Context: an optimization exercise on an open-source flow, tuned for small area, a short achievable clock period and few clock cycles per item. The choices shown serve that exercise and are no tape-out recipe. Function was checked by simulation only, so behaviour that the tests miss may differ from the original. The series may have gaps, and a smaller design here may also do less where the tests do not look.

==> flow/design.v, too long to show whole: its modules and the start of the top module <==
// module booth_ctl: 12 lines
// module csa_fa: 10 lines
// module csa_ha: 9 lines
// module ReLU: 17 lines
// module fully_serial: 1823 lines
// module neuron_top: 19 lines
module neuron_top (
    input  logic         clk,
    input  logic         rst_n,
    input  logic [511:0] in_vec,
    input  logic [255:0] weights_vec,
    input  logic [31:0]  bias,
    output logic [31:0]  out,
    output logic         done
);
  // ...
==> flow/flow/run.sh <==
#!/bin/bash
# Own layout flow: the standard flow (standard.sh, unchanged synthesis and
# steps), except that the port buffers are plain buffers
# (sky130_fd_sc_hd__buf_2) rather than the delay buffers that buffer_ports
# picks by itself.  Each step's full output goes to a log file here.
set -euo pipefail
export BUFFER_PORTS_ARGS="-buffer_cell sky130_fd_sc_hd__buf_2"
bash standard.sh synth > flow_synth.log 2>&1
bash standard.sh finish > flow_finish.log 2>&1
==> flow/standard.sh <==
#!/bin/bash
# synth_recipe.tcl (not shown) runs the flow's synth.tcl, then flattens the netlist and writes it again
# the make line also repeats each setting of config.mk as NAME=value (left out here)
make -C /OpenROAD-flow-scripts/flow DESIGN_CONFIG=/design/flow/config.mk WORK_HOME=/design/flow/orfs CLKGATE_MAP_FILE= SYNTH_SCRIPT=/design/flow/synth_recipe.tcl "${@:-finish}"
==> flow/config.mk <==
export PLATFORM = sky130hd
export DESIGN_NAME = neuron_top
export DESIGN_NICKNAME = neuron_top
export VERILOG_FILES = /design/flow/design.v
export SDC_FILE = /design/flow/constraint.sdc
export NUM_CORES = 4
export LEC_CHECK = 0
export CAP_MARGIN = 20
export CORE_MARGIN = 2
export CORE_UTILIZATION = 50
export SLEW_MARGIN = 20
export SYNTH_HIERARCHICAL = 1
==> flow/constraint.sdc <==
create_clock -name core_clock -period 12.0 [get_ports {clk}]
set_input_delay 2.4000 -clock core_clock [delete_from_list [all_inputs] [get_ports {clk}]]
set_output_delay 2.4000 -clock core_clock [all_outputs]
set_load 0.01 [all_outputs]
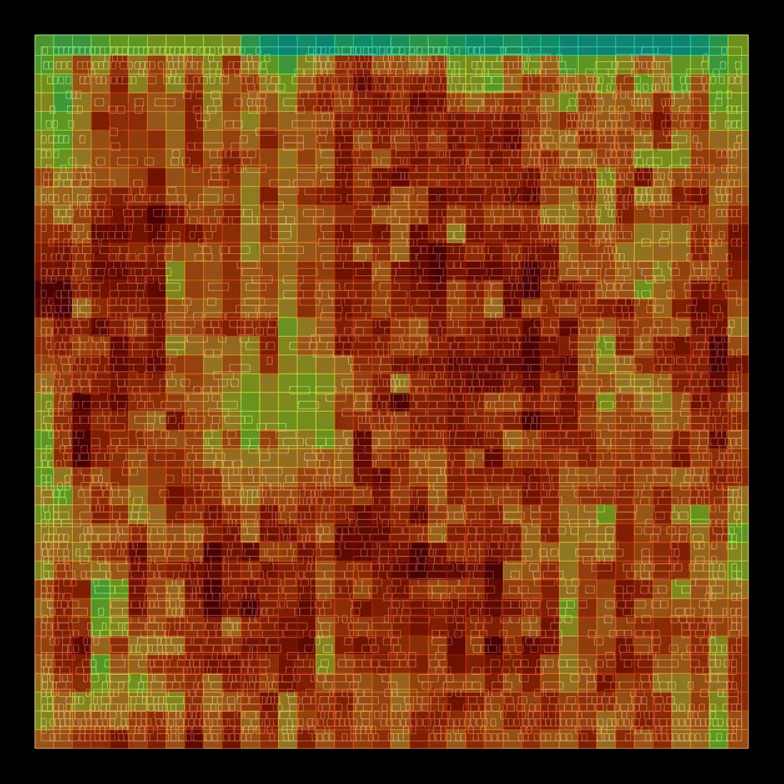
Run 1: routing congestion
met1 track demand over resource in global routing: 0.587
global routing met3 resource utilization: 0.172
highest-utilization routing layer at the global route stage: met2

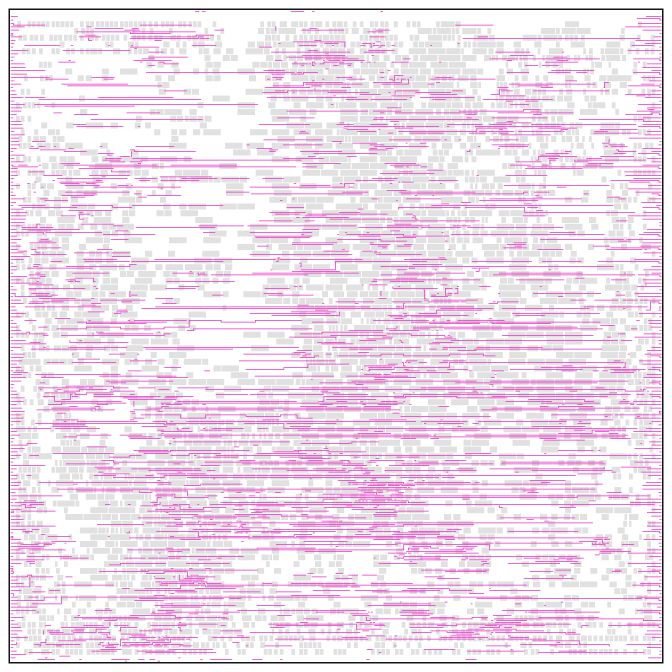
Run 1: met3 routing
Cells faint in the background.
share of all routed wire: 13%
wire length on this layer: 22.8 mm
longest straight run: 217 µm
main direction: horizontal
nets with wire on the layer: 1360

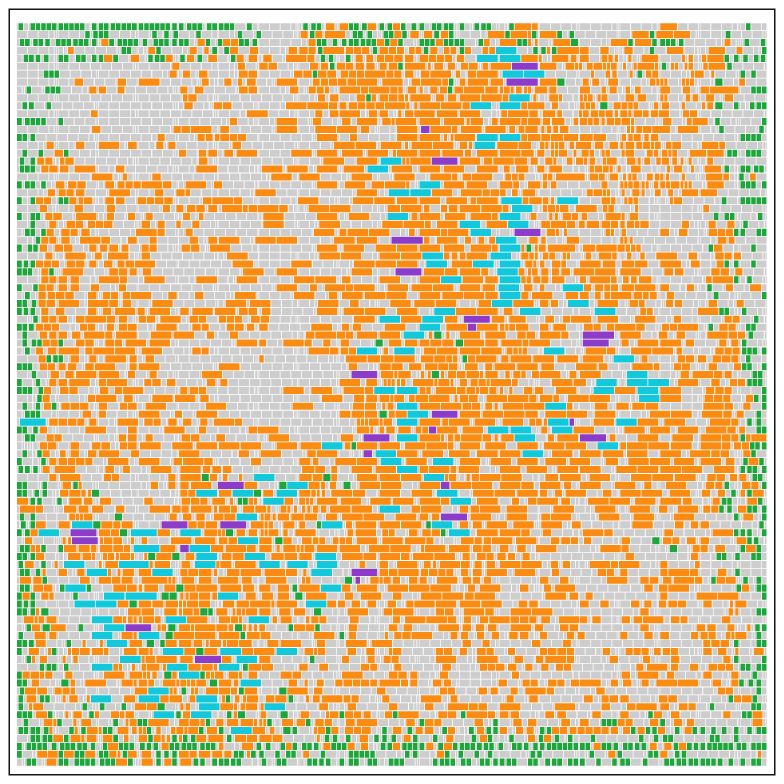
Run 1: cells coloured by class
Fill, decap, tap and diode cells in grey.
| class | colour | cells | share of their area |
|---|---|---|---|
| clock drivers and dummy loads | purple | 30 | 1.7% |
| combinational and other logic | orange | 2793 | 78% |
| remaining buffers and delay cells | green | 883 | 12% |
| sequential cells | cyan | 145 | 7.8% |

==> results.txt, run 1 <==
- Cell count after synthesis: 3174
- Most common cell after layout, fill and taps aside: sky130_fd_sc_hd__buf_2
- Reg-to-reg slack, setup: 4690 ps
- Logic depth of the worst setup path including buffers: 16
- Worst path required time: 12370 ps
- Number of nets still failing antenna checks after routing: 0
- Yosys warning count: 9
- Cell chain of the critical path: inv_1 -> ha_2 -> nor2b_4 -> buf_4 -> nor2b_1 -> fa_1 -> fa_1 -> fa_1 -> fa_1 -> fa_1 -> fa_1 -> fa_1 -> fa_1 -> fa_1 -> fa_1 -> ha_1
- Final max-slew violation count: 0
- Leading cell types in the layout, fill and taps excluded: 835 x sky130_fd_sc_hd__buf_2, 621 x sky130_fd_sc_hd__fa_1, 541 x sky130_fd_sc_hd__xnor2_1
- Total half-perimeter wirelength after legalization and detailed placement: 153 mm
- Worst-skew pair later-pin latency: ~480 ps
- Status: finished clean
- Number of detailed-route iterations in the first pass: 10
- Worst-case clock skew: around 12 ps
- CTS tree: built
- Total Die Area: 0.0691 mm²
- Total negative setup slack: 0 ps
- Number of synthesized flops with an enable pin: 0
- Worst path top cell family by delay: adder cells
- Die X-Extent: between 200 and 300 µm
- Cts repair resizes: 0
- Number of synthesized register bits: 145
- Class of the most critical hold timing path: flop to flop
- Most frequent CP cell: sky130_fd_sc_hd__fa_1
- Maximum cell stage delay along the critical path: 800 ps
- Arrival @ worst endpoint: 7680 ps
- Number of sinks on the clock net: 145
- Remaining Overflow, GRT: 0
- Netlist area before placement: around 0.033 mm²
- Share of post-route cells with drive strength above 1: 0.278
- Number of global-route vias before repair: 33841
- Global placement routability congestion: 1.12
- Starting DRC count in detailed routing: 4731
- Number of stages on the worst hold path: 0
- Endpoint class of the critical path: flop
- Area fraction of the dominant cell type after synthesis: 0.371
- Transition at the pin with the smallest max-transition slack: 1140 ps
- Worst slew slack as a fraction of its limit: 0.242
- Share of flip-flops with an asynchronous set or reset after synthesis: 0.0345
- Antenna violations before repair: 36
- Area growth from synthesis to layout: 15.8%
- Setup bufs post-CTS: 0
- Core area: 0.0660 mm²
- Final cell count without fillers: 4739
- Largest cells by area after synthesis: sky130_fd_sc_hd__fa_1 37%, sky130_fd_sc_hd__xnor2_1 14%, sky130_fd_sc_hd__a22oi_1 12%
- Count of H-tree levels built during CTS: 4
- Final Critical Period: 7310 ps
- Cell taking the most area after synthesis: sky130_fd_sc_hd__fa_1
- Wire length after detailed routing: 176 mm
- Initial cell density of the core: 0.508
Testbench counts for the RTL of run 1, summed over its fixed seeds: cycles 7,680, items 960.
-- run 1: final cells by class --
cell class | count | area (µm²)
multi-input cells | 2698 | 29200
fillers | 5564 | 27200
repair buffers | 883 | 4540
flip-flops and latches | 145 | 2940
well taps | 864 | 1080
clock buffers | 19 | 475
inverters | 95 | 357
clock inverters | 11 | 151
diodes | 24 | 60.1
-- run 1: metrics by stage --
stage	instance area (µm²)	hold WS (ps)	util	worst slack [ps]
2_1_floorplan	33500	331	-	5280
3_3_place_gp	38100	344	0.577	4940
3_5_place_dp	38100	357	0.577	4740
6_report	38800	374	0.588	4690
4_1_cts	38700	365	0.587	4720
5_1_grt	38800	371	0.588	4450
-- run 1: logic make-up after synthesis --
kind of cell               share of synthesized area
AOI/OAI and AO/OA                              0.195
adders and majority gates                      0.422
xor gates and xnor gates                       0.144
and+or+nand+nor                               0.0619
buffers and inverters                         0.0437
DFF                                           0.0875
muxes                                         0.0447
other                                       0.000224
-- run 1: routing by layer --
metal	vias to the layer above	wire length (µm)
met5	-	97
met4	12	15300
met3	713	22800
met2	3041	77200
met1	16232	60300
li1	12601	-
==> run 1 -> run 2 <==
--- a/flow/design.v
+++ b/flow/design.v
@@ -1,15 +1,3 @@
-module booth_ctl (
-    input  logic       first,
-    input  logic [2:0] ctl0,
-    input  logic [2:0] winr,
-    output logic [2:0] ctl
-);
-  logic [2:0] ctlr;
-  assign ctlr[2] = winr[1] ^ winr[0];
-  assign ctlr[1] = winr[2] ? (~winr[1] & ~winr[0]) : (winr[1] & winr[0]);
-  assign ctlr[0] = winr[2];
-  assign ctl     = first ? ctl0 : ctlr;
-endmodule
 module csa_fa (
     input  logic a,
     input  logic b,
@@ -56,8 +44,7 @@
     output logic         done
 );
   logic [2:0] ph;
-  logic first, ph_zero, is_last, is_bias, is_prelast;
-  assign ph_zero    = (ph == 3'd0);
+  logic first, is_last, is_bias, is_prelast;
   assign is_last    = (ph == 3'd7);
   assign is_prelast = (ph == 3'd6);
   assign is_bias    = (ph == 3'd5);
@@ -308,8 +295,8 @@
     rs_q <= rs_n;
     rc_q <= rc_n;
   end
-  assign rs_g = ph_zero ? '0 : rs_q;
-  assign rc_g = ph_zero ? '0 : rc_q;
+  assign rs_g = first ? '0 : rs_q;
+  assign rc_g = first ? '0 : rc_q;
   assign negn_g[0] = is_prelast & ctl_nxt_0_0[0];
   assign negn_g[1] = is_prelast & ctl_nxt_1_0[0];
   assign negn_g[2] = is_prelast & ctl_nxt_2_0[0];
@@ -328,8 +315,8 @@
   assign negn_g[15] = is_prelast & ctl_nxt_15_0[0];
   logic [38:0] as_q, ac_q, as_g, ac_g, as_n, ac_n;
   logic [1:0] res;
-  assign as_g = ph_zero ? '0 : as_q;
-  assign ac_g = ph_zero ? '0 : ac_q;
+  assign as_g = first ? '0 : as_q;
+  assign ac_g = first ? '0 : ac_q;
   always_ff @(posedge clk) begin
     as_q <= as_n;
     ac_q <= ac_n;
@@ -356,117 +343,37 @@
   assign xs[14] = {{2{in_vec[479]}}, in_vec[479:448], 1'b0};
   assign xs[15] = {{2{in_vec[511]}}, in_vec[511:480], 1'b0};
   logic [33:0] pp0_0;
-  logic [2:0] c0_0_0;
-  booth_ctl u_bc0_0_0 (.first(first), .ctl0(booth_enc({weights_vec[1], weights_vec[0], 1'b0})), .winr(win_r_0_0), .ctl(c0_0_0));
-  assign pp0_0[16:0] = ((({17{c0_0_0[2]}} & xs[0][17:1]) | ({17{c0_0_0[1]}} & xs[0][16:0])) ^ {17{c0_0_0[0]}});
-  logic [2:0] c0_0_1;
-  booth_ctl u_bc0_0_1 (.first(first), .ctl0(booth_enc({weights_vec[1], weights_vec[0], 1'b0})), .winr(win_r_0_0), .ctl(c0_0_1));
-  assign pp0_0[33:17] = ((({17{c0_0_1[2]}} & xs[0][34:18]) | ({17{c0_0_1[1]}} & xs[0][33:17])) ^ {17{c0_0_1[0]}}) ^ (17'd1 << 16);
+  assign pp0_0 = ((({34{ctl_cur_0_0[2]}} & xs[0][34:1]) | ({34{ctl_cur_0_0[1]}} & xs[0][33:0])) ^ {34{ctl_cur_0_0[0]}}) ^ (34'd1 << 33);
   logic [33:0] pp1_0;
-  logic [2:0] c1_0_0;
-  booth_ctl u_bc1_0_0 (.first(first), .ctl0(booth_enc({weights_vec[17], weights_vec[16], 1'b0})), .winr(win_r_1_0), .ctl(c1_0_0));
-  assign pp1_0[16:0] = ((({17{c1_0_0[2]}} & xs[1][17:1]) | ({17{c1_0_0[1]}} & xs[1][16:0])) ^ {17{c1_0_0[0]}});
-  logic [2:0] c1_0_1;
-  booth_ctl u_bc1_0_1 (.first(first), .ctl0(booth_enc({weights_vec[17], weights_vec[16], 1'b0})), .winr(win_r_1_0), .ctl(c1_0_1));
-  assign pp1_0[33:17] = ((({17{c1_0_1[2]}} & xs[1][34:18]) | ({17{c1_0_1[1]}} & xs[1][33:17])) ^ {17{c1_0_1[0]}}) ^ (17'd1 << 16);
+  assign pp1_0 = ((({34{ctl_cur_1_0[2]}} & xs[1][34:1]) | ({34{ctl_cur_1_0[1]}} & xs[1][33:0])) ^ {34{ctl_cur_1_0[0]}}) ^ (34'd1 << 33);
   logic [33:0] pp2_0;
-  logic [2:0] c2_0_0;
-  booth_ctl u_bc2_0_0 (.first(first), .ctl0(booth_enc({weights_vec[33], weights_vec[32], 1'b0})), .winr(win_r_2_0), .ctl(c2_0_0));
-  assign pp2_0[16:0] = ((({17{c2_0_0[2]}} & xs[2][17:1]) | ({17{c2_0_0[1]}} & xs[2][16:0])) ^ {17{c2_0_0[0]}});
-  logic [2:0] c2_0_1;
-  booth_ctl u_bc2_0_1 (.first(first), .ctl0(booth_enc({weights_vec[33], weights_vec[32], 1'b0})), .winr(win_r_2_0), .ctl(c2_0_1));
-  assign pp2_0[33:17] = ((({17{c2_0_1[2]}} & xs[2][34:18]) | ({17{c2_0_1[1]}} & xs[2][33:17])) ^ {17{c2_0_1[0]}}) ^ (17'd1 << 16);
+  assign pp2_0 = ((({34{ctl_cur_2_0[2]}} & xs[2][34:1]) | ({34{ctl_cur_2_0[1]}} & xs[2][33:0])) ^ {34{ctl_cur_2_0[0]}}) ^ (34'd1 << 33);
   logic [33:0] pp3_0;
-  logic [2:0] c3_0_0;
-  booth_ctl u_bc3_0_0 (.first(first), .ctl0(booth_enc({weights_vec[49], weights_vec[48], 1'b0})), .winr(win_r_3_0), .ctl(c3_0_0));
-  assign pp3_0[16:0] = ((({17{c3_0_0[2]}} & xs[3][17:1]) | ({17{c3_0_0[1]}} & xs[3][16:0])) ^ {17{c3_0_0[0]}});
-  logic [2:0] c3_0_1;
-  booth_ctl u_bc3_0_1 (.first(first), .ctl0(booth_enc({weights_vec[49], weights_vec[48], 1'b0})), .winr(win_r_3_0), .ctl(c3_0_1));
-  assign pp3_0[33:17] = ((({17{c3_0_1[2]}} & xs[3][34:18]) | ({17{c3_0_1[1]}} & xs[3][33:17])) ^ {17{c3_0_1[0]}}) ^ (17'd1 << 16);
+  assign pp3_0 = ((({34{ctl_cur_3_0[2]}} & xs[3][34:1]) | ({34{ctl_cur_3_0[1]}} & xs[3][33:0])) ^ {34{ctl_cur_3_0[0]}}) ^ (34'd1 << 33);
   logic [33:0] pp4_0;
-  logic [2:0] c4_0_0;
-  booth_ctl u_bc4_0_0 (.first(first), .ctl0(booth_enc({weights_vec[65], weights_vec[64], 1'b0})), .winr(win_r_4_0), .ctl(c4_0_0));
-  assign pp4_0[16:0] = ((({17{c4_0_0[2]}} & xs[4][17:1]) | ({17{c4_0_0[1]}} & xs[4][16:0])) ^ {17{c4_0_0[0]}});
-  logic [2:0] c4_0_1;
-  booth_ctl u_bc4_0_1 (.first(first), .ctl0(booth_enc({weights_vec[65], weights_vec[64], 1'b0})), .winr(win_r_4_0), .ctl(c4_0_1));
-  assign pp4_0[33:17] = ((({17{c4_0_1[2]}} & xs[4][34:18]) | ({17{c4_0_1[1]}} & xs[4][33:17])) ^ {17{c4_0_1[0]}}) ^ (17'd1 << 16);
+  assign pp4_0 = ((({34{ctl_cur_4_0[2]}} & xs[4][34:1]) | ({34{ctl_cur_4_0[1]}} & xs[4][33:0])) ^ {34{ctl_cur_4_0[0]}}) ^ (34'd1 << 33);
   logic [33:0] pp5_0;
-  logic [2:0] c5_0_0;
-  booth_ctl u_bc5_0_0 (.first(first), .ctl0(booth_enc({weights_vec[81], weights_vec[80], 1'b0})), .winr(win_r_5_0), .ctl(c5_0_0));
-  assign pp5_0[16:0] = ((({17{c5_0_0[2]}} & xs[5][17:1]) | ({17{c5_0_0[1]}} & xs[5][16:0])) ^ {17{c5_0_0[0]}});
-  logic [2:0] c5_0_1;
-  booth_ctl u_bc5_0_1 (.first(first), .ctl0(booth_enc({weights_vec[81], weights_vec[80], 1'b0})), .winr(win_r_5_0), .ctl(c5_0_1));
-  assign pp5_0[33:17] = ((({17{c5_0_1[2]}} & xs[5][34:18]) | ({17{c5_0_1[1]}} & xs[5][33:17])) ^ {17{c5_0_1[0]}}) ^ (17'd1 << 16);
+  assign pp5_0 = ((({34{ctl_cur_5_0[2]}} & xs[5][34:1]) | ({34{ctl_cur_5_0[1]}} & xs[5][33:0])) ^ {34{ctl_cur_5_0[0]}}) ^ (34'd1 << 33);
   logic [33:0] pp6_0;
-  logic [2:0] c6_0_0;
-  booth_ctl u_bc6_0_0 (.first(first), .ctl0(booth_enc({weights_vec[97], weights_vec[96], 1'b0})), .winr(win_r_6_0), .ctl(c6_0_0));
-  assign pp6_0[16:0] = ((({17{c6_0_0[2]}} & xs[6][17:1]) | ({17{c6_0_0[1]}} & xs[6][16:0])) ^ {17{c6_0_0[0]}});
-  logic [2:0] c6_0_1;
-  booth_ctl u_bc6_0_1 (.first(first), .ctl0(booth_enc({weights_vec[97], weights_vec[96], 1'b0})), .winr(win_r_6_0), .ctl(c6_0_1));
-  assign pp6_0[33:17] = ((({17{c6_0_1[2]}} & xs[6][34:18]) | ({17{c6_0_1[1]}} & xs[6][33:17])) ^ {17{c6_0_1[0]}}) ^ (17'd1 << 16);
+  assign pp6_0 = ((({34{ctl_cur_6_0[2]}} & xs[6][34:1]) | ({34{ctl_cur_6_0[1]}} & xs[6][33:0])) ^ {34{ctl_cur_6_0[0]}}) ^ (34'd1 << 33);
   logic [33:0] pp7_0;
-  logic [2:0] c7_0_0;
-  booth_ctl u_bc7_0_0 (.first(first), .ctl0(booth_enc({weights_vec[113], weights_vec[112], 1'b0})), .winr(win_r_7_0), .ctl(c7_0_0));
-  assign pp7_0[16:0] = ((({17{c7_0_0[2]}} & xs[7][17:1]) | ({17{c7_0_0[1]}} & xs[7][16:0])) ^ {17{c7_0_0[0]}});
-  logic [2:0] c7_0_1;
-  booth_ctl u_bc7_0_1 (.first(first), .ctl0(booth_enc({weights_vec[113], weights_vec[112], 1'b0})), .winr(win_r_7_0), .ctl(c7_0_1));
-  assign pp7_0[33:17] = ((({17{c7_0_1[2]}} & xs[7][34:18]) | ({17{c7_0_1[1]}} & xs[7][33:17])) ^ {17{c7_0_1[0]}}) ^ (17'd1 << 16);
+  assign pp7_0 = ((({34{ctl_cur_7_0[2]}} & xs[7][34:1]) | ({34{ctl_cur_7_0[1]}} & xs[7][33:0])) ^ {34{ctl_cur_7_0[0]}}) ^ (34'd1 << 33);
   logic [33:0] pp8_0;
-  logic [2:0] c8_0_0;
-  booth_ctl u_bc8_0_0 (.first(first), .ctl0(booth_enc({weights_vec[129], weights_vec[128], 1'b0})), .winr(win_r_8_0), .ctl(c8_0_0));
-  assign pp8_0[16:0] = ((({17{c8_0_0[2]}} & xs[8][17:1]) | ({17{c8_0_0[1]}} & xs[8][16:0])) ^ {17{c8_0_0[0]}});
-  logic [2:0] c8_0_1;
-  booth_ctl u_bc8_0_1 (.first(first), .ctl0(booth_enc({weights_vec[129], weights_vec[128], 1'b0})), .winr(win_r_8_0), .ctl(c8_0_1));
-  assign pp8_0[33:17] = ((({17{c8_0_1[2]}} & xs[8][34:18]) | ({17{c8_0_1[1]}} & xs[8][33:17])) ^ {17{c8_0_1[0]}}) ^ (17'd1 << 16);
+  assign pp8_0 = ((({34{ctl_cur_8_0[2]}} & xs[8][34:1]) | ({34{ctl_cur_8_0[1]}} & xs[8][33:0])) ^ {34{ctl_cur_8_0[0]}}) ^ (34'd1 << 33);
   logic [33:0] pp9_0;
-  logic [2:0] c9_0_0;
-  booth_ctl u_bc9_0_0 (.first(first), .ctl0(booth_enc({weights_vec[145], weights_vec[144], 1'b0})), .winr(win_r_9_0), .ctl(c9_0_0));
-  assign pp9_0[16:0] = ((({17{c9_0_0[2]}} & xs[9][17:1]) | ({17{c9_0_0[1]}} & xs[9][16:0])) ^ {17{c9_0_0[0]}});
-  logic [2:0] c9_0_1;
-  booth_ctl u_bc9_0_1 (.first(first), .ctl0(booth_enc({weights_vec[145], weights_vec[144], 1'b0})), .winr(win_r_9_0), .ctl(c9_0_1));
-  assign pp9_0[33:17] = ((({17{c9_0_1[2]}} & xs[9][34:18]) | ({17{c9_0_1[1]}} & xs[9][33:17])) ^ {17{c9_0_1[0]}}) ^ (17'd1 << 16);
+  assign pp9_0 = ((({34{ctl_cur_9_0[2]}} & xs[9][34:1]) | ({34{ctl_cur_9_0[1]}} & xs[9][33:0])) ^ {34{ctl_cur_9_0[0]}}) ^ (34'd1 << 33);
   logic [33:0] pp10_0;
-  logic [2:0] c10_0_0;
-  booth_ctl u_bc10_0_0 (.first(first), .ctl0(booth_enc({weights_vec[161], weights_vec[160], 1'b0})), .winr(win_r_10_0), .ctl(c10_0_0));
-  assign pp10_0[16:0] = ((({17{c10_0_0[2]}} & xs[10][17:1]) | ({17{c10_0_0[1]}} & xs[10][16:0])) ^ {17{c10_0_0[0]}});
-  logic [2:0] c10_0_1;
-  booth_ctl u_bc10_0_1 (.first(first), .ctl0(booth_enc({weights_vec[161], weights_vec[160], 1'b0})), .winr(win_r_10_0), .ctl(c10_0_1));
-  assign pp10_0[33:17] = ((({17{c10_0_1[2]}} & xs[10][34:18]) | ({17{c10_0_1[1]}} & xs[10][33:17])) ^ {17{c10_0_1[0]}}) ^ (17'd1 << 16);
+  assign pp10_0 = ((({34{ctl_cur_10_0[2]}} & xs[10][34:1]) | ({34{ctl_cur_10_0[1]}} & xs[10][33:0])) ^ {34{ctl_cur_10_0[0]}}) ^ (34'd1 << 33);
   logic [33:0] pp11_0;
-  logic [2:0] c11_0_0;
-  booth_ctl u_bc11_0_0 (.first(first), .ctl0(booth_enc({weights_vec[177], weights_vec[176], 1'b0})), .winr(win_r_11_0), .ctl(c11_0_0));
-  assign pp11_0[16:0] = ((({17{c11_0_0[2]}} & xs[11][17:1]) | ({17{c11_0_0[1]}} & xs[11][16:0])) ^ {17{c11_0_0[0]}});
-  logic [2:0] c11_0_1;
-  booth_ctl u_bc11_0_1 (.first(first), .ctl0(booth_enc({weights_vec[177], weights_vec[176], 1'b0})), .winr(win_r_11_0), .ctl(c11_0_1));
-  assign pp11_0[33:17] = ((({17{c11_0_1[2]}} & xs[11][34:18]) | ({17{c11_0_1[1]}} & xs[11][33:17])) ^ {17{c11_0_1[0]}}) ^ (17'd1 << 16);
+  assign pp11_0 = ((({34{ctl_cur_11_0[2]}} & xs[11][34:1]) | ({34{ctl_cur_11_0[1]}} & xs[11][33:0])) ^ {34{ctl_cur_11_0[0]}}) ^ (34'd1 << 33);
   logic [33:0] pp12_0;
-  logic [2:0] c12_0_0;
-  booth_ctl u_bc12_0_0 (.first(first), .ctl0(booth_enc({weights_vec[193], weights_vec[192], 1'b0})), .winr(win_r_12_0), .ctl(c12_0_0));
-  assign pp12_0[16:0] = ((({17{c12_0_0[2]}} & xs[12][17:1]) | ({17{c12_0_0[1]}} & xs[12][16:0])) ^ {17{c12_0_0[0]}});
-  logic [2:0] c12_0_1;
-  booth_ctl u_bc12_0_1 (.first(first), .ctl0(booth_enc({weights_vec[193], weights_vec[192], 1'b0})), .winr(win_r_12_0), .ctl(c12_0_1));
-  assign pp12_0[33:17] = ((({17{c12_0_1[2]}} & xs[12][34:18]) | ({17{c12_0_1[1]}} & xs[12][33:17])) ^ {17{c12_0_1[0]}}) ^ (17'd1 << 16);
+  assign pp12_0 = ((({34{ctl_cur_12_0[2]}} & xs[12][34:1]) | ({34{ctl_cur_12_0[1]}} & xs[12][33:0])) ^ {34{ctl_cur_12_0[0]}}) ^ (34'd1 << 33);
   logic [33:0] pp13_0;
-  logic [2:0] c13_0_0;
-  booth_ctl u_bc13_0_0 (.first(first), .ctl0(booth_enc({weights_vec[209], weights_vec[208], 1'b0})), .winr(win_r_13_0), .ctl(c13_0_0));
-  assign pp13_0[16:0] = ((({17{c13_0_0[2]}} & xs[13][17:1]) | ({17{c13_0_0[1]}} & xs[13][16:0])) ^ {17{c13_0_0[0]}});
-  logic [2:0] c13_0_1;
-  booth_ctl u_bc13_0_1 (.first(first), .ctl0(booth_enc({weights_vec[209], weights_vec[208], 1'b0})), .winr(win_r_13_0), .ctl(c13_0_1));
-  assign pp13_0[33:17] = ((({17{c13_0_1[2]}} & xs[13][34:18]) | ({17{c13_0_1[1]}} & xs[13][33:17])) ^ {17{c13_0_1[0]}}) ^ (17'd1 << 16);
+  assign pp13_0 = ((({34{ctl_cur_13_0[2]}} & xs[13][34:1]) | ({34{ctl_cur_13_0[1]}} & xs[13][33:0])) ^ {34{ctl_cur_13_0[0]}}) ^ (34'd1 << 33);
   logic [33:0] pp14_0;
-  logic [2:0] c14_0_0;
-  booth_ctl u_bc14_0_0 (.first(first), .ctl0(booth_enc({weights_vec[225], weights_vec[224], 1'b0})), .winr(win_r_14_0), .ctl(c14_0_0));
-  assign pp14_0[16:0] = ((({17{c14_0_0[2]}} & xs[14][17:1]) | ({17{c14_0_0[1]}} & xs[14][16:0])) ^ {17{c14_0_0[0]}});
-  logic [2:0] c14_0_1;
-  booth_ctl u_bc14_0_1 (.first(first), .ctl0(booth_enc({weights_vec[225], weights_vec[224], 1'b0})), .winr(win_r_14_0), .ctl(c14_0_1));
-  assign pp14_0[33:17] = ((({17{c14_0_1[2]}} & xs[14][34:18]) | ({17{c14_0_1[1]}} & xs[14][33:17])) ^ {17{c14_0_1[0]}}) ^ (17'd1 << 16);
+  assign pp14_0 = ((({34{ctl_cur_14_0[2]}} & xs[14][34:1]) | ({34{ctl_cur_14_0[1]}} & xs[14][33:0])) ^ {34{ctl_cur_14_0[0]}}) ^ (34'd1 << 33);
   logic [33:0] pp15_0;
-  logic [2:0] c15_0_0;
-  booth_ctl u_bc15_0_0 (.first(first), .ctl0(booth_enc({weights_vec[241], weights_vec[240], 1'b0})), .winr(win_r_15_0), .ctl(c15_0_0));
-  assign pp15_0[16:0] = ((({17{c15_0_0[2]}} & xs[15][17:1]) | ({17{c15_0_0[1]}} & xs[15][16:0])) ^ {17{c15_0_0[0]}});
-  logic [2:0] c15_0_1;
-  booth_ctl u_bc15_0_1 (.first(first), .ctl0(booth_enc({weights_vec[241], weights_vec[240], 1'b0})), .winr(win_r_15_0), .ctl(c15_0_1));
-  assign pp15_0[33:17] = ((({17{c15_0_1[2]}} & xs[15][34:18]) | ({17{c15_0_1[1]}} & xs[15][33:17])) ^ {17{c15_0_1[0]}}) ^ (17'd1 << 16);
+  assign pp15_0 = ((({34{ctl_cur_15_0[2]}} & xs[15][34:1]) | ({34{ctl_cur_15_0[1]}} & xs[15][33:0])) ^ {34{ctl_cur_15_0[0]}}) ^ (34'd1 << 33);
   logic fs0, fc0;
   logic fs1, fc1;
   logic fs2, fc2;
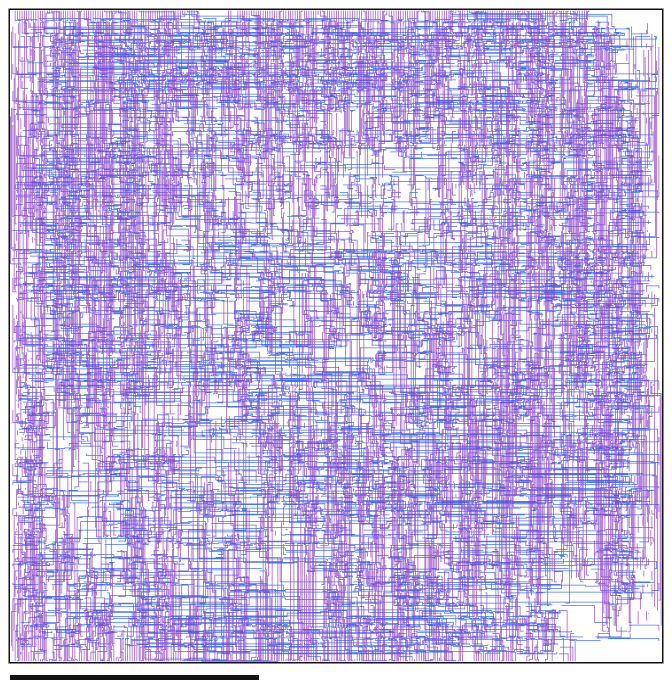
Run 2: routed metal, one colour a layer
Bar = 100 µm. Only two layers are drawn.
| layer | colour | wire length |
|---|---|---|
| metal 2 | purple | 71.2 mm |
| metal 1 | blue | 55.6 mm |

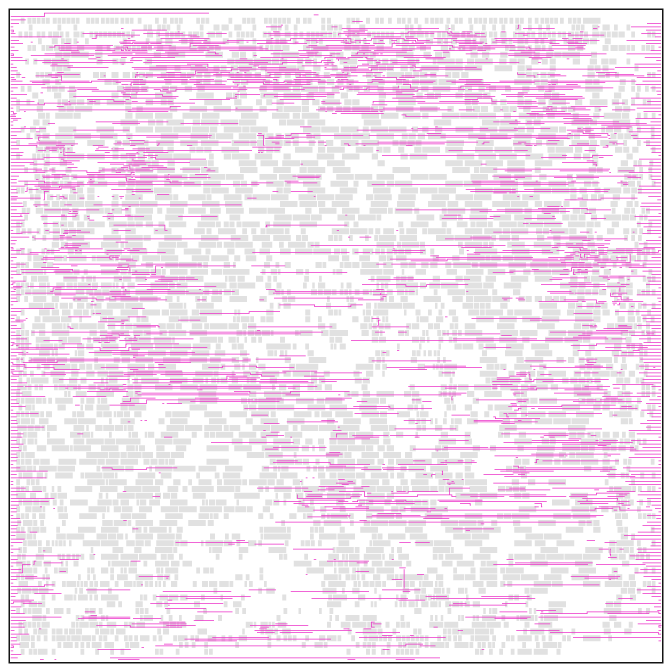
Run 2: met3 routing
Cells faint in the background.
longest straight run: 132 µm
nets with wire on the layer: 1059

==> run 2 against run 1 <==
Critical endpoint is now u_neuron.ac_q[12]. Non-clock buffer count shrank 5. Worst setup slack gained 280 ps. Register-to-register slack improved by 280 ps. Critical path type unchanged. Utilization down 0.86 points. Fmax increased by 4.0%. Synthesized area decreased by 1.1%. Critical path depth is 4 lower. Synthesized cell count down 4.6%. Largest cell class unchanged. Count of clock-buffer cells in the layout unchanged. Still clean on timing, DRC and antenna.
==> results.txt, run 2 <==
- RSZ-0062 raised after global routing: false
- Global placement routability congestion: 1.06
- Adder-cell share of the synthesized area: 0.415
- Post-layout utilization of the core: 0.579
- Wire length after detailed routing: roughly 160 mm
- Clock Root Buffer: sky130_fd_sc_hd__clkbuf_16
- Area used by multi-input combinational logic: 0.0285 mm²
- Share of flip-flops with an asynchronous set or reset after synthesis: 0.0345
- Number of inserted filler cells in the final layout: 5691
- Cts repair resizes: 0
- Area fraction of the dominant cell type after synthesis: 0.375
- Maximum number of pins on one net before global-route repair: 93
- Final cell count without fillers: 4615
- Reported max-cap violation count: 0
- Yosys warning count: 9
- Total negative setup slack: 0 ps
- Clock-pin transition on the worst setup and hold timing paths: 80 ps
- Number of cells on the worst reg-to-reg path: 12
- Cell with the largest stage delay on the worst path: sky130_fd_sc_hd__dfstp_4
- Count of H-tree levels built during CTS: 4
- Endpoint class of the critical path: flop
- Cell row count: 94
- Top flip-flop cell by instance count after synthesis: sky130_fd_sc_hd__dfxtp_1
- Die X-Extent: 261 µm
- Post-placement cell count: between 4000 and 5000
- Final hold slack: 397 ps
- Register area: approximately 0.0029 mm²
- Reg-to-reg slack, setup: 4970 ps
- Number of hold violations in the final report: 0
- Maximum cell stage delay along the critical path: 1190 ps
- Multiplexer fraction of the synthesized cell area: 0.0408
- Worst path top cell family by delay: adder cells
- Share of post-route cells with drive strength above 1: 0.293
- Total Die Area: 0.0683 mm²
- CTS tree: built
- Die Y: 261 µm
- Cell Area, Placed: 0.0373 mm²
- Number of hold buffers added after CTS: 0
- Number of sinks on the clock net: around 150
- Transition at the pin with the smallest max-transition slack: around 950 ps
- Netlist area before placement: 0.0331 mm²
- Area growth from synthesis to layout: 14.8%
- Number of buffer and inverter stages on the critical path: 2
- Synthesized-area fraction occupied by and/or/nand/nor cells: 0.0596
- Cell chain of the critical path: buf_4 -> buf_16 -> mux2_4 -> a22oi_1 -> xnor2_1 -> fa_1 -> fa_1 -> fa_1 -> fa_1 -> fa_1 -> fa_1 -> ha_1
- Worst slew slack as a fraction of its limit: 0.368
- Worst-case clock skew: 13.9 ps
- Number of flip-flops under the largest register name: 39
- Number of nets still failing antenna checks after routing: 0
- Final Critical Period: between 7000 and 8000 ps
- First-pass GRT wire length: 220 mm
- Final non-filler cell area: 0.0380 mm²
- Core area: 0.0656 mm²
- Routed wire length per instance: 34.5 µm
- Cts bufs inserted: 17
- Most frequent CP cell: sky130_fd_sc_hd__fa_1
- Number of distinct standard cells referenced by the synthesized netlist: 86
- Remaining Overflow, GRT: 0
- Most common cell after layout, fill and taps aside: sky130_fd_sc_hd__buf_2
- Fin nets: 5231
- Number of synthesized flops with an enable pin: 0
- I/O pin count: 835
- Vias/cell: 6.71
- Via count: 30949
- Setup bufs post-CTS: 0
- Logic depth of the worst setup path including buffers: 12
- Initial cell density of the core: 0.505
- Number of global-route vias before repair: 31878
- Total half-perimeter wirelength after legalization and detailed placement: 128 mm
- Endpoints failing setup: 0
- Maximum fanout count along the critical path: 92
- Worst setup path category: flop to flop
- Complex-gate fraction of the synthesized area: 0.190
- Dominant combinational cell family by area after synthesis: adder cells
- Status: finished clean
- Maximum clock path buffer count: 2
- Worst path required time: 12360 ps
- Worst-skew pair later-pin latency: 470 ps
- Post-placement worst setup slack: 4750 ps
- Arrival @ worst endpoint: 7390 ps
- Class of the most critical hold timing path: flop to flop
- Number of stages on the worst hold path: 0
- Synth top cells by count: 621 x sky130_fd_sc_hd__fa_1, 558 x sky130_fd_sc_hd__xnor2_1, 523 x sky130_fd_sc_hd__a22oi_1
- Area share of xor/xnor cells in the synthesized design: 0.150
- Maximum clock frequency: 142 MHz
- Cell count after synthesis: roughly 3000
- Cell taking the most area after synthesis: sky130_fd_sc_hd__fa_1
- Final max-slew violation count: 0
- Antenna violations before repair: 53
- Kind of start point of the critical path: flop
- Cell with the most instances after synthesis: sky130_fd_sc_hd__fa_1
- Number of synthesized register bits: 145
- Post-route worst setup slack: 4970 ps
- Total global routing track utilization: 0.457
- Largest cells by area after synthesis: sky130_fd_sc_hd__fa_1 38%, sky130_fd_sc_hd__xnor2_1 15%, sky130_fd_sc_hd__a22oi_1 12%
- Number of detailed-route iterations in the first pass: 10
- Number of DRC violations after detailed routing: 0
- Mean Syn Cell Area: 10.9 µm²
- Port Buf Inserts: roughly 830
- Leading cell types in the layout, fill and taps excluded: 833 x sky130_fd_sc_hd__buf_2, 621 x sky130_fd_sc_hd__fa_1, 557 x sky130_fd_sc_hd__xnor2_1
- Crit share post-route: 0.586
- Starting DRC count in detailed routing: 4233
- Sequential cell area fraction in the yosys report: 0.0884
Testbench counts for the RTL of run 2, summed over its fixed seeds: cycles 7,680, items 960.
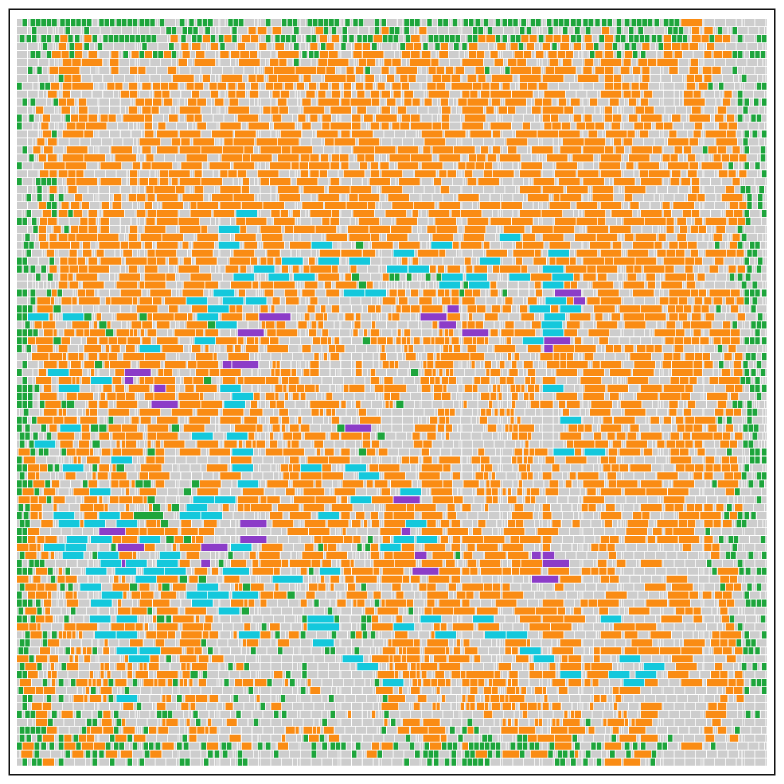
Run 2: cells coloured by class
Fill, decap, tap and diode cells in grey.
| class | colour | cells | share of their area |
|---|---|---|---|
| remaining buffers and delay cells | green | 878 | 12% |
| sequential cells | cyan | 145 | 8.0% |
| clock drivers and dummy loads | purple | 32 | 1.7% |
| combinational and other logic | orange | 2661 | 78% |

-- run 2: cell types whose count changed in the layout (fill, tap and decap cells not counted), sizes merged, moves of 7 or more --
cell,previous run,this run
a21oi,60,53
a222oi,42,20
a22oi,515,528
diode,24,35
ha,137,105
inv,97,81
mux2,102,85
nand2,111,89
nand3b,1,17
nor2b,117,98
o211ai,17,6
o21ai,70,53
xnor2,542,558
-- run 2: metal layers --
layer | track usage | part of all wire
met2 | 0.701 | 0.45
met4 | 0.297 | 0.076
met5 | 0 | 0.00068
met1 | 0.558 | 0.35
met3 | 0.142 | 0.13
-- run 2: area by class of cell --
| cell class | instances | area share |
|---|---|---|
| Multi-Input combinational cell | 2590 | 0.750 |
| Timing Repair Buffer | 878 | 0.119 |
| Sequential cell | 145 | 0.0772 |
| Tap cell | 864 | 0.0284 |
| Clock buffer | 19 | 0.0119 |
| Inverter | 71 | 0.00701 |
| Clock inverter | 13 | 0.00408 |
| Antenna cell | 35 | 0.00230 |
==> run 2 -> run 3 <==
--- a/flow/config.mk
+++ b/flow/config.mk
@@ -8,5 +8,6 @@
 export CAP_MARGIN = 20
 export CORE_MARGIN = 2
 export CORE_UTILIZATION = 50
+export SETUP_SLACK_MARGIN = 5
 export SLEW_MARGIN = 20
 export SYNTH_HIERARCHICAL = 1
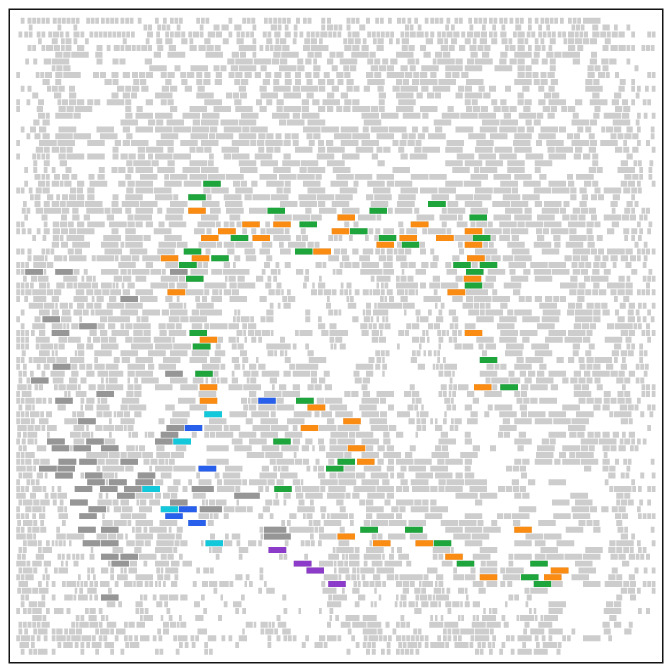
Run 3: sequential cells grouped by signal name
| signal | colour | flops |
|---|---|---|
| `u_neuron.rs_q` | blue | 6 |
| `u_neuron.rc_q` | cyan | 5 |
| `u_neuron.ac_q` | green | 38 |
| `u_neuron.low_q` | purple | 4 |
| `u_neuron.as_q` | orange | 39 |
not coloured: 53

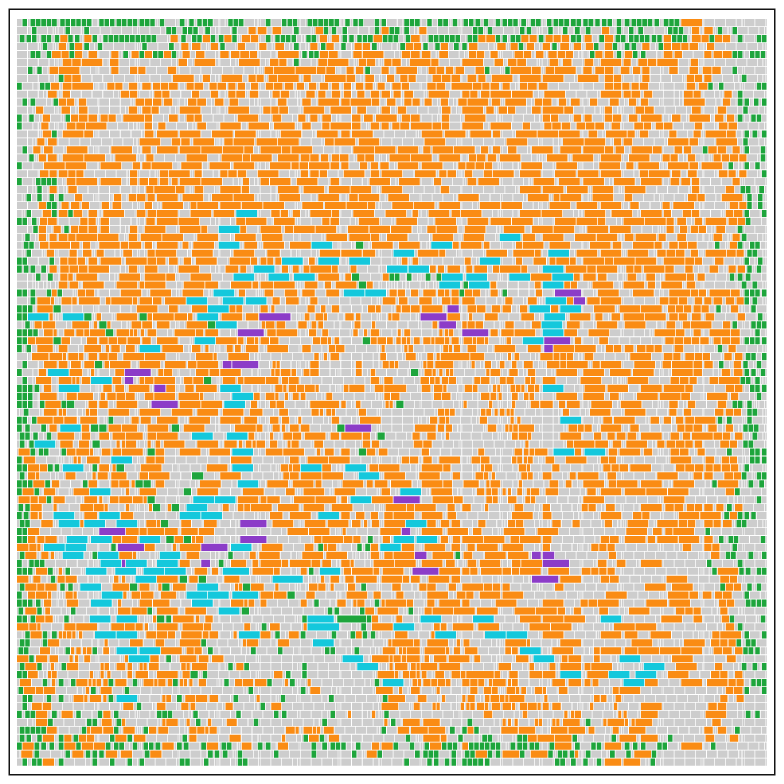
Run 3: cells coloured by class
Fill, decap, tap and diode cells in grey.
| class | colour | cells | share of their area |
|---|---|---|---|
| sequential cells | cyan | 145 | 8.0% |
| combinational and other logic | orange | 2661 | 78% |
| remaining buffers and delay cells | green | 878 | 12% |
| clock drivers and dummy loads | purple | 32 | 1.7% |

==> run 3 against run 2 <==
Cell count barely moved. Wire length rose by 0.29%. Worst setup slack improved by 110 ps. First-iteration DRC count rose by 2.8%. Clock skew rose by 8.0 ps. Non-clock buffer count did not move. Count of clock-buffer cells in the layout did not move. Fmax rose by 1.6%. Critical path type is now primary input to flop. Largest cell class unchanged.
==> results.txt, run 3 <==
- Cell taking the most area after synthesis: sky130_fd_sc_hd__fa_1
- Worst setup path category: primary input to flop
- Transition at the pin with the smallest max-transition slack: between 900 and 1000 ps
- Number of stages on the worst hold path: 0
- Area fraction of the dominant cell type after synthesis: 0.375
- Share of post-route cells with drive strength above 1: 0.293
- Final cell count without fillers: 4612
- Final max-slew violation count: 0
- Via count: 30961
- Synth top cells by count: 621 x sky130_fd_sc_hd__fa_1, 558 x sky130_fd_sc_hd__xnor2_1, 523 x sky130_fd_sc_hd__a22oi_1
- Reg-to-reg slack, setup: 5310 ps
- Routed wire length per instance: 34.7 µm
- Total global routing track utilization: 0.457
- RSZ-0062 raised after global routing: false
- Logic depth of the worst setup path including buffers: 13
- Clock Root Buffer: sky130_fd_sc_hd__clkbuf_16
- Post-placement cell count: 4547
- Status: finished clean
- Worst-skew pair later-pin latency: between 400 and 500 ps
- I/O pin count: 835
- Sequential cell area fraction in the yosys report: 0.0884
- Global placement routability congestion: 1.06
- Number of global-route vias before repair: between 30000 and 40000
- Endpoint class of the critical path: flop
- Final hold slack: 405 ps
- Number of cells on the worst reg-to-reg path: 13
- Largest cells by area after synthesis: sky130_fd_sc_hd__fa_1 38%, sky130_fd_sc_hd__xnor2_1 15%, sky130_fd_sc_hd__a22oi_1 12%
- Cell with the largest stage delay on the worst path: sky130_fd_sc_hd__fa_1
- Core area: roughly 0.066 mm²
- Cell count after synthesis: 3027
- Cell Area, Placed: 0.0373 mm²
- Fin nets: 5231
- Arrival @ worst endpoint: 7260 ps
- Antenna violations before repair: 53
- Number of nets still failing antenna checks after routing: 0
- Maximum clock path buffer count: 2
- Maximum cell stage delay along the critical path: a little under 600 ps
- Cell row count: 94
- First-pass GRT wire length: roughly 220 mm
- Post-layout utilization of the core: 0.579
- Endpoints failing setup: 0
- Number of DRC violations after detailed routing: 0
- Number of hold buffers added after CTS: 0
- Reported max-cap violation count: 0
- Remaining Overflow, GRT: 0
- Number of synthesized flops with an enable pin: 0
- Number of synthesized register bits: 145
- Maximum clock frequency: 145 MHz
- Number of flip-flops under the largest register name: 39
- Worst-case clock skew: approximately 22 ps
- Leading cell types in the layout, fill and taps excluded: 833 x sky130_fd_sc_hd__buf_2, 621 x sky130_fd_sc_hd__fa_1, 557 x sky130_fd_sc_hd__xnor2_1
- Most frequent CP cell: sky130_fd_sc_hd__fa_1
- Maximum fanout count along the critical path: 32
- Total half-perimeter wirelength after legalization and detailed placement: between 100 and 150 mm
- Final non-filler cell area: roughly 0.038 mm²
- Initial cell density of the core: 0.505
- Yosys warning count: 9
- Total negative setup slack: 0 ps
- Netlist area before placement: 0.0331 mm²
- Total Die Area: 0.0683 mm²
- Post-route worst setup slack: 5080 ps
- Worst slew slack as a fraction of its limit: 0.365
- Number of distinct standard cells referenced by the synthesized netlist: 86
- Kind of start point of the critical path: primary input
- Count of H-tree levels built during CTS: 4
- Most common cell after layout, fill and taps aside: sky130_fd_sc_hd__buf_2
- Maximum number of pins on one net before global-route repair: 93
- Cell with the most instances after synthesis: sky130_fd_sc_hd__fa_1
- Share of flip-flops with an asynchronous set or reset after synthesis: 0.0345
- Number of hold violations in the final report: 0
- Number of sinks on the clock net: 145
- Cts bufs inserted: 17
- Die Y: 261 µm
- Starting DRC count in detailed routing: 4351
- Class of the most critical hold timing path: flop to flop
- Vias/cell: 6.71
- Clock-pin transition on the worst setup and hold timing paths: 80 ps
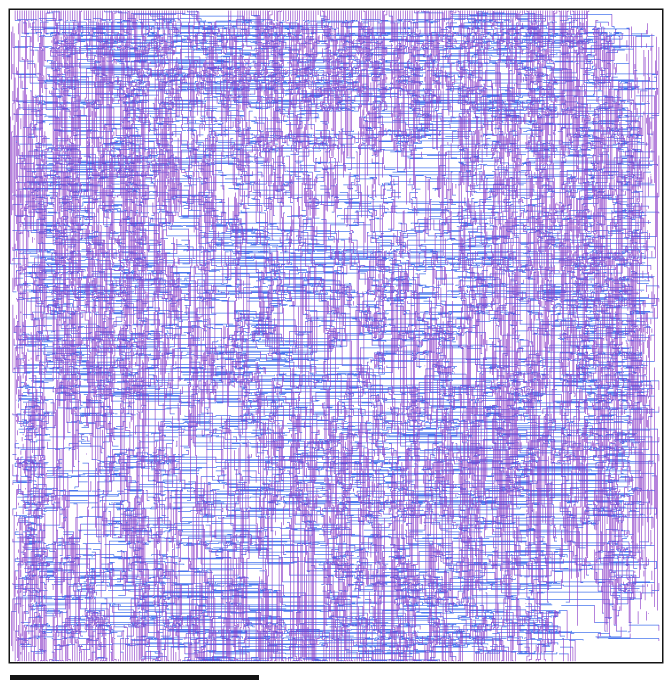
Run 3: routed metal, one colour a layer
Bar = 100 µm. Only two layers are drawn.
| layer | colour | wire length |
|---|---|---|
| metal 2 | purple | 71.4 mm |
| metal 1 | blue | 55.6 mm |

## run 3: cell counts after synthesis
No cell type changed its count.
## run 3: cells by family after synthesis
logic type,Yosys count,share of synthesized area
buf+inv,298,0.0558
xor+xnor,567,0.150
compound gates,798,0.190
simple gates,373,0.0596
other cells,2,0.000227
fa+ha+maj,726,0.415
flops,145,0.0884
mux,118,0.0408
## run 3: repair_timing
item                       CTS  global route
setup buffers                0             1
resized for setup            1             0
pin swaps                    0             0
setup endpoints to repair   24            10
## run 3: routing by layer
metal  share of wire  GRT usage
met5         0.00097          0
met4           0.076      0.297
met2            0.45      0.701
met1            0.35      0.558
met3            0.13      0.142
## run 3: cell type report
cell class                 count  area, µm²
timing repair buffer         878       4530
clock inverter                13        155
multi-input combinational   2590      28500
fill                        5692      27600
antenna                       32       80.1
inverter                      71        267
sequential                   145       2940
clock buffer                  19        454
tap                          864       1080
--- run 4: outline of the changes from run 3 ---
flow/design.v: 1797 -> 1931 lines; modules unchanged: 3
  booth_ctl: new, 12 lines
  ReLU: edited, 17 -> 19 lines
  fully_serial: edited, 1742 -> 1862 lines
==> module booth_ctl as of run 4 <==
module booth_ctl (
    input  logic       first,
    input  logic [2:0] ctl0,
    input  logic [2:0] winr,
    output logic [2:0] ctl
);
  logic [2:0] ctlr;
  assign ctlr[2] = winr[1] ^ winr[0];
  assign ctlr[1] = winr[2] ? (~winr[1] & ~winr[0]) : (winr[1] & winr[0]);
  assign ctlr[0] = winr[2];
  assign ctl     = first ? ctl0 : ctlr;
endmodule
==> module ReLU as of run 4 <==
module ReLU #(parameter AW = 39, parameter M = 38, parameter NR = 3) (
  input  logic [NR*AW-1:0] rows,
  input  logic [3:0] low,
  output logic [31:0] out
);
  logic [AW-1:0] t, g, p;
  logic negative, big;
  always_comb begin
    t = '0;
    for (int r = 0; r < NR; r++) t = t + rows[r*AW +: AW];
  end
  assign negative = ~t[M];
  assign big = t[M] & (|t[M-1:27]);
  always_comb begin
    if (negative) out = 32'd0;
    else if (big) out = 32'h7fffffff;
    else out = {1'b0, t[26:0], low};
  end
endmodule
--- a/flow/config.mk
+++ b/flow/config.mk
@@ -9,5 +9,4 @@
 export CORE_MARGIN = 2
 export CORE_UTILIZATION = 50
-export SETUP_SLACK_MARGIN = 5
 export SLEW_MARGIN = 20
 export SYNTH_HIERARCHICAL = 1
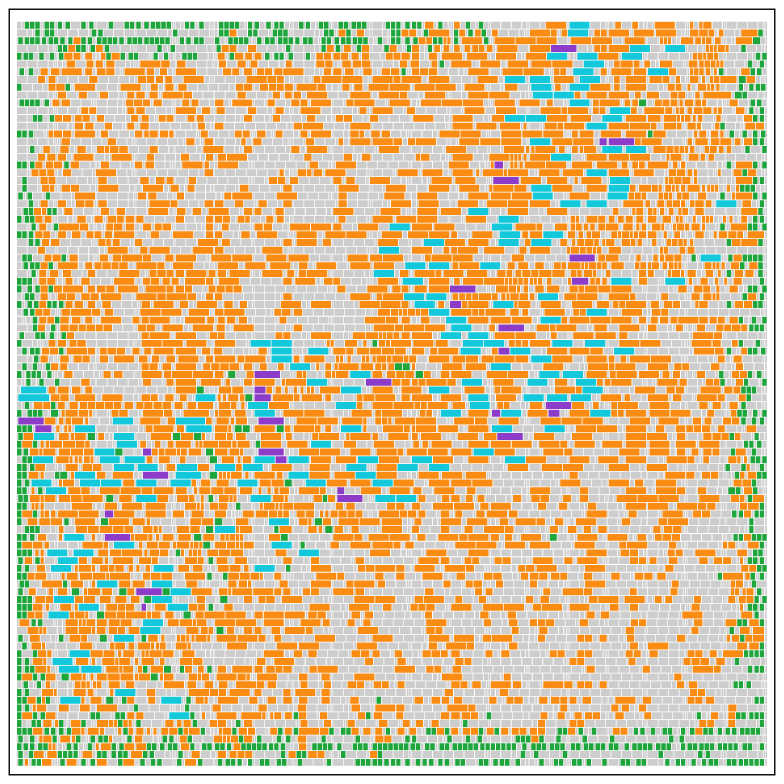
Run 4: cells coloured by class
Fill, decap, tap and diode cells in grey.
| class | colour | cells | share of their area |
|---|---|---|---|
| combinational and other logic | orange | 2855 | 77% |
| remaining buffers and delay cells | green | 881 | 12% |
| sequential cells | cyan | 182 | 9.5% |
| clock drivers and dummy loads | purple | 32 | 1.5% |

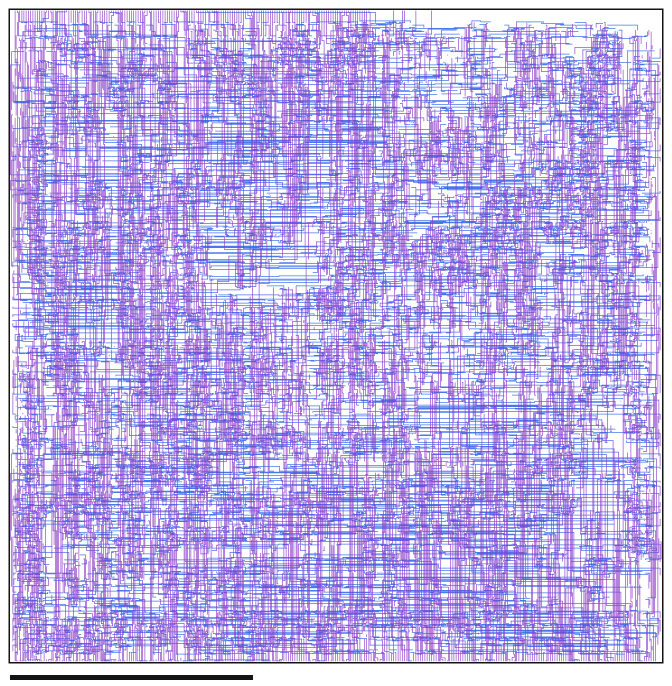
Run 4: routed metal, one colour a layer
Bar = 100 µm. Only two layers are drawn.
| layer | colour | wire length |
|---|---|---|
| metal 1 | blue | 63.7 mm |
| metal 2 | purple | 75.9 mm |

==> run 4 against run 3 <==
First-iteration DRC count rose by 4.1%. Highest routed layer unchanged. Fmax decreased by 6.4%. Design area increased by 5.6%. Synthesized cell count rose by 8.2%. Non-clock buffer count grew 3. Die area is 5.0% higher. Sequential share of layout area up 1.4 points. Wire length increased by 10%. Cell count rose by 6.4%.
==> results.txt, run 4 <==
- Top cell category: multi-input combinational cells
- Number of DRC violations after detailed routing: 0
- Starting DRC count in detailed routing: approximately 4500
- Non-clk buf share: 0.113
- Wire length after detailed routing: approximately 180 mm
- Die X-Extent: between 200 and 300 µm
- Antenna violations before repair: 33
- Logic depth of the worst setup path including buffers: 14
- First-pass GRT wire length: roughly 240 mm
- Tap Count: roughly 930
- Area fraction of the dominant cell type after synthesis: 0.380
- Post-route worst setup slack: 4610 ps
- Status: finished clean
- Number of stages on the worst hold path: 0
- Count of antenna diodes in the layout: 25
- Plain + repair buffers: 881
- Cell row count: 96
- Maximum fanout count along the critical path: 78
- Reg-to-reg slack, setup: roughly 4600 ps
- Maximum clock path buffer count: 2
- Die Y: about 270 µm
- Global placement routability congestion: 1.10
- Number of sinks on the clock net: 182
- Port Buf Inserts: ~830
- Worst setup path category: flop to flop
- I/O pin count: roughly 840
- Clock-pin transition on the worst setup and hold timing paths: 90 ps
- Maximum clock frequency: 135 MHz
- Cell taking the most area after synthesis: sky130_fd_sc_hd__fa_1
- Register area: 0.00368 mm²
- Number of cells on the worst reg-to-reg path: 14
- Total half-perimeter wirelength after legalization and detailed placement: 154 mm
- Cell with the most instances after synthesis: sky130_fd_sc_hd__fa_1
- Sequential portion of the cell area: 0.0916
- Fin nets: approximately 5500
- CTS tree: built
- Worst path top cell family by delay: adder cells
- Endpoints failing setup: 0
- Class of the most critical hold timing path: flop to flop
- Worst path required time: 12360 ps
- Share of flip-flops with an asynchronous set or reset after synthesis: 0.0275
- Number of hold violations in the final report: 0
- Final hold slack: 415 ps
- Netlist area before placement: between 0.03 and 0.04 mm²
- Mean Syn Cell Area: about 11 µm²
- Final max-slew violation count: 0
- Cell with the largest stage delay on the worst path: sky130_fd_sc_hd__buf_4
- Leading cell types in the layout, fill and taps excluded: 834 x sky130_fd_sc_hd__buf_2, 661 x sky130_fd_sc_hd__fa_1, 544 x sky130_fd_sc_hd__xnor2_1
- Number of buffer and inverter stages on the critical path: 3
- Total Die Area: 0.0717 mm²
- Worst-skew pair later-pin latency: 500 ps
- Worst-case clock skew: 22.0 ps
- Via count: 32709
- Clock tree cell share of total cell area: 0.0146
- Post-placement worst setup slack: approximately 4800 ps
- Area growth from synthesis to layout: 15.3%
- Setup bufs post-CTS: 0
- Multi-input combinational area share: 0.741
- Kind of start point of the critical path: flop
- Number of nets still failing antenna checks after routing: 0
- Count of inverters other than clock inverters in the layout: around 100
- Number of hold buffers added after CTS: 0
- Reported max-cap violation count: 0
- Core area: just under 0.07 mm²
- Sequential cell area fraction in the yosys report: 0.105
- Maximum number of pins on one net before global-route repair: 79
- Maximum cell stage delay along the critical path: slightly below 700 ps
- Worst slew slack as a fraction of its limit: 0.133
- RSZ-0062 raised after global routing: false
- Top flip-flop cell by instance count after synthesis: sky130_fd_sc_hd__dfxtp_1
- Remaining Overflow, GRT: 0
- Count of H-tree levels built during CTS: 4
- Number of inserted filler cells in the final layout: between 5000 and 6000
- Total negative setup slack: 0 ps
- Final Critical Period: 7390 ps
- Vias/cell: ~6.7
- Share of post-route cells with drive strength above 1: 0.263
- Arrival @ worst endpoint: 7760 ps
- Number of distinct standard cells referenced by the synthesized netlist: 67
- Cts repair resizes: 0
- Final cell count without fillers: 4906
- Number of multi-input logic gates: 2751
- Number of synthesized register bits: 182
- Number of global-route vias before repair: around 34000
- Area used by multi-input combinational logic: between 0.02 and 0.03 mm²
- Most common cell after layout, fill and taps aside: sky130_fd_sc_hd__buf_2
- Number of synthesized flops with an enable pin: 0
- Endpoint class of the critical path: flop
- Crit share post-route: 0.616
- Cts bufs inserted: 17
- Final sequential cell count: 182
- Cell count after synthesis: 3275
- Largest cells by area after synthesis: sky130_fd_sc_hd__fa_1 38%, sky130_fd_sc_hd__xnor2_1 14%, sky130_fd_sc_hd__a22oi_1 11%
- Routed wire length per instance: 35.9 µm
- Number of detailed-route iterations in the first pass: 10
- Synth top cells by count: 661 x sky130_fd_sc_hd__fa_1, 546 x sky130_fd_sc_hd__xnor2_1, 513 x sky130_fd_sc_hd__a22oi_1
- Transition at the pin with the smallest max-transition slack: 1300 ps
- Most frequent CP cell: sky130_fd_sc_hd__fa_1
- Total of clock buffers placed in the layout: 17
- Cell chain of the critical path: inv_1 -> ha_2 -> nor2b_4 -> buf_4 -> buf_4 -> nor2b_1 -> fa_1 -> fa_1 -> fa_1 -> fa_1 -> fa_1 -> fa_1 -> fa_1 -> fa_1
- Clock Root Buffer: sky130_fd_sc_hd__clkbuf_16
- Post-placement cell count: 4848
- Total global routing track utilization: 0.488
- Yosys warning count: 9
- Initial cell density of the core: 0.507
Testbench counts for the RTL of run 4, summed over its fixed seeds: cycles 7,680, items 960.
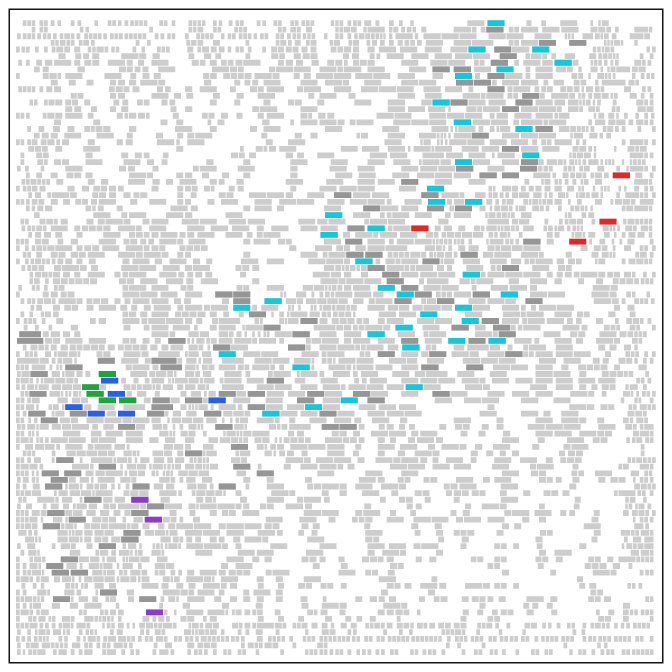
Run 4: sequential cells grouped by signal name
| signal | colour | flops |
|---|---|---|
| `u_neuron.a2_q` | cyan | 38 |
| `u_neuron.rc_q` | green | 5 |
| `u_neuron.rs_q` | blue | 6 |
| `u_neuron.win_r_1_0` | purple | 3 |
| `u_neuron.low_q` | red | 4 |

run 4: cell families (layout without fill, tap and decap cells):
kind of cell	Yosys count	in the layout	synth area share
flip-flops	182	182	0.105
buffers and inverters	352	1017	0.0438
adder cells (fa/ha/maj)	794	794	0.428
XOR/XNOR	559	559	0.141
AO/OA/AOI/OAI	840	840	0.180
AND/OR/NAND/NOR	413	413	0.0604
multiplexers	133	133	0.0418
other	2	37	0.000216
run 4: per-layer routing:
metal	vias to the layer above	wire length [µm]	track usage
li1	12818	-	-
met1	16387	63700	0.612
met2	2900	75900	0.728
met3	594	23200	0.163
met4	10	13000	0.303
met5	-	225	0
run 4: metrics by stage:
step / utilization / area (µm²)
after CTS: 0.583 / 40100
after global placement: 0.575 / 39500
final: 0.584 / 40100
after global routing: 0.584 / 40100
after floorplan: - / 34800
after detailed placement: 0.575 / 39500
## Run 5: large edit since run 4, in outline
flow/design.v: 1931 -> 1934 lines; modules unchanged: 5
  fully_serial: edited, 1862 -> 1865 lines
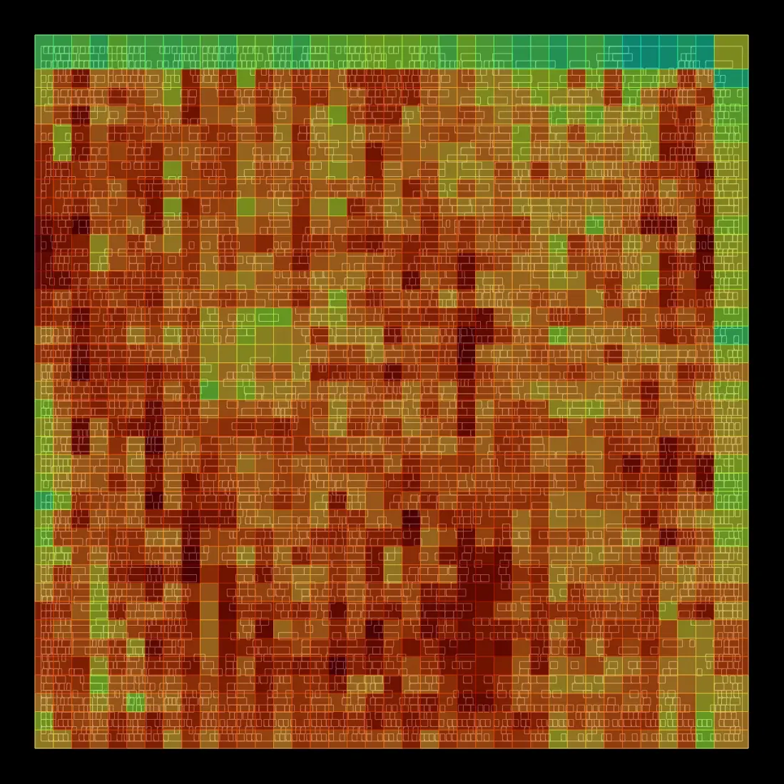
Run 5: routing congestion
total global routing track utilization: 0.485
routed wire length per instance: 36.0 µm
post-layout utilization of the core: 0.584
met2 capacity usage during global routing: 0.718

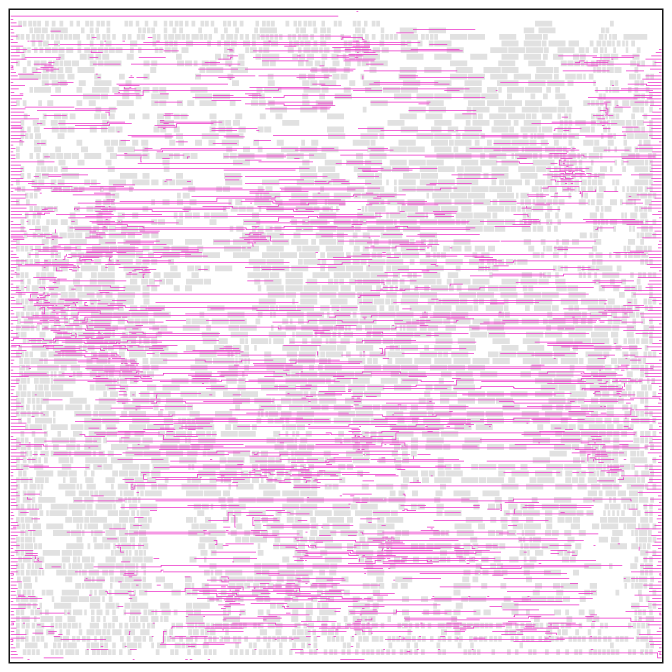
Run 5: met3 routing
Cells faint in the background.
main direction: horizontal
longest straight run: 240 µm
share of all routed wire: 15%
wire length on this layer: 25.9 mm

==> run 5 against run 4 <==
Still clean on timing, DRC and antenna. Hold slack got worse by 50 ps. Sequential share of layout area about the same. Cell count did not move.
==> results.txt, run 5 <==
- Met1 track demand over resource in global routing: 0.602
- Final max-slew violation count: 0
- Global placement routability congestion: 1.09
- Clock-pin transition on the worst setup and hold timing paths: 90 ps
- Detailed route wirelength on metal2: 74.7 mm
- Yosys warning count: 9
- Total negative setup slack: 0 ps
- Share of post-route cells with drive strength above 1: 0.265
- Worst path required time: 9600 ps
- Number of inserted filler cells in the final layout: ~6000
- Final hold slack: 365 ps
- Most frequent CP cell: sky130_fd_sc_hd__inv_1
- Logic depth of the worst setup path including buffers: 17
- Cell row count: between 90 and 100
- Complex-gate fraction of the synthesized area: 0.178
- Via count: about 33000
- Global routing met3 resource utilization: 0.198
- Multiplexer fraction of the synthesized cell area: 0.0438
- Kind of start point of the critical path: flop
- Cts bufs inserted: 17
- Number of DRC violations after detailed routing: 0
- Area share of xor/xnor cells in the synthesized design: 0.140
- Worst-skew pair later-pin latency: 490 ps
- Endpoint class of the critical path: output pin
- Top flip-flop cell by instance count after synthesis: sky130_fd_sc_hd__dfxtp_1
- Maximum number of pins on one net before global-route repair: between 90 and 100
- Clock Root Buffer: sky130_fd_sc_hd__clkbuf_16
- Antenna violations before repair: slightly above 40
- Maximum cell stage delay along the critical path: 580 ps
- Reported max-cap violation count: 0
- Vias/cell: 6.73
- Synth top cells by count: 661 x sky130_fd_sc_hd__fa_1, 546 x sky130_fd_sc_hd__xnor2_1, 514 x sky130_fd_sc_hd__a22oi_1
- Initial cell density of the core: 0.507
- Die Y: between 200 and 300 µm
- Mean Syn Cell Area: 10.6 µm²
- Area fraction of the dominant cell type after synthesis: 0.379
- Endpoints failing setup: 0
- Number of detailed-route iterations in the first pass: 10
- Number of distinct standard cells referenced by the synthesized netlist: 67
- Top Layer Used: met5
- Worst path top cell family by delay: compound AO/OA/AOI/OAI gates
- Number of synthesized register bits: 183
- Count of H-tree levels built during CTS: 4
- Dominant combinational cell family by area after synthesis: adder cells
- CTS tree: built
- Number of synthesized flops with an enable pin: 0
- Cell taking the most area after synthesis: sky130_fd_sc_hd__fa_1
- Core area: 0.0688 mm²
- Sequential cell area fraction in the yosys report: 0.106
- Cell chain of the critical path: inv_1 -> fa_1 -> inv_1 -> ha_1 -> inv_1 -> fa_1 -> nand2b_1 -> a21o_1 -> a31o_1 -> a211o_1 -> a2111oi_0 -> a311oi_1 -> o2111ai_1 -> a2111oi_4 -> buf_4 -> a41oi_1 -> buf_2
- Starting DRC count in detailed routing: 4841
- Wire length after detailed routing: 177 mm
- Largest cells by area after synthesis: sky130_fd_sc_hd__fa_1 38%, sky130_fd_sc_hd__xnor2_1 14%, sky130_fd_sc_hd__a22oi_1 11%
- Arrival @ worst endpoint: ~4800 ps
- Number of stages on the worst hold path: 0
- Number of buffer and inverter stages on the critical path: 5
- Maximum clock path buffer count: 2
- Highest-utilization routing layer at the global route stage: met2
- Total length of routed met3 wires: 25.9 mm
- Remaining Overflow, GRT: 0
- Maximum clock frequency: 139 MHz
- Transition at the pin with the smallest max-transition slack: around 1200 ps
- Leading cell types in the layout, fill and taps excluded: 833 x sky130_fd_sc_hd__buf_2, 661 x sky130_fd_sc_hd__fa_1, 544 x sky130_fd_sc_hd__xnor2_1
- Most common cell after layout, fill and taps aside: sky130_fd_sc_hd__buf_2
- Cell with the most instances after synthesis: sky130_fd_sc_hd__fa_1
- Cell count after synthesis: approximately 3300
- Status: finished clean
- Adder-cell share of the synthesized area: 0.427
- Worst slew slack as a fraction of its limit: 0.195
- Reg-to-reg slack, setup: 6060 ps
- Worst setup path category: flop to output pin
- Synthesized-area fraction occupied by and/or/nand/nor cells: 0.0607
- Total half-perimeter wirelength after legalization and detailed placement: 153 mm
- Number of sinks on the clock net: ~180
- Die X-Extent: roughly 270 µm
- First-pass GRT wire length: around 240 mm
- Fin nets: 5535
- Cts repair resizes: 0
- Netlist area before placement: ~0.035 mm²
- Worst-case clock skew: 24.1 ps
- Number of hold buffers added after CTS: 0
- Crit share post-route: 0.601
- Number of nets still failing antenna checks after routing: 0
- Share of flip-flops with an asynchronous set or reset after synthesis: 0.0328
- Final Critical Period: 7210 ps
- Number of cells on the worst reg-to-reg path: 11
- Maximum fanout count along the critical path: 31
- Number of hold violations in the final report: 0
- RSZ-0062 raised after global routing: false
- Port Buf Inserts: 833
- Area growth from synthesis to layout: 15.3%
- Setup bufs post-CTS: 0
- I/O pin count: 835
- Routed metal-1 wirelength: 64.0 mm
- Number of global-route vias before repair: between 30000 and 40000
- Cell with the largest stage delay on the worst path: sky130_fd_sc_hd__a2111oi_0
- Class of the most critical hold timing path: flop to flop
- Total Die Area: 0.0719 mm²
Testbench counts for the RTL of run 5, summed over its fixed seeds: cycles 7,680, items 960.
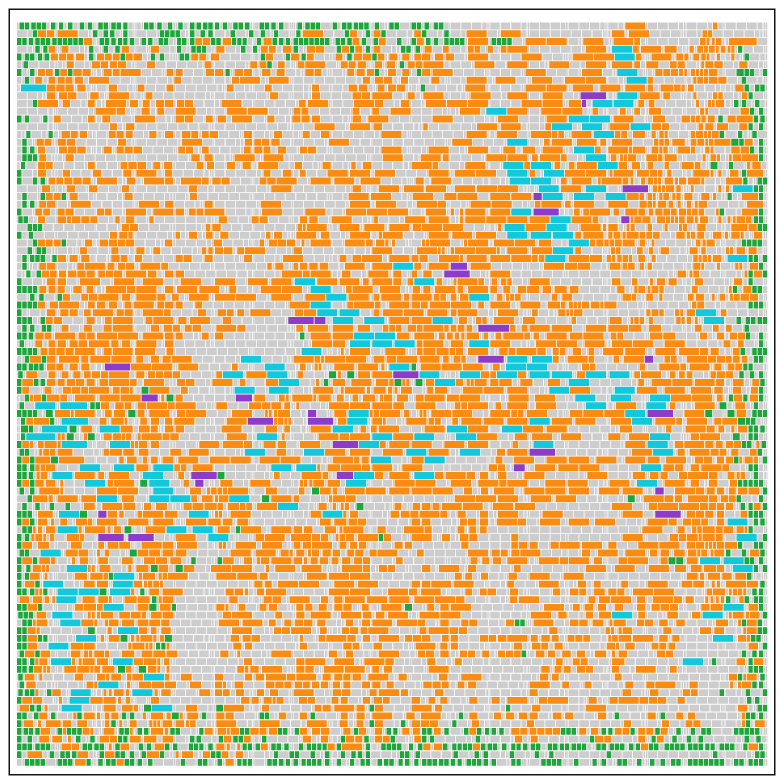
Run 5: cells coloured by class
Fill, decap, tap and diode cells in grey.
| class | colour | cells | share of their area |
|---|---|---|---|
| sequential cells | cyan | 183 | 9.5% |
| combinational and other logic | orange | 2859 | 77% |
| remaining buffers and delay cells | green | 878 | 12% |
| clock drivers and dummy loads | purple | 32 | 1.6% |

==> run 5: final cells by class <==
class / count / area, µm² / share of cell area
Tap cell: 931 / 1160 / 0.0290
Timing Repair Buffer: 878 / 4510 / 0.112
Multi-Input combinational cell: 2753 / 29800 / 0.740
Clock inverter: 15 / 184 / 0.00457
Sequential cell: 183 / 3700 / 0.0920
Clock buffer: 17 / 425 / 0.0106
Inverter: 106 / 398 / 0.00990
Antenna cell: 23 / 57.6 / 0.00143
==> run 5: through the flow <==
| stage | instances | setup slack, ps | cell area (µm²) | utilization |
|---|---|---|---|---|
| final | 4906 | 4790 | 40200 | 0.584 |
| after global routing | 4895 | 4450 | 40200 | 0.584 |
| after CTS | 4882 | 4500 | 40100 | 0.583 |
| after detailed placement | 4850 | 5040 | 39500 | 0.574 |
| after global placement | 4850 | 5150 | 39500 | 0.574 |
| after floorplan | 3290 | 5770 | 34900 | - |
==> run 5 -> run 6 <==
--- a/flow/design.v
+++ b/flow/design.v
@@ -365,115 +365,67 @@
   logic [33:0] pp0_0;
   logic [2:0] c0_0_0;
   booth_ctl u_bc0_0_0 (.first(first), .ctl0(booth_enc({weights_vec[1], weights_vec[0], 1'b0})), .winr(win_r_0_0), .ctl(c0_0_0));
-  assign pp0_0[16:0] = ((({17{c0_0_0[2]}} & xs[0][17:1]) | ({17{c0_0_0[1]}} & xs[0][16:0])) ^ {17{c0_0_0[0]}});
-  logic [2:0] c0_0_1;
-  booth_ctl u_bc0_0_1 (.first(~nfirst), .ctl0(booth_enc({weights_vec[1], weights_vec[0], 1'b0})), .winr(win_r_0_0), .ctl(c0_0_1));
-  assign pp0_0[33:17] = ((({17{c0_0_1[2]}} & xs[0][34:18]) | ({17{c0_0_1[1]}} & xs[0][33:17])) ^ {17{c0_0_1[0]}}) ^ (17'd1 << 16);
+  assign pp0_0[33:0] = ((({34{c0_0_0[2]}} & xs[0][34:1]) | ({34{c0_0_0[1]}} & xs[0][33:0])) ^ {34{c0_0_0[0]}}) ^ (34'd1 << 33);
   logic [33:0] pp1_0;
   logic [2:0] c1_0_0;
   booth_ctl u_bc1_0_0 (.first(first), .ctl0(booth_enc({weights_vec[17], weights_vec[16], 1'b0})), .winr(win_r_1_0), .ctl(c1_0_0));
-  assign pp1_0[16:0] = ((({17{c1_0_0[2]}} & xs[1][17:1]) | ({17{c1_0_0[1]}} & xs[1][16:0])) ^ {17{c1_0_0[0]}});
-  logic [2:0] c1_0_1;
-  booth_ctl u_bc1_0_1 (.first(~nfirst), .ctl0(booth_enc({weights_vec[17], weights_vec[16], 1'b0})), .winr(win_r_1_0), .ctl(c1_0_1));
-  assign pp1_0[33:17] = ((({17{c1_0_1[2]}} & xs[1][34:18]) | ({17{c1_0_1[1]}} & xs[1][33:17])) ^ {17{c1_0_1[0]}}) ^ (17'd1 << 16);
+  assign pp1_0[33:0] = ((({34{c1_0_0[2]}} & xs[1][34:1]) | ({34{c1_0_0[1]}} & xs[1][33:0])) ^ {34{c1_0_0[0]}}) ^ (34'd1 << 33);
   logic [33:0] pp2_0;
   logic [2:0] c2_0_0;
   booth_ctl u_bc2_0_0 (.first(first), .ctl0(booth_enc({weights_vec[33], weights_vec[32], 1'b0})), .winr(win_r_2_0), .ctl(c2_0_0));
-  assign pp2_0[16:0] = ((({17{c2_0_0[2]}} & xs[2][17:1]) | ({17{c2_0_0[1]}} & xs[2][16:0])) ^ {17{c2_0_0[0]}});
-  logic [2:0] c2_0_1;
-  booth_ctl u_bc2_0_1 (.first(~nfirst), .ctl0(booth_enc({weights_vec[33], weights_vec[32], 1'b0})), .winr(win_r_2_0), .ctl(c2_0_1));
-  assign pp2_0[33:17] = ((({17{c2_0_1[2]}} & xs[2][34:18]) | ({17{c2_0_1[1]}} & xs[2][33:17])) ^ {17{c2_0_1[0]}}) ^ (17'd1 << 16);
+  assign pp2_0[33:0] = ((({34{c2_0_0[2]}} & xs[2][34:1]) | ({34{c2_0_0[1]}} & xs[2][33:0])) ^ {34{c2_0_0[0]}}) ^ (34'd1 << 33);
   logic [33:0] pp3_0;
   logic [2:0] c3_0_0;
   booth_ctl u_bc3_0_0 (.first(first), .ctl0(booth_enc({weights_vec[49], weights_vec[48], 1'b0})), .winr(win_r_3_0), .ctl(c3_0_0));
-  assign pp3_0[16:0] = ((({17{c3_0_0[2]}} & xs[3][17:1]) | ({17{c3_0_0[1]}} & xs[3][16:0])) ^ {17{c3_0_0[0]}});
-  logic [2:0] c3_0_1;
-  booth_ctl u_bc3_0_1 (.first(~nfirst), .ctl0(booth_enc({weights_vec[49], weights_vec[48], 1'b0})), .winr(win_r_3_0), .ctl(c3_0_1));
-  assign pp3_0[33:17] = ((({17{c3_0_1[2]}} & xs[3][34:18]) | ({17{c3_0_1[1]}} & xs[3][33:17])) ^ {17{c3_0_1[0]}}) ^ (17'd1 << 16);
+  assign pp3_0[33:0] = ((({34{c3_0_0[2]}} & xs[3][34:1]) | ({34{c3_0_0[1]}} & xs[3][33:0])) ^ {34{c3_0_0[0]}}) ^ (34'd1 << 33);
   logic [33:0] pp4_0;
   logic [2:0] c4_0_0;
   booth_ctl u_bc4_0_0 (.first(first), .ctl0(booth_enc({weights_vec[65], weights_vec[64], 1'b0})), .winr(win_r_4_0), .ctl(c4_0_0));
-  assign pp4_0[16:0] = ((({17{c4_0_0[2]}} & xs[4][17:1]) | ({17{c4_0_0[1]}} & xs[4][16:0])) ^ {17{c4_0_0[0]}});
-  logic [2:0] c4_0_1;
-  booth_ctl u_bc4_0_1 (.first(~nfirst), .ctl0(booth_enc({weights_vec[65], weights_vec[64], 1'b0})), .winr(win_r_4_0), .ctl(c4_0_1));
-  assign pp4_0[33:17] = ((({17{c4_0_1[2]}} & xs[4][34:18]) | ({17{c4_0_1[1]}} & xs[4][33:17])) ^ {17{c4_0_1[0]}}) ^ (17'd1 << 16);
+  assign pp4_0[33:0] = ((({34{c4_0_0[2]}} & xs[4][34:1]) | ({34{c4_0_0[1]}} & xs[4][33:0])) ^ {34{c4_0_0[0]}}) ^ (34'd1 << 33);
   logic [33:0] pp5_0;
   logic [2:0] c5_0_0;
   booth_ctl u_bc5_0_0 (.first(first), .ctl0(booth_enc({weights_vec[81], weights_vec[80], 1'b0})), .winr(win_r_5_0), .ctl(c5_0_0));
-  assign pp5_0[16:0] = ((({17{c5_0_0[2]}} & xs[5][17:1]) | ({17{c5_0_0[1]}} & xs[5][16:0])) ^ {17{c5_0_0[0]}});
-  logic [2:0] c5_0_1;
-  booth_ctl u_bc5_0_1 (.first(~nfirst), .ctl0(booth_enc({weights_vec[81], weights_vec[80], 1'b0})), .winr(win_r_5_0), .ctl(c5_0_1));
-  assign pp5_0[33:17] = ((({17{c5_0_1[2]}} & xs[5][34:18]) | ({17{c5_0_1[1]}} & xs[5][33:17])) ^ {17{c5_0_1[0]}}) ^ (17'd1 << 16);
+  assign pp5_0[33:0] = ((({34{c5_0_0[2]}} & xs[5][34:1]) | ({34{c5_0_0[1]}} & xs[5][33:0])) ^ {34{c5_0_0[0]}}) ^ (34'd1 << 33);
   logic [33:0] pp6_0;
   logic [2:0] c6_0_0;
   booth_ctl u_bc6_0_0 (.first(first), .ctl0(booth_enc({weights_vec[97], weights_vec[96], 1'b0})), .winr(win_r_6_0), .ctl(c6_0_0));
-  assign pp6_0[16:0] = ((({17{c6_0_0[2]}} & xs[6][17:1]) | ({17{c6_0_0[1]}} & xs[6][16:0])) ^ {17{c6_0_0[0]}});
-  logic [2:0] c6_0_1;
-  booth_ctl u_bc6_0_1 (.first(~nfirst), .ctl0(booth_enc({weights_vec[97], weights_vec[96], 1'b0})), .winr(win_r_6_0), .ctl(c6_0_1));
-  assign pp6_0[33:17] = ((({17{c6_0_1[2]}} & xs[6][34:18]) | ({17{c6_0_1[1]}} & xs[6][33:17])) ^ {17{c6_0_1[0]}}) ^ (17'd1 << 16);
+  assign pp6_0[33:0] = ((({34{c6_0_0[2]}} & xs[6][34:1]) | ({34{c6_0_0[1]}} & xs[6][33:0])) ^ {34{c6_0_0[0]}}) ^ (34'd1 << 33);
   logic [33:0] pp7_0;
   logic [2:0] c7_0_0;
   booth_ctl u_bc7_0_0 (.first(first), .ctl0(booth_enc({weights_vec[113], weights_vec[112], 1'b0})), .winr(win_r_7_0), .ctl(c7_0_0));
-  assign pp7_0[16:0] = ((({17{c7_0_0[2]}} & xs[7][17:1]) | ({17{c7_0_0[1]}} & xs[7][16:0])) ^ {17{c7_0_0[0]}});
-  logic [2:0] c7_0_1;
-  booth_ctl u_bc7_0_1 (.first(~nfirst), .ctl0(booth_enc({weights_vec[113], weights_vec[112], 1'b0})), .winr(win_r_7_0), .ctl(c7_0_1));
-  assign pp7_0[33:17] = ((({17{c7_0_1[2]}} & xs[7][34:18]) | ({17{c7_0_1[1]}} & xs[7][33:17])) ^ {17{c7_0_1[0]}}) ^ (17'd1 << 16);
+  assign pp7_0[33:0] = ((({34{c7_0_0[2]}} & xs[7][34:1]) | ({34{c7_0_0[1]}} & xs[7][33:0])) ^ {34{c7_0_0[0]}}) ^ (34'd1 << 33);
   logic [33:0] pp8_0;
   logic [2:0] c8_0_0;
   booth_ctl u_bc8_0_0 (.first(first), .ctl0(booth_enc({weights_vec[129], weights_vec[128], 1'b0})), .winr(win_r_8_0), .ctl(c8_0_0));
-  assign pp8_0[16:0] = ((({17{c8_0_0[2]}} & xs[8][17:1]) | ({17{c8_0_0[1]}} & xs[8][16:0])) ^ {17{c8_0_0[0]}});
-  logic [2:0] c8_0_1;
-  booth_ctl u_bc8_0_1 (.first(~nfirst), .ctl0(booth_enc({weights_vec[129], weights_vec[128], 1'b0})), .winr(win_r_8_0), .ctl(c8_0_1));
-  assign pp8_0[33:17] = ((({17{c8_0_1[2]}} & xs[8][34:18]) | ({17{c8_0_1[1]}} & xs[8][33:17])) ^ {17{c8_0_1[0]}}) ^ (17'd1 << 16);
+  assign pp8_0[33:0] = ((({34{c8_0_0[2]}} & xs[8][34:1]) | ({34{c8_0_0[1]}} & xs[8][33:0])) ^ {34{c8_0_0[0]}}) ^ (34'd1 << 33);
   logic [33:0] pp9_0;
   logic [2:0] c9_0_0;
   booth_ctl u_bc9_0_0 (.first(first), .ctl0(booth_enc({weights_vec[145], weights_vec[144], 1'b0})), .winr(win_r_9_0), .ctl(c9_0_0));
-  assign pp9_0[16:0] = ((({17{c9_0_0[2]}} & xs[9][17:1]) | ({17{c9_0_0[1]}} & xs[9][16:0])) ^ {17{c9_0_0[0]}});
-  logic [2:0] c9_0_1;
-  booth_ctl u_bc9_0_1 (.first(~nfirst), .ctl0(booth_enc({weights_vec[145], weights_vec[144], 1'b0})), .winr(win_r_9_0), .ctl(c9_0_1));
-  assign pp9_0[33:17] = ((({17{c9_0_1[2]}} & xs[9][34:18]) | ({17{c9_0_1[1]}} & xs[9][33:17])) ^ {17{c9_0_1[0]}}) ^ (17'd1 << 16);
+  assign pp9_0[33:0] = ((({34{c9_0_0[2]}} & xs[9][34:1]) | ({34{c9_0_0[1]}} & xs[9][33:0])) ^ {34{c9_0_0[0]}}) ^ (34'd1 << 33);
   logic [33:0] pp10_0;
   logic [2:0] c10_0_0;
   booth_ctl u_bc10_0_0 (.first(first), .ctl0(booth_enc({weights_vec[161], weights_vec[160], 1'b0})), .winr(win_r_10_0), .ctl(c10_0_0));
-  assign pp10_0[16:0] = ((({17{c10_0_0[2]}} & xs[10][17:1]) | ({17{c10_0_0[1]}} & xs[10][16:0])) ^ {17{c10_0_0[0]}});
-  logic [2:0] c10_0_1;
-  booth_ctl u_bc10_0_1 (.first(~nfirst), .ctl0(booth_enc({weights_vec[161], weights_vec[160], 1'b0})), .winr(win_r_10_0), .ctl(c10_0_1));
-  assign pp10_0[33:17] = ((({17{c10_0_1[2]}} & xs[10][34:18]) | ({17{c10_0_1[1]}} & xs[10][33:17])) ^ {17{c10_0_1[0]}}) ^ (17'd1 << 16);
+  assign pp10_0[33:0] = ((({34{c10_0_0[2]}} & xs[10][34:1]) | ({34{c10_0_0[1]}} & xs[10][33:0])) ^ {34{c10_0_0[0]}}) ^ (34'd1 << 33);
   logic [33:0] pp11_0;
   logic [2:0] c11_0_0;
   booth_ctl u_bc11_0_0 (.first(first), .ctl0(booth_enc({weights_vec[177], weights_vec[176], 1'b0})), .winr(win_r_11_0), .ctl(c11_0_0));
-  assign pp11_0[16:0] = ((({17{c11_0_0[2]}} & xs[11][17:1]) | ({17{c11_0_0[1]}} & xs[11][16:0])) ^ {17{c11_0_0[0]}});
-  logic [2:0] c11_0_1;
-  booth_ctl u_bc11_0_1 (.first(~nfirst), .ctl0(booth_enc({weights_vec[177], weights_vec[176], 1'b0})), .winr(win_r_11_0), .ctl(c11_0_1));
-  assign pp11_0[33:17] = ((({17{c11_0_1[2]}} & xs[11][34:18]) | ({17{c11_0_1[1]}} & xs[11][33:17])) ^ {17{c11_0_1[0]}}) ^ (17'd1 << 16);
+  assign pp11_0[33:0] = ((({34{c11_0_0[2]}} & xs[11][34:1]) | ({34{c11_0_0[1]}} & xs[11][33:0])) ^ {34{c11_0_0[0]}}) ^ (34'd1 << 33);
   logic [33:0] pp12_0;
   logic [2:0] c12_0_0;
   booth_ctl u_bc12_0_0 (.first(first), .ctl0(booth_enc({weights_vec[193], weights_vec[192], 1'b0})), .winr(win_r_12_0), .ctl(c12_0_0));
-  assign pp12_0[16:0] = ((({17{c12_0_0[2]}} & xs[12][17:1]) | ({17{c12_0_0[1]}} & xs[12][16:0])) ^ {17{c12_0_0[0]}});
-  logic [2:0] c12_0_1;
-  booth_ctl u_bc12_0_1 (.first(~nfirst), .ctl0(booth_enc({weights_vec[193], weights_vec[192], 1'b0})), .winr(win_r_12_0), .ctl(c12_0_1));
-  assign pp12_0[33:17] = ((({17{c12_0_1[2]}} & xs[12][34:18]) | ({17{c12_0_1[1]}} & xs[12][33:17])) ^ {17{c12_0_1[0]}}) ^ (17'd1 << 16);
+  assign pp12_0[33:0] = ((({34{c12_0_0[2]}} & xs[12][34:1]) | ({34{c12_0_0[1]}} & xs[12][33:0])) ^ {34{c12_0_0[0]}}) ^ (34'd1 << 33);
   logic [33:0] pp13_0;
   logic [2:0] c13_0_0;
   booth_ctl u_bc13_0_0 (.first(first), .ctl0(booth_enc({weights_vec[209], weights_vec[208], 1'b0})), .winr(win_r_13_0), .ctl(c13_0_0));
-  assign pp13_0[16:0] = ((({17{c13_0_0[2]}} & xs[13][17:1]) | ({17{c13_0_0[1]}} & xs[13][16:0])) ^ {17{c13_0_0[0]}});
-  logic [2:0] c13_0_1;
-  booth_ctl u_bc13_0_1 (.first(~nfirst), .ctl0(booth_enc({weights_vec[209], weights_vec[208], 1'b0})), .winr(win_r_13_0), .ctl(c13_0_1));
-  assign pp13_0[33:17] = ((({17{c13_0_1[2]}} & xs[13][34:18]) | ({17{c13_0_1[1]}} & xs[13][33:17])) ^ {17{c13_0_1[0]}}) ^ (17'd1 << 16);
+  assign pp13_0[33:0] = ((({34{c13_0_0[2]}} & xs[13][34:1]) | ({34{c13_0_0[1]}} & xs[13][33:0])) ^ {34{c13_0_0[0]}}) ^ (34'd1 << 33);
   logic [33:0] pp14_0;
   logic [2:0] c14_0_0;
   booth_ctl u_bc14_0_0 (.first(first), .ctl0(booth_enc({weights_vec[225], weights_vec[224], 1'b0})), .winr(win_r_14_0), .ctl(c14_0_0));
-  assign pp14_0[16:0] = ((({17{c14_0_0[2]}} & xs[14][17:1]) | ({17{c14_0_0[1]}} & xs[14][16:0])) ^ {17{c14_0_0[0]}});
-  logic [2:0] c14_0_1;
-  booth_ctl u_bc14_0_1 (.first(~nfirst), .ctl0(booth_enc({weights_vec[225], weights_vec[224], 1'b0})), .winr(win_r_14_0), .ctl(c14_0_1));
-  assign pp14_0[33:17] = ((({17{c14_0_1[2]}} & xs[14][34:18]) | ({17{c14_0_1[1]}} & xs[14][33:17])) ^ {17{c14_0_1[0]}}) ^ (17'd1 << 16);
+  assign pp14_0[33:0] = ((({34{c14_0_0[2]}} & xs[14][34:1]) | ({34{c14_0_0[1]}} & xs[14][33:0])) ^ {34{c14_0_0[0]}}) ^ (34'd1 << 33);
   logic [33:0] pp15_0;
   logic [2:0] c15_0_0;
   booth_ctl u_bc15_0_0 (.first(first), .ctl0(booth_enc({weights_vec[241], weights_vec[240], 1'b0})), .winr(win_r_15_0), .ctl(c15_0_0));
-  assign pp15_0[16:0] = ((({17{c15_0_0[2]}} & xs[15][17:1]) | ({17{c15_0_0[1]}} & xs[15][16:0])) ^ {17{c15_0_0[0]}});
-  logic [2:0] c15_0_1;
-  booth_ctl u_bc15_0_1 (.first(~nfirst), .ctl0(booth_enc({weights_vec[241], weights_vec[240], 1'b0})), .winr(win_r_15_0), .ctl(c15_0_1));
-  assign pp15_0[33:17] = ((({17{c15_0_1[2]}} & xs[15][34:18]) | ({17{c15_0_1[1]}} & xs[15][33:17])) ^ {17{c15_0_1[0]}}) ^ (17'd1 << 16);
+  assign pp15_0[33:0] = ((({34{c15_0_0[2]}} & xs[15][34:1]) | ({34{c15_0_0[1]}} & xs[15][33:0])) ^ {34{c15_0_0[0]}}) ^ (34'd1 << 33);
   logic fs0, fc0;
   logic fs1, fc1;
   logic fs2, fc2;
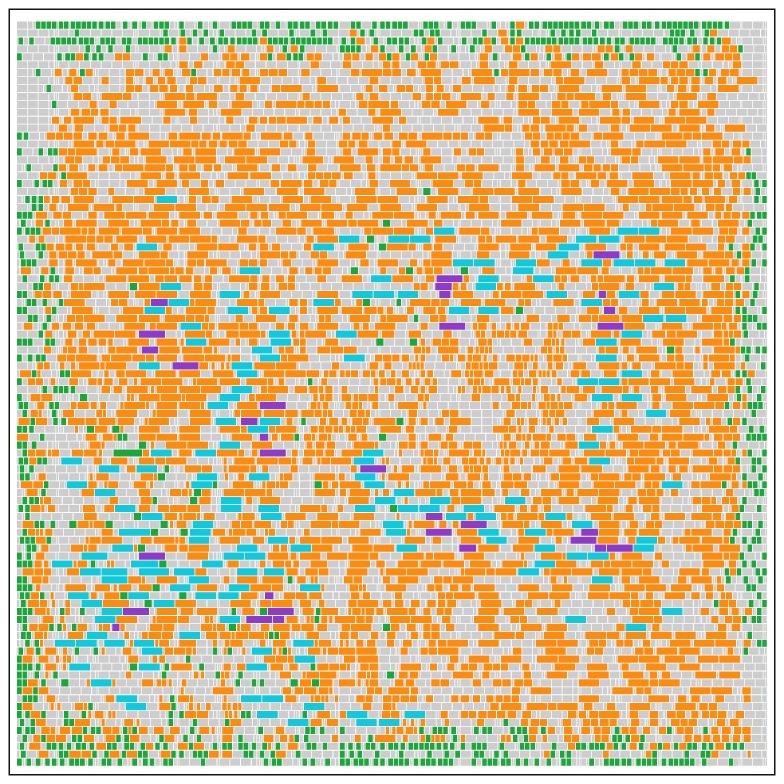
Run 6: cells coloured by class
Fill, decap, tap and diode cells in grey.
| class | colour | cells | share of their area |
|---|---|---|---|
| clock drivers and dummy loads | purple | 32 | 1.6% |
| combinational and other logic | orange | 2674 | 76% |
| sequential cells | cyan | 183 | 9.8% |
| remaining buffers and delay cells | green | 878 | 12% |

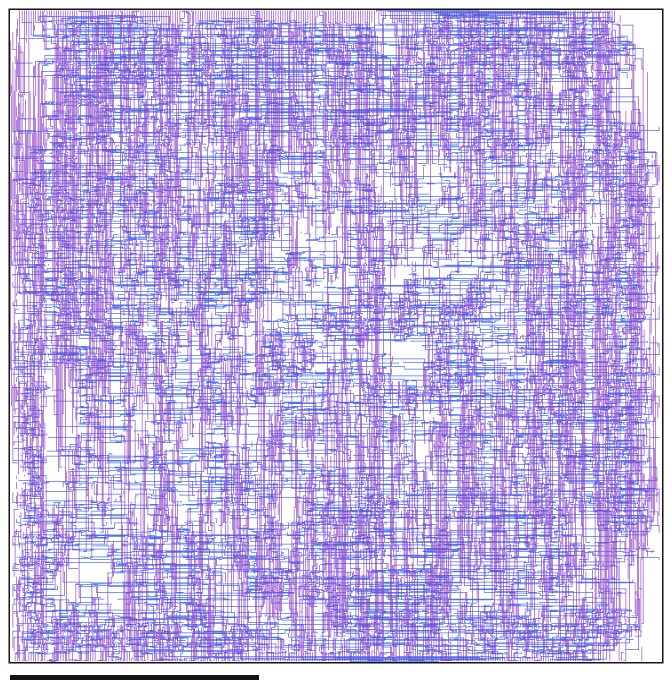
Run 6: routed metal, one colour a layer
Bar = 100 µm. Only two layers are drawn.
| layer | colour | wire length |
|---|---|---|
| metal 1 | blue | 56.9 mm |
| metal 2 | purple | 71.0 mm |

==> run 6 against run 5 <==
Critical path type unchanged. Utilization grew 0.45 points. Die area shrank 4.3%. Synthesized cell count shrank 5.5%. Critical endpoint is now out[6]. Register-to-register slack lost 290 ps. Flip-flop and latch count is the same. Global-route usage shrank 3.5 points. Design area shrank 3.6%. Worst setup slack lost 79 ps.
==> results.txt, run 6 <==
- Top flip-flop cell by instance count after synthesis: sky130_fd_sc_hd__dfxtp_1
- Total length of routed met3 wires: 18.1 mm
- Post-route worst setup slack: 4710 ps
- Maximum clock frequency: between 100 and 150 MHz
- Global routing met3 resource utilization: 0.144
- Die Y: roughly 260 µm
- Cts repair resizes: 0
- Plain + repair buffers: 878
- Number of hold violations in the final report: 0
- Final sequential cell count: 183
- Remaining Overflow, GRT: 0
- Worst setup path category: flop to output pin
- Fin nets: approximately 5300
- Crit share post-route: 0.608
- Met2 capacity usage during global routing: 0.694
- Total of clock buffers placed in the layout: 17
- Final hold slack: 366 ps
- Count of inverters other than clock inverters in the layout: 77
- Transition at the pin with the smallest max-transition slack: 1290 ps
- Number of cells on the worst reg-to-reg path: 10
- Sequential portion of the cell area: 0.0955
- Non-clk buf share: 0.117
- Sequential cell area fraction in the yosys report: 0.111
- Cts bufs inserted: 17
- Share of post-route cells with drive strength above 1: 0.270
- Reported max-cap violation count: 0
- Top Layer Used: met5
- Yosys warning count: 9
- Routed metal-1 wirelength: 56.9 mm
- Final cell count without fillers: 4655
- Routed wire length per instance: 33.8 µm
- Number of stages on the worst hold path: 0
- Clock Root Buffer: sky130_fd_sc_hd__clkbuf_16
- Status: finished clean
- Worst path required time: 9600 ps
- Area growth from synthesis to layout: 16.3%
- Top cell category: multi-input combinational cells
- Multiplexer fraction of the synthesized cell area: 0.0306
- Highest-utilization routing layer at the global route stage: met2
- Setup bufs post-CTS: 0
- Dominant combinational cell family by area after synthesis: adder cells
- Starting DRC count in detailed routing: 3855
- Area used by multi-input combinational logic: 0.0285 mm²
- Register area: 0.00370 mm²
- RSZ-0062 raised after global routing: false
- Share of flip-flops with an asynchronous set or reset after synthesis: 0.0328
- Port Buf Inserts: ~830
- Maximum number of pins on one net before global-route repair: 126
- Initial cell density of the core: 0.506
- Arrival @ worst endpoint: 4890 ps
- Mean Syn Cell Area: approximately 11 µm²
- Number of inserted filler cells in the final layout: approximately 5700
- Final max-slew violation count: 0
- Via count: approximately 30000
- Cell with the largest stage delay on the worst path: sky130_fd_sc_hd__nand3_2
- Number of nets still failing antenna checks after routing: 0
- Endpoints failing setup: 0
- Wire length after detailed routing: 157 mm
- Adder-cell share of the synthesized area: 0.435
- Total half-perimeter wirelength after legalization and detailed placement: 129 mm
Testbench counts for the RTL of run 6, summed over its fixed seeds: cycles 7,680, items 960.
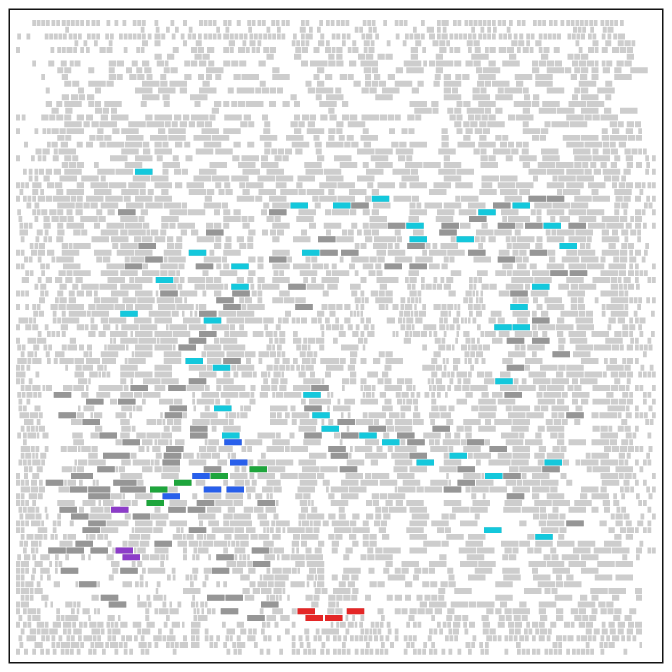
Run 6: sequential cells grouped by signal name
| signal | colour | flops |
|---|---|---|
| `u_neuron.low_q` | red | 4 |
| `u_neuron.rc_q` | green | 5 |
| `u_neuron.win_r_1_0` | purple | 3 |
| `u_neuron.a2_q` | cyan | 38 |
| `u_neuron.rs_q` | blue | 6 |

## run 6: cell count changes in the layout (fill, tap and decap cells not counted), sizes merged, moves of 15 or more
cell | previous run | this run
a21oi | 62 | 93
a41oi | 30 | 2
ha | 133 | 101
inv | 114 | 85
mux2 | 104 | 74
mux2i | 33 | 18
nand2 | 116 | 100
nor2 | 77 | 30
o21ai | 75 | 55
## run 6: critical path, delay by kind of cell, from the launching register on
kind	cells	cell delay, ps
AND/OR/NAND/NOR	3	1130
adder cells (fa/ha/maj)	2	870
buffers and inverters	3	340
AO/OA/AOI/OAI	6	1700
flip-flops	1	350
## run 6: kinds of logic after synthesis
logic type | Yosys count
compound gates | 802
xor+xnor | 558
simple gates | 371
other cells | 2
mux | 92
fa+ha+maj | 762
flops | 183
buf+inv | 330
==> run 6 -> run 7 <==
--- a/flow/design.v
+++ b/flow/design.v
@@ -36,12 +36,27 @@
 );
   logic [AW-1:0] t, g, p;
   logic negative, big;
-  always_comb begin
-    t = '0;
-    for (int r = 0; r < NR; r++) t = t + rows[r*AW +: AW];
-  end
-  assign negative = ~t[M];
-  assign big = t[M] & (|t[M-1:27]);
+  logic [AW-1:0] s2, c2;
+  logic [AW-1:0] ra, rb, rc, cy;
+  assign ra = rows[AW-1:0];
+  assign rb = rows[2*AW-1:AW];
+  assign rc = rows[3*AW-1:2*AW];
+  assign s2 = ra ^ rb ^ rc;
+  assign cy = (ra & rb) | (ra & rc) | (rb & rc);
+  assign c2 = {cy[AW-2:0], 1'b0};
+  assign t = s2 + c2;
+  logic [M:0] cm;        
+  logic [27:0] cl;
+  assign cm = {1'b0, s2[M-1:0]} + {1'b0, c2[M-1:0]};
+  assign cl = {1'b0, s2[26:0]} + {1'b0, c2[26:0]};
+  logic [M-1:27] hx, ho;
+  logic e, zero;
+  assign hx = s2[M-1:27] ^ c2[M-1:27];
+  assign ho = s2[M-1:27] | c2[M-1:27];
+  assign e = &(hx[M-1:28] ~^ ho[M-2:27]);
+  assign zero = e & ~(hx[27] ^ cl[27]);
+  assign negative = ~(s2[M] ^ c2[M] ^ cm[M]);
+  assign big = ~negative & ~zero;
   always_comb begin
     if (negative) out = 32'd0;
     else if (big) out = 32'h7fffffff;
--- a/flow/config.mk
+++ b/flow/config.mk
@@ -8,5 +8,6 @@
 export CAP_MARGIN = 20
 export CORE_MARGIN = 2
 export CORE_UTILIZATION = 50
+export SETUP_SLACK_MARGIN = 5
 export SLEW_MARGIN = 20
 export SYNTH_HIERARCHICAL = 1
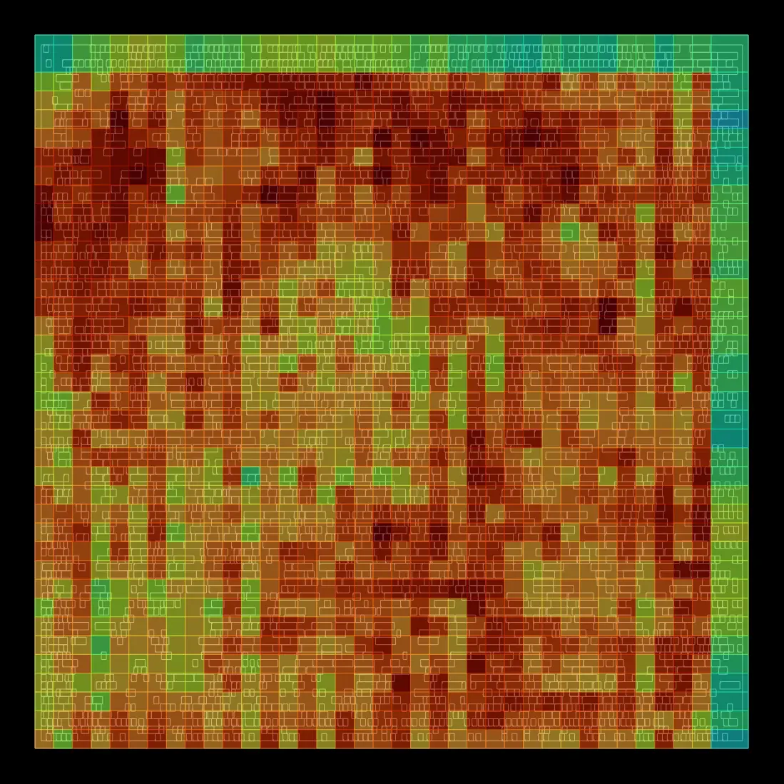
Run 7: routing congestion
met1 track demand over resource in global routing: 0.581
post-layout utilization of the core: 0.590
met2 capacity usage during global routing: 0.698

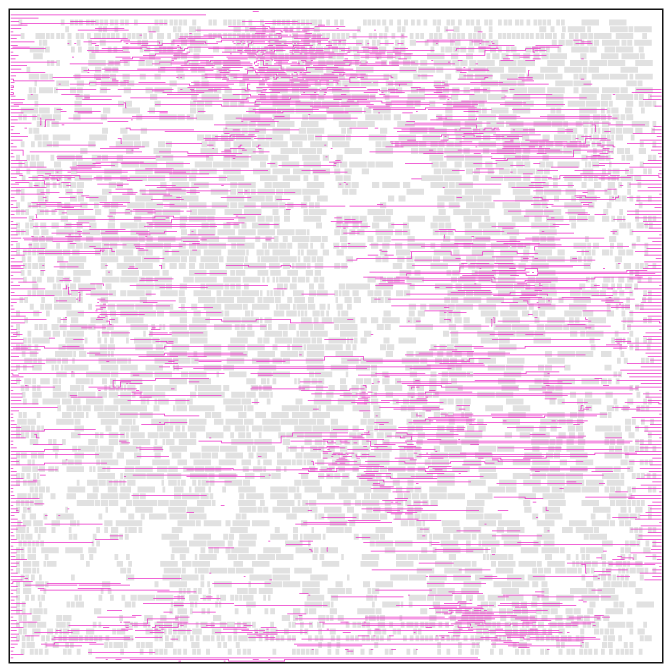
Run 7: met3 routing
Cells faint in the background.
share of all routed wire: 13%
longest straight run: 157 µm
wire length on this layer: 21.2 mm
main direction: horizontal

==> run 7 against run 6 <==
Critical endpoint is now out[5]. Hold slack better by 16 ps. Via count rose by 0.62%. Critical path type unchanged. Worst setup slack better by 350 ps.
==> results.txt, run 7 <==
- Share of post-route cells with drive strength above 1: 0.281
- Die Y: 262 µm
- Worst-case clock skew: 31.2 ps
- Area fraction of the dominant cell type after synthesis: 0.397
- Transition at the pin with the smallest max-transition slack: around 1100 ps
- Maximum clock frequency: 144 MHz
- Cell count after synthesis: ~3100
- Via count: 30730
- Number of nets still failing antenna checks after routing: 0
- Sequential portion of the cell area: 0.0953
- Global routing met3 resource utilization: 0.168
- Clock tree cell share of total cell area: 0.0168
- Sequential cell area fraction in the yosys report: 0.111
- RSZ-0062 raised after global routing: false
- Netlist area before placement: 0.0333 mm²
- Maximum clock path buffer count: 2
- Reg-to-reg slack, setup: roughly 5800 ps
- Starting DRC count in detailed routing: 4640
- Maximum cell stage delay along the critical path: 460 ps
- Highest-utilization routing layer at the global route stage: met2
- Port Buf Inserts: 833
- Global placement routability congestion: between 1 and 1.5
- Cell with the largest stage delay on the worst path: sky130_fd_sc_hd__fa_1
- Worst-skew pair later-pin latency: 520 ps
- Share of flip-flops with an asynchronous set or reset after synthesis: 0.0328
- Multi-input combinational area share: 0.731
- Cell row count: 94
- Clock Root Buffer: sky130_fd_sc_hd__clkbuf_16
- Number of synthesized register bits: 183
- Worst slew slack as a fraction of its limit: 0.231
- Antenna violations before repair: 29
- Tap Count: 864
- Cell with the most instances after synthesis: sky130_fd_sc_hd__fa_1
- Total global routing track utilization: 0.468
- Register area: between 0.003 and 0.004 mm²
- Logic depth of the worst setup path including buffers: 16
- I/O pin count: approximately 840
- Cell Area, Placed: 0.0381 mm²
- Plain + repair buffers: 879
- Arrival @ worst endpoint: 4540 ps
- Total Die Area: 0.0687 mm²
- First-pass GRT wire length: 224 mm
- Clock-pin transition on the worst setup and hold timing paths: 90 ps
- Wire length after detailed routing: approximately 160 mm
- Remaining Overflow, GRT: 0
- Number of buffer and inverter stages on the critical path: 5
- Cts bufs inserted: 17
- Final sequential cell count: 183
- Count of H-tree levels built during CTS: 4
- Largest cells by area after synthesis: sky130_fd_sc_hd__fa_1 40%, sky130_fd_sc_hd__xnor2_1 15%, sky130_fd_sc_hd__a22oi_1 12%
- Number of stages on the worst hold path: 0
- Initial cell density of the core: 0.506
- Crit share post-route: 0.578
- Non-clk buf share: 0.118
- Post-route worst setup slack: 5060 ps
- Yosys warning count: 9
- Number of multi-input logic gates: 2546
- Final max-slew violation count: 0
- Post-placement worst setup slack: roughly 5300 ps
- Mean Syn Cell Area: around 11 µm²
- Number of detailed-route iterations in the first pass: 10
- Cell chain of the critical path: inv_1 -> fa_1 -> inv_1 -> ha_1 -> inv_1 -> fa_1 -> nand2b_1 -> a211oi_4 -> nor2_1 -> o21ai_2 -> o21ai_2 -> xnor2_2 -> nor2_4 -> clkbuf_8 -> a21oi_2 -> buf_2
- Detailed route wirelength on metal2: slightly above 70 mm
- Setup bufs post-CTS: 0
- Area growth from synthesis to layout: 16.7%
- Number of synthesized flops with an enable pin: 0
- Kind of start point of the critical path: flop
- Class of the most critical hold timing path: flop to flop
- Total length of routed met3 wires: 21.2 mm
- Worst setup path category: flop to output pin
- Number of DRC violations after detailed routing: 0
- Number of inserted filler cells in the final layout: 5686
- Top cell category: multi-input combinational cells
- Final non-filler cell area: around 0.04 mm²
- Total of clock buffers placed in the layout: 17
- Most common cell after layout, fill and taps aside: sky130_fd_sc_hd__buf_2
- Top flip-flop cell by instance count after synthesis: sky130_fd_sc_hd__dfxtp_1
- Number of distinct standard cells referenced by the synthesized netlist: 63
- Count of inverters other than clock inverters in the layout: 96
- Endpoints failing setup: 0
- Number of hold violations in the final report: 0
- Total negative setup slack: 0 ps
- Total half-perimeter wirelength after legalization and detailed placement: 134 mm
- Area used by multi-input combinational logic: around 0.028 mm²
- Number of global-route vias before repair: about 32000
- Number of sinks on the clock net: 183
- Routed wire length per instance: 35.1 µm
- Synth top cells by count: 661 x sky130_fd_sc_hd__fa_1, 552 x sky130_fd_sc_hd__xnor2_1, 513 x sky130_fd_sc_hd__a22oi_1
- Endpoint class of the critical path: output pin
- Leading cell types in the layout, fill and taps excluded: 833 x sky130_fd_sc_hd__buf_2, 661 x sky130_fd_sc_hd__fa_1, 551 x sky130_fd_sc_hd__xnor2_1
- Maximum fanout count along the critical path: 30
- Cell taking the most area after synthesis: sky130_fd_sc_hd__fa_1
- Status: finished clean
- CTS tree: built
- Vias/cell: between 6 and 7
- Core area: between 0.06 and 0.07 mm²
- Maximum number of pins on one net before global-route repair: approximately 130
- Fin nets: 5297
- Most frequent CP cell: sky130_fd_sc_hd__inv_1
- Worst path required time: between 9000 and 10000 ps
- Worst path top cell family by delay: adder cells
- Top Layer Used: met5
- Number of cells on the worst reg-to-reg path: 10
- Count of antenna diodes in the layout: 21
- Die X-Extent: 262 µm
- Reported max-cap violation count: 0
- Final Critical Period: 6940 ps
- Routed metal-1 wirelength: between 50 and 60 mm
Testbench counts for the RTL of run 7, summed over its fixed seeds: cycles 7,680, items 960.
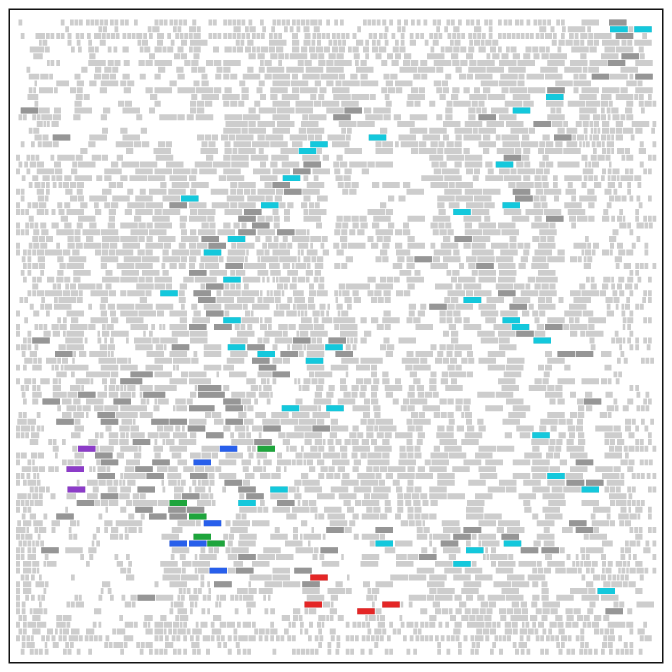
Run 7: sequential cells grouped by signal name
| signal | colour | flops |
|---|---|---|
| `u_neuron.a2_q` | cyan | 38 |
| `u_neuron.low_q` | red | 4 |
| `u_neuron.win_r_1_0` | purple | 3 |
| `u_neuron.rc_q` | green | 5 |
| `u_neuron.rs_q` | blue | 6 |

run 7: changes by cell type after synthesis, sizes merged, moves of 5 or more:
cell   change
xnor2     +10
a21oi     -11
nand2     -13
buf        -5
ha        +10
o21a       -6
inv       +18
nor3       -6
run 7: through the flow:
| stage | hold slack, ps | std cells | util |
|---|---|---|---|
| global placement | 355 | 4564 | 0.577 |
| detailed placement | 361 | 4566 | 0.578 |
| finish | 382 | 4621 | 0.590 |
| floorplan | 331 | 3070 | - |
| CTS | 374 | 4598 | 0.588 |
| global route | 380 | 4615 | 0.590 |
run 7: cell families after synthesis:
group / count (synthesis) / synth area share
adder cells (fa/ha/maj): 772 / 0.439
AO/OA/AOI/OAI: 776 / 0.174
other: 2 / 0.000226
XOR/XNOR: 566 / 0.149
AND/OR/NAND/NOR: 334 / 0.0542
buffers and inverters: 341 / 0.0438
multiplexers: 86 / 0.0285
flip-flops: 183 / 0.111
run 7: what timing repair did:
item,CTS,global route
hold buffers,0,0
setup endpoints to repair,31,31
gates cloned,0,0
resized for setup,2,5
pin swaps,0,0
==> run 7 -> run 8 <==
==> flow/flow/run.sh (replaced) <==
#!/bin/bash
set -euo pipefail
export BUFFER_PORTS_ARGS="-buffer_cell sky130_fd_sc_hd__buf_2"
export SETUP_SLACK_MARGIN=6.4
bash standard.sh synth > flow_synth.log 2>&1
bash standard.sh finish > flow_finish.log 2>&1
--- a/flow/config.mk
+++ b/flow/config.mk
@@ -8,6 +8,5 @@
 export CAP_MARGIN = 20
 export CORE_MARGIN = 2
 export CORE_UTILIZATION = 50
-export SETUP_SLACK_MARGIN = 5
 export SLEW_MARGIN = 20
 export SYNTH_HIERARCHICAL = 1
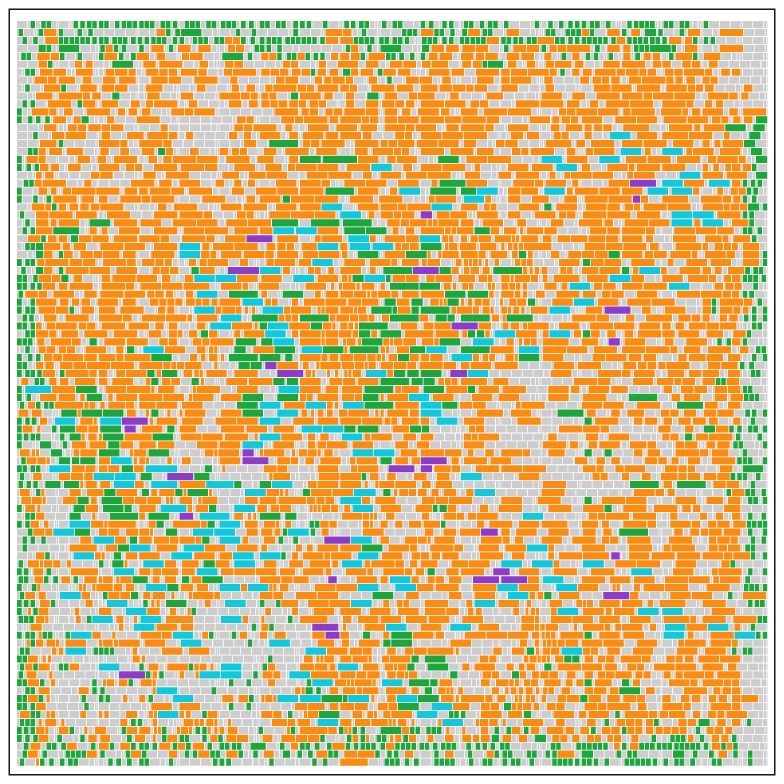
Run 8: cells coloured by class
Fill, decap, tap and diode cells in grey.
| class | colour | cells | share of their area |
|---|---|---|---|
| combinational and other logic | orange | 2644 | 73% |
| clock drivers and dummy loads | purple | 32 | 1.4% |
| sequential cells | cyan | 183 | 8.4% |
| remaining buffers and delay cells | green | 1057 | 17% |

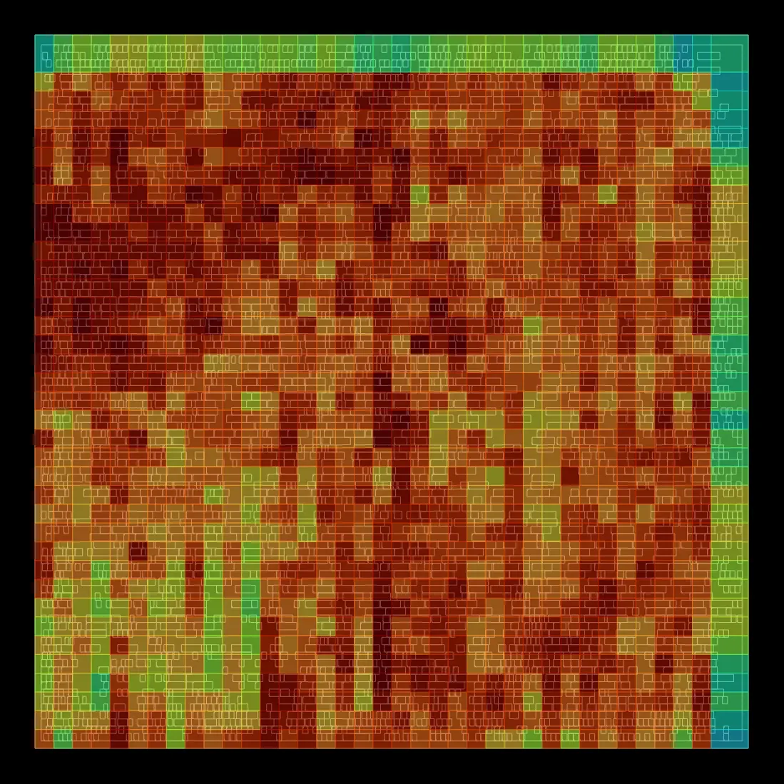
Run 8: routing congestion
routed wire length per instance: 37.7 µm
global routing met3 resource utilization: 0.188

==> run 8 against run 7 <==
Critical path depth fell by 1. Global-route usage rose by 3.8 points. Hold slack got worse by 10 ps. Synthesized cell count did not move. Critical endpoint is now out[19]. Largest cell class unchanged. Highest routed layer unchanged.
==> results.txt, run 8 <==
- Number of stages on the worst hold path: 0
- Reported max-cap violation count: 0
- Endpoints failing setup: 0
- Area share of xor/xnor cells in the synthesized design: 0.149
- Cell chain of the critical path: inv_2 -> fa_1 -> inv_2 -> ha_4 -> inv_2 -> fa_2 -> nand2b_4 -> a211oi_4 -> buf_4 -> o21ai_1 -> nand2_1 -> a31oi_1 -> xor2_1 -> a21oi_2 -> buf_2
- Complex-gate fraction of the synthesized area: 0.174
- Area fraction of the dominant cell type after synthesis: 0.397
- Worst-skew pair later-pin latency: 510 ps
- Maximum number of pins on one net before global-route repair: between 100 and 150
- Met2 capacity usage during global routing: 0.722
- Status: finished clean
- Detailed route wirelength on metal2: approximately 76 mm
- Starting DRC count in detailed routing: 4741
- Clock-pin transition on the worst setup and hold timing paths: 90 ps
- Initial cell density of the core: 0.506
- Leading cell types in the layout, fill and taps excluded: 804 x sky130_fd_sc_hd__buf_2, 432 x sky130_fd_sc_hd__fa_1, 431 x sky130_fd_sc_hd__xnor2_1
- Cell taking the most area after synthesis: sky130_fd_sc_hd__fa_1
- Number of synthesized flops with an enable pin: 0
- Total length of routed met3 wires: 27.2 mm
- Via count: approximately 33000
- Total negative setup slack: 0 ps
- Synth top cells by count: 661 x sky130_fd_sc_hd__fa_1, 552 x sky130_fd_sc_hd__xnor2_1, 513 x sky130_fd_sc_hd__a22oi_1
- Class of the most critical hold timing path: flop to flop
- Cell with the largest stage delay on the worst path: sky130_fd_sc_hd__fa_1
- Mean Syn Cell Area: 10.9 µm²
- RSZ-0062 raised after global routing: true
- Crit share post-route: 0.530
- I/O pin count: 835
- Met1 track demand over resource in global routing: 0.625
- Post-route worst setup slack: between 5000 and 6000 ps
- Port Buf Inserts: 833
- Most frequent CP cell: sky130_fd_sc_hd__inv_2
- Largest cells by area after synthesis: sky130_fd_sc_hd__fa_1 40%, sky130_fd_sc_hd__xnor2_1 15%, sky130_fd_sc_hd__a22oi_1 12%
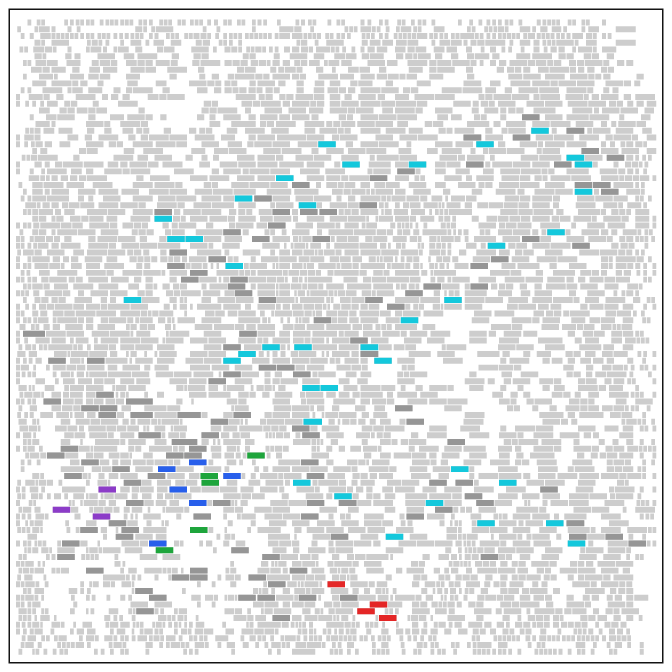
Run 8: sequential cells grouped by signal name
| signal | colour | flops |
|---|---|---|
| `u_neuron.win_r_1_0` | purple | 3 |
| `u_neuron.rc_q` | green | 5 |
| `u_neuron.low_q` | red | 4 |
| `u_neuron.rs_q` | blue | 6 |
| `u_neuron.a2_q` | cyan | 38 |

[run 8: cell counts after synthesis]
No cell type changed its count.
[run 8: metrics by stage]
| step | std cells | hold WS [ps] |
|---|---|---|
| final | 4813 | 372 |
| after global routing | 4806 | 381 |
| after CTS | 4707 | 374 |
| after detailed placement | 4568 | 338 |
| after global placement | 4567 | 344 |
| after floorplan | 3070 | 331 |
[run 8: layout make-up]
cell class / count / area, µm²
Antenna cell: 33 / 82.6
Clock buffer: 19 / 453
Multi-Input combinational cell: 2548 / 31800
Sequential cell: 183 / 3700
Fill cell: 4908 / 20500
Clock inverter: 13 / 171
Inverter: 96 / 362
Timing Repair Buffer: 1057 / 7720
Tap cell: 864 / 1080
[run 8: timing repair]
| action | 4_1_cts | 5_1_grt |
|---|---|---|
| buffers inserted | 84 | 64 |
| cloned | 23 | 9 |
| pin swaps | 196 | 229 |
| resized for setup | 377 | 281 |
| endpoints found under the hold margin | 0 | 0 |
| endpoints found under the setup margin | 132 | 107 |

## Gallery

Sequential cells grouped by signal name.
Plate I
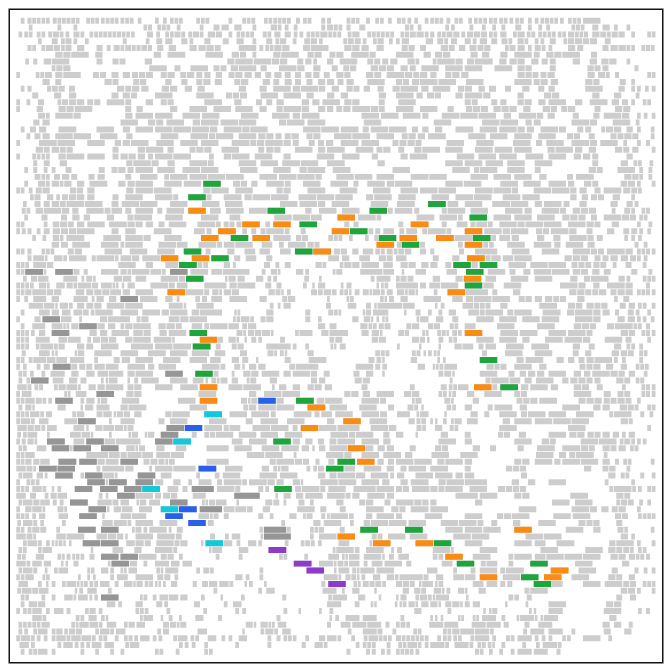
Plate II
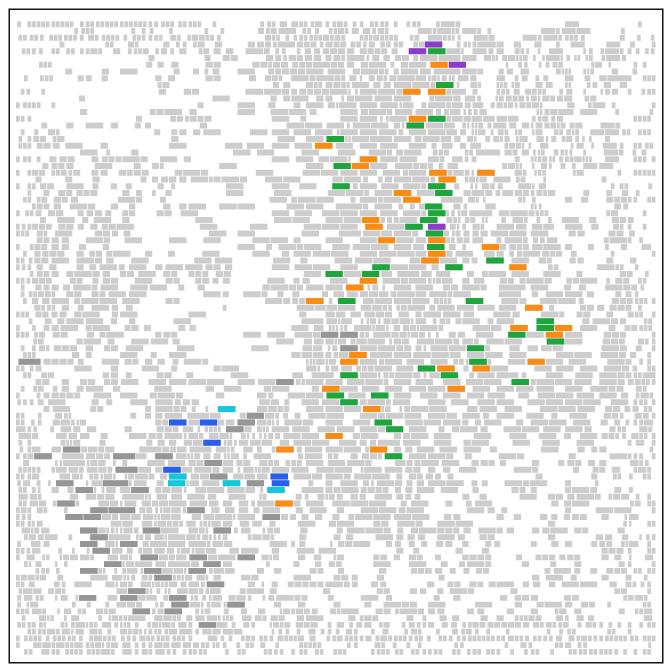
Plate III
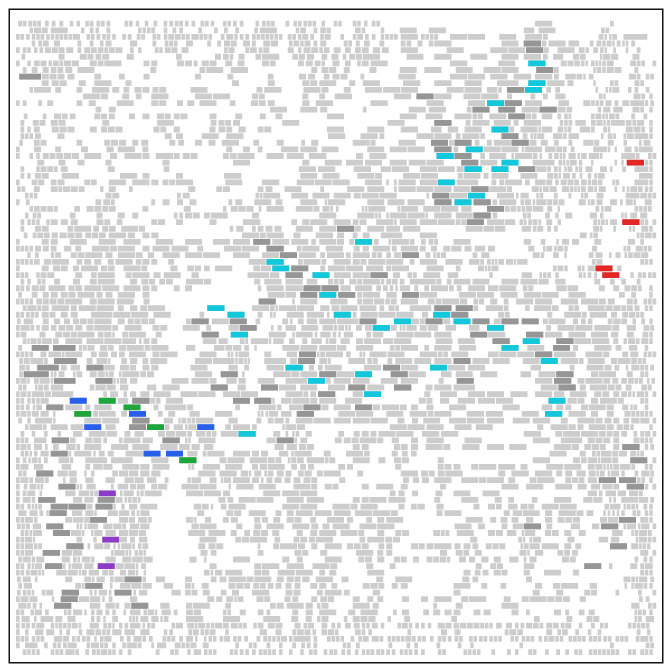
- run 1 = Plate II
- run 5 = Plate III
- run 2 = Plate I
- most sequential cells: Plate III

Key to Plate II:
| signal | colour | flops |
|---|---|---|
| `u_neuron.low_q` | purple | 4 |
| `u_neuron.as_q` | orange | 39 |
| `u_neuron.ac_q` | green | 38 |
| `u_neuron.rs_q` | blue | 6 |
| `u_neuron.rc_q` | cyan | 5 |

-- port drivers added, routing unchanged --
How much do the figures lean on ideal ports? The routed layouts below were timed once more, with nothing changed but the port constraints.
Step 1, drivers: a clkbuf_16 drives clk and a buf_2 each remaining input, both assumed.
Step 2 times the ports against the registers' clock, not the clock port: input delays grow and output delays shrink by t, the midpoint of the rising clock arrivals with the driver on.
a / b / c = no drivers / after step 1 / after step 2; a / b = the first two.
| run | t (ns) | setup WS [ns] | hold WS [ns] |
|---|---|---|---|
| run 1 | 0.543 | 4.686 / 4.686 / 4.618 | 0.374 / 0.374 / 0.374 |
| run 2 | 0.531 | 4.967 / 4.967 / 4.528 | 0.397 / 0.397 / 0.397 |
| run 3 | 0.529 | 5.081 / 5.040 / 4.511 | 0.405 / 0.405 / 0.405 |
| run 4 | 0.551 | 4.609 / 4.609 / 4.609 | 0.415 / 0.415 / 0.415 |
| run 5 | 0.546 | 4.786 / 4.722 / 4.928 | 0.365 / 0.365 / 0.365 |
| run 6 | 0.541 | 4.706 / 4.638 / 5.029 | 0.366 / 0.366 / 0.366 |
| run 7 | 0.571 | 5.059 / 4.993 / 5.093 | 0.382 / 0.382 / 0.382 |
| run 8 | 0.568 | 5.638 / 5.565 / 5.587 | 0.372 / 0.372 / 0.372 |
After both steps setup and hold are still met in every run listed. For run 3, which loses most, drivers alone change the setup slack by -0.041 ns; drivers and shift together by -0.570 ns.
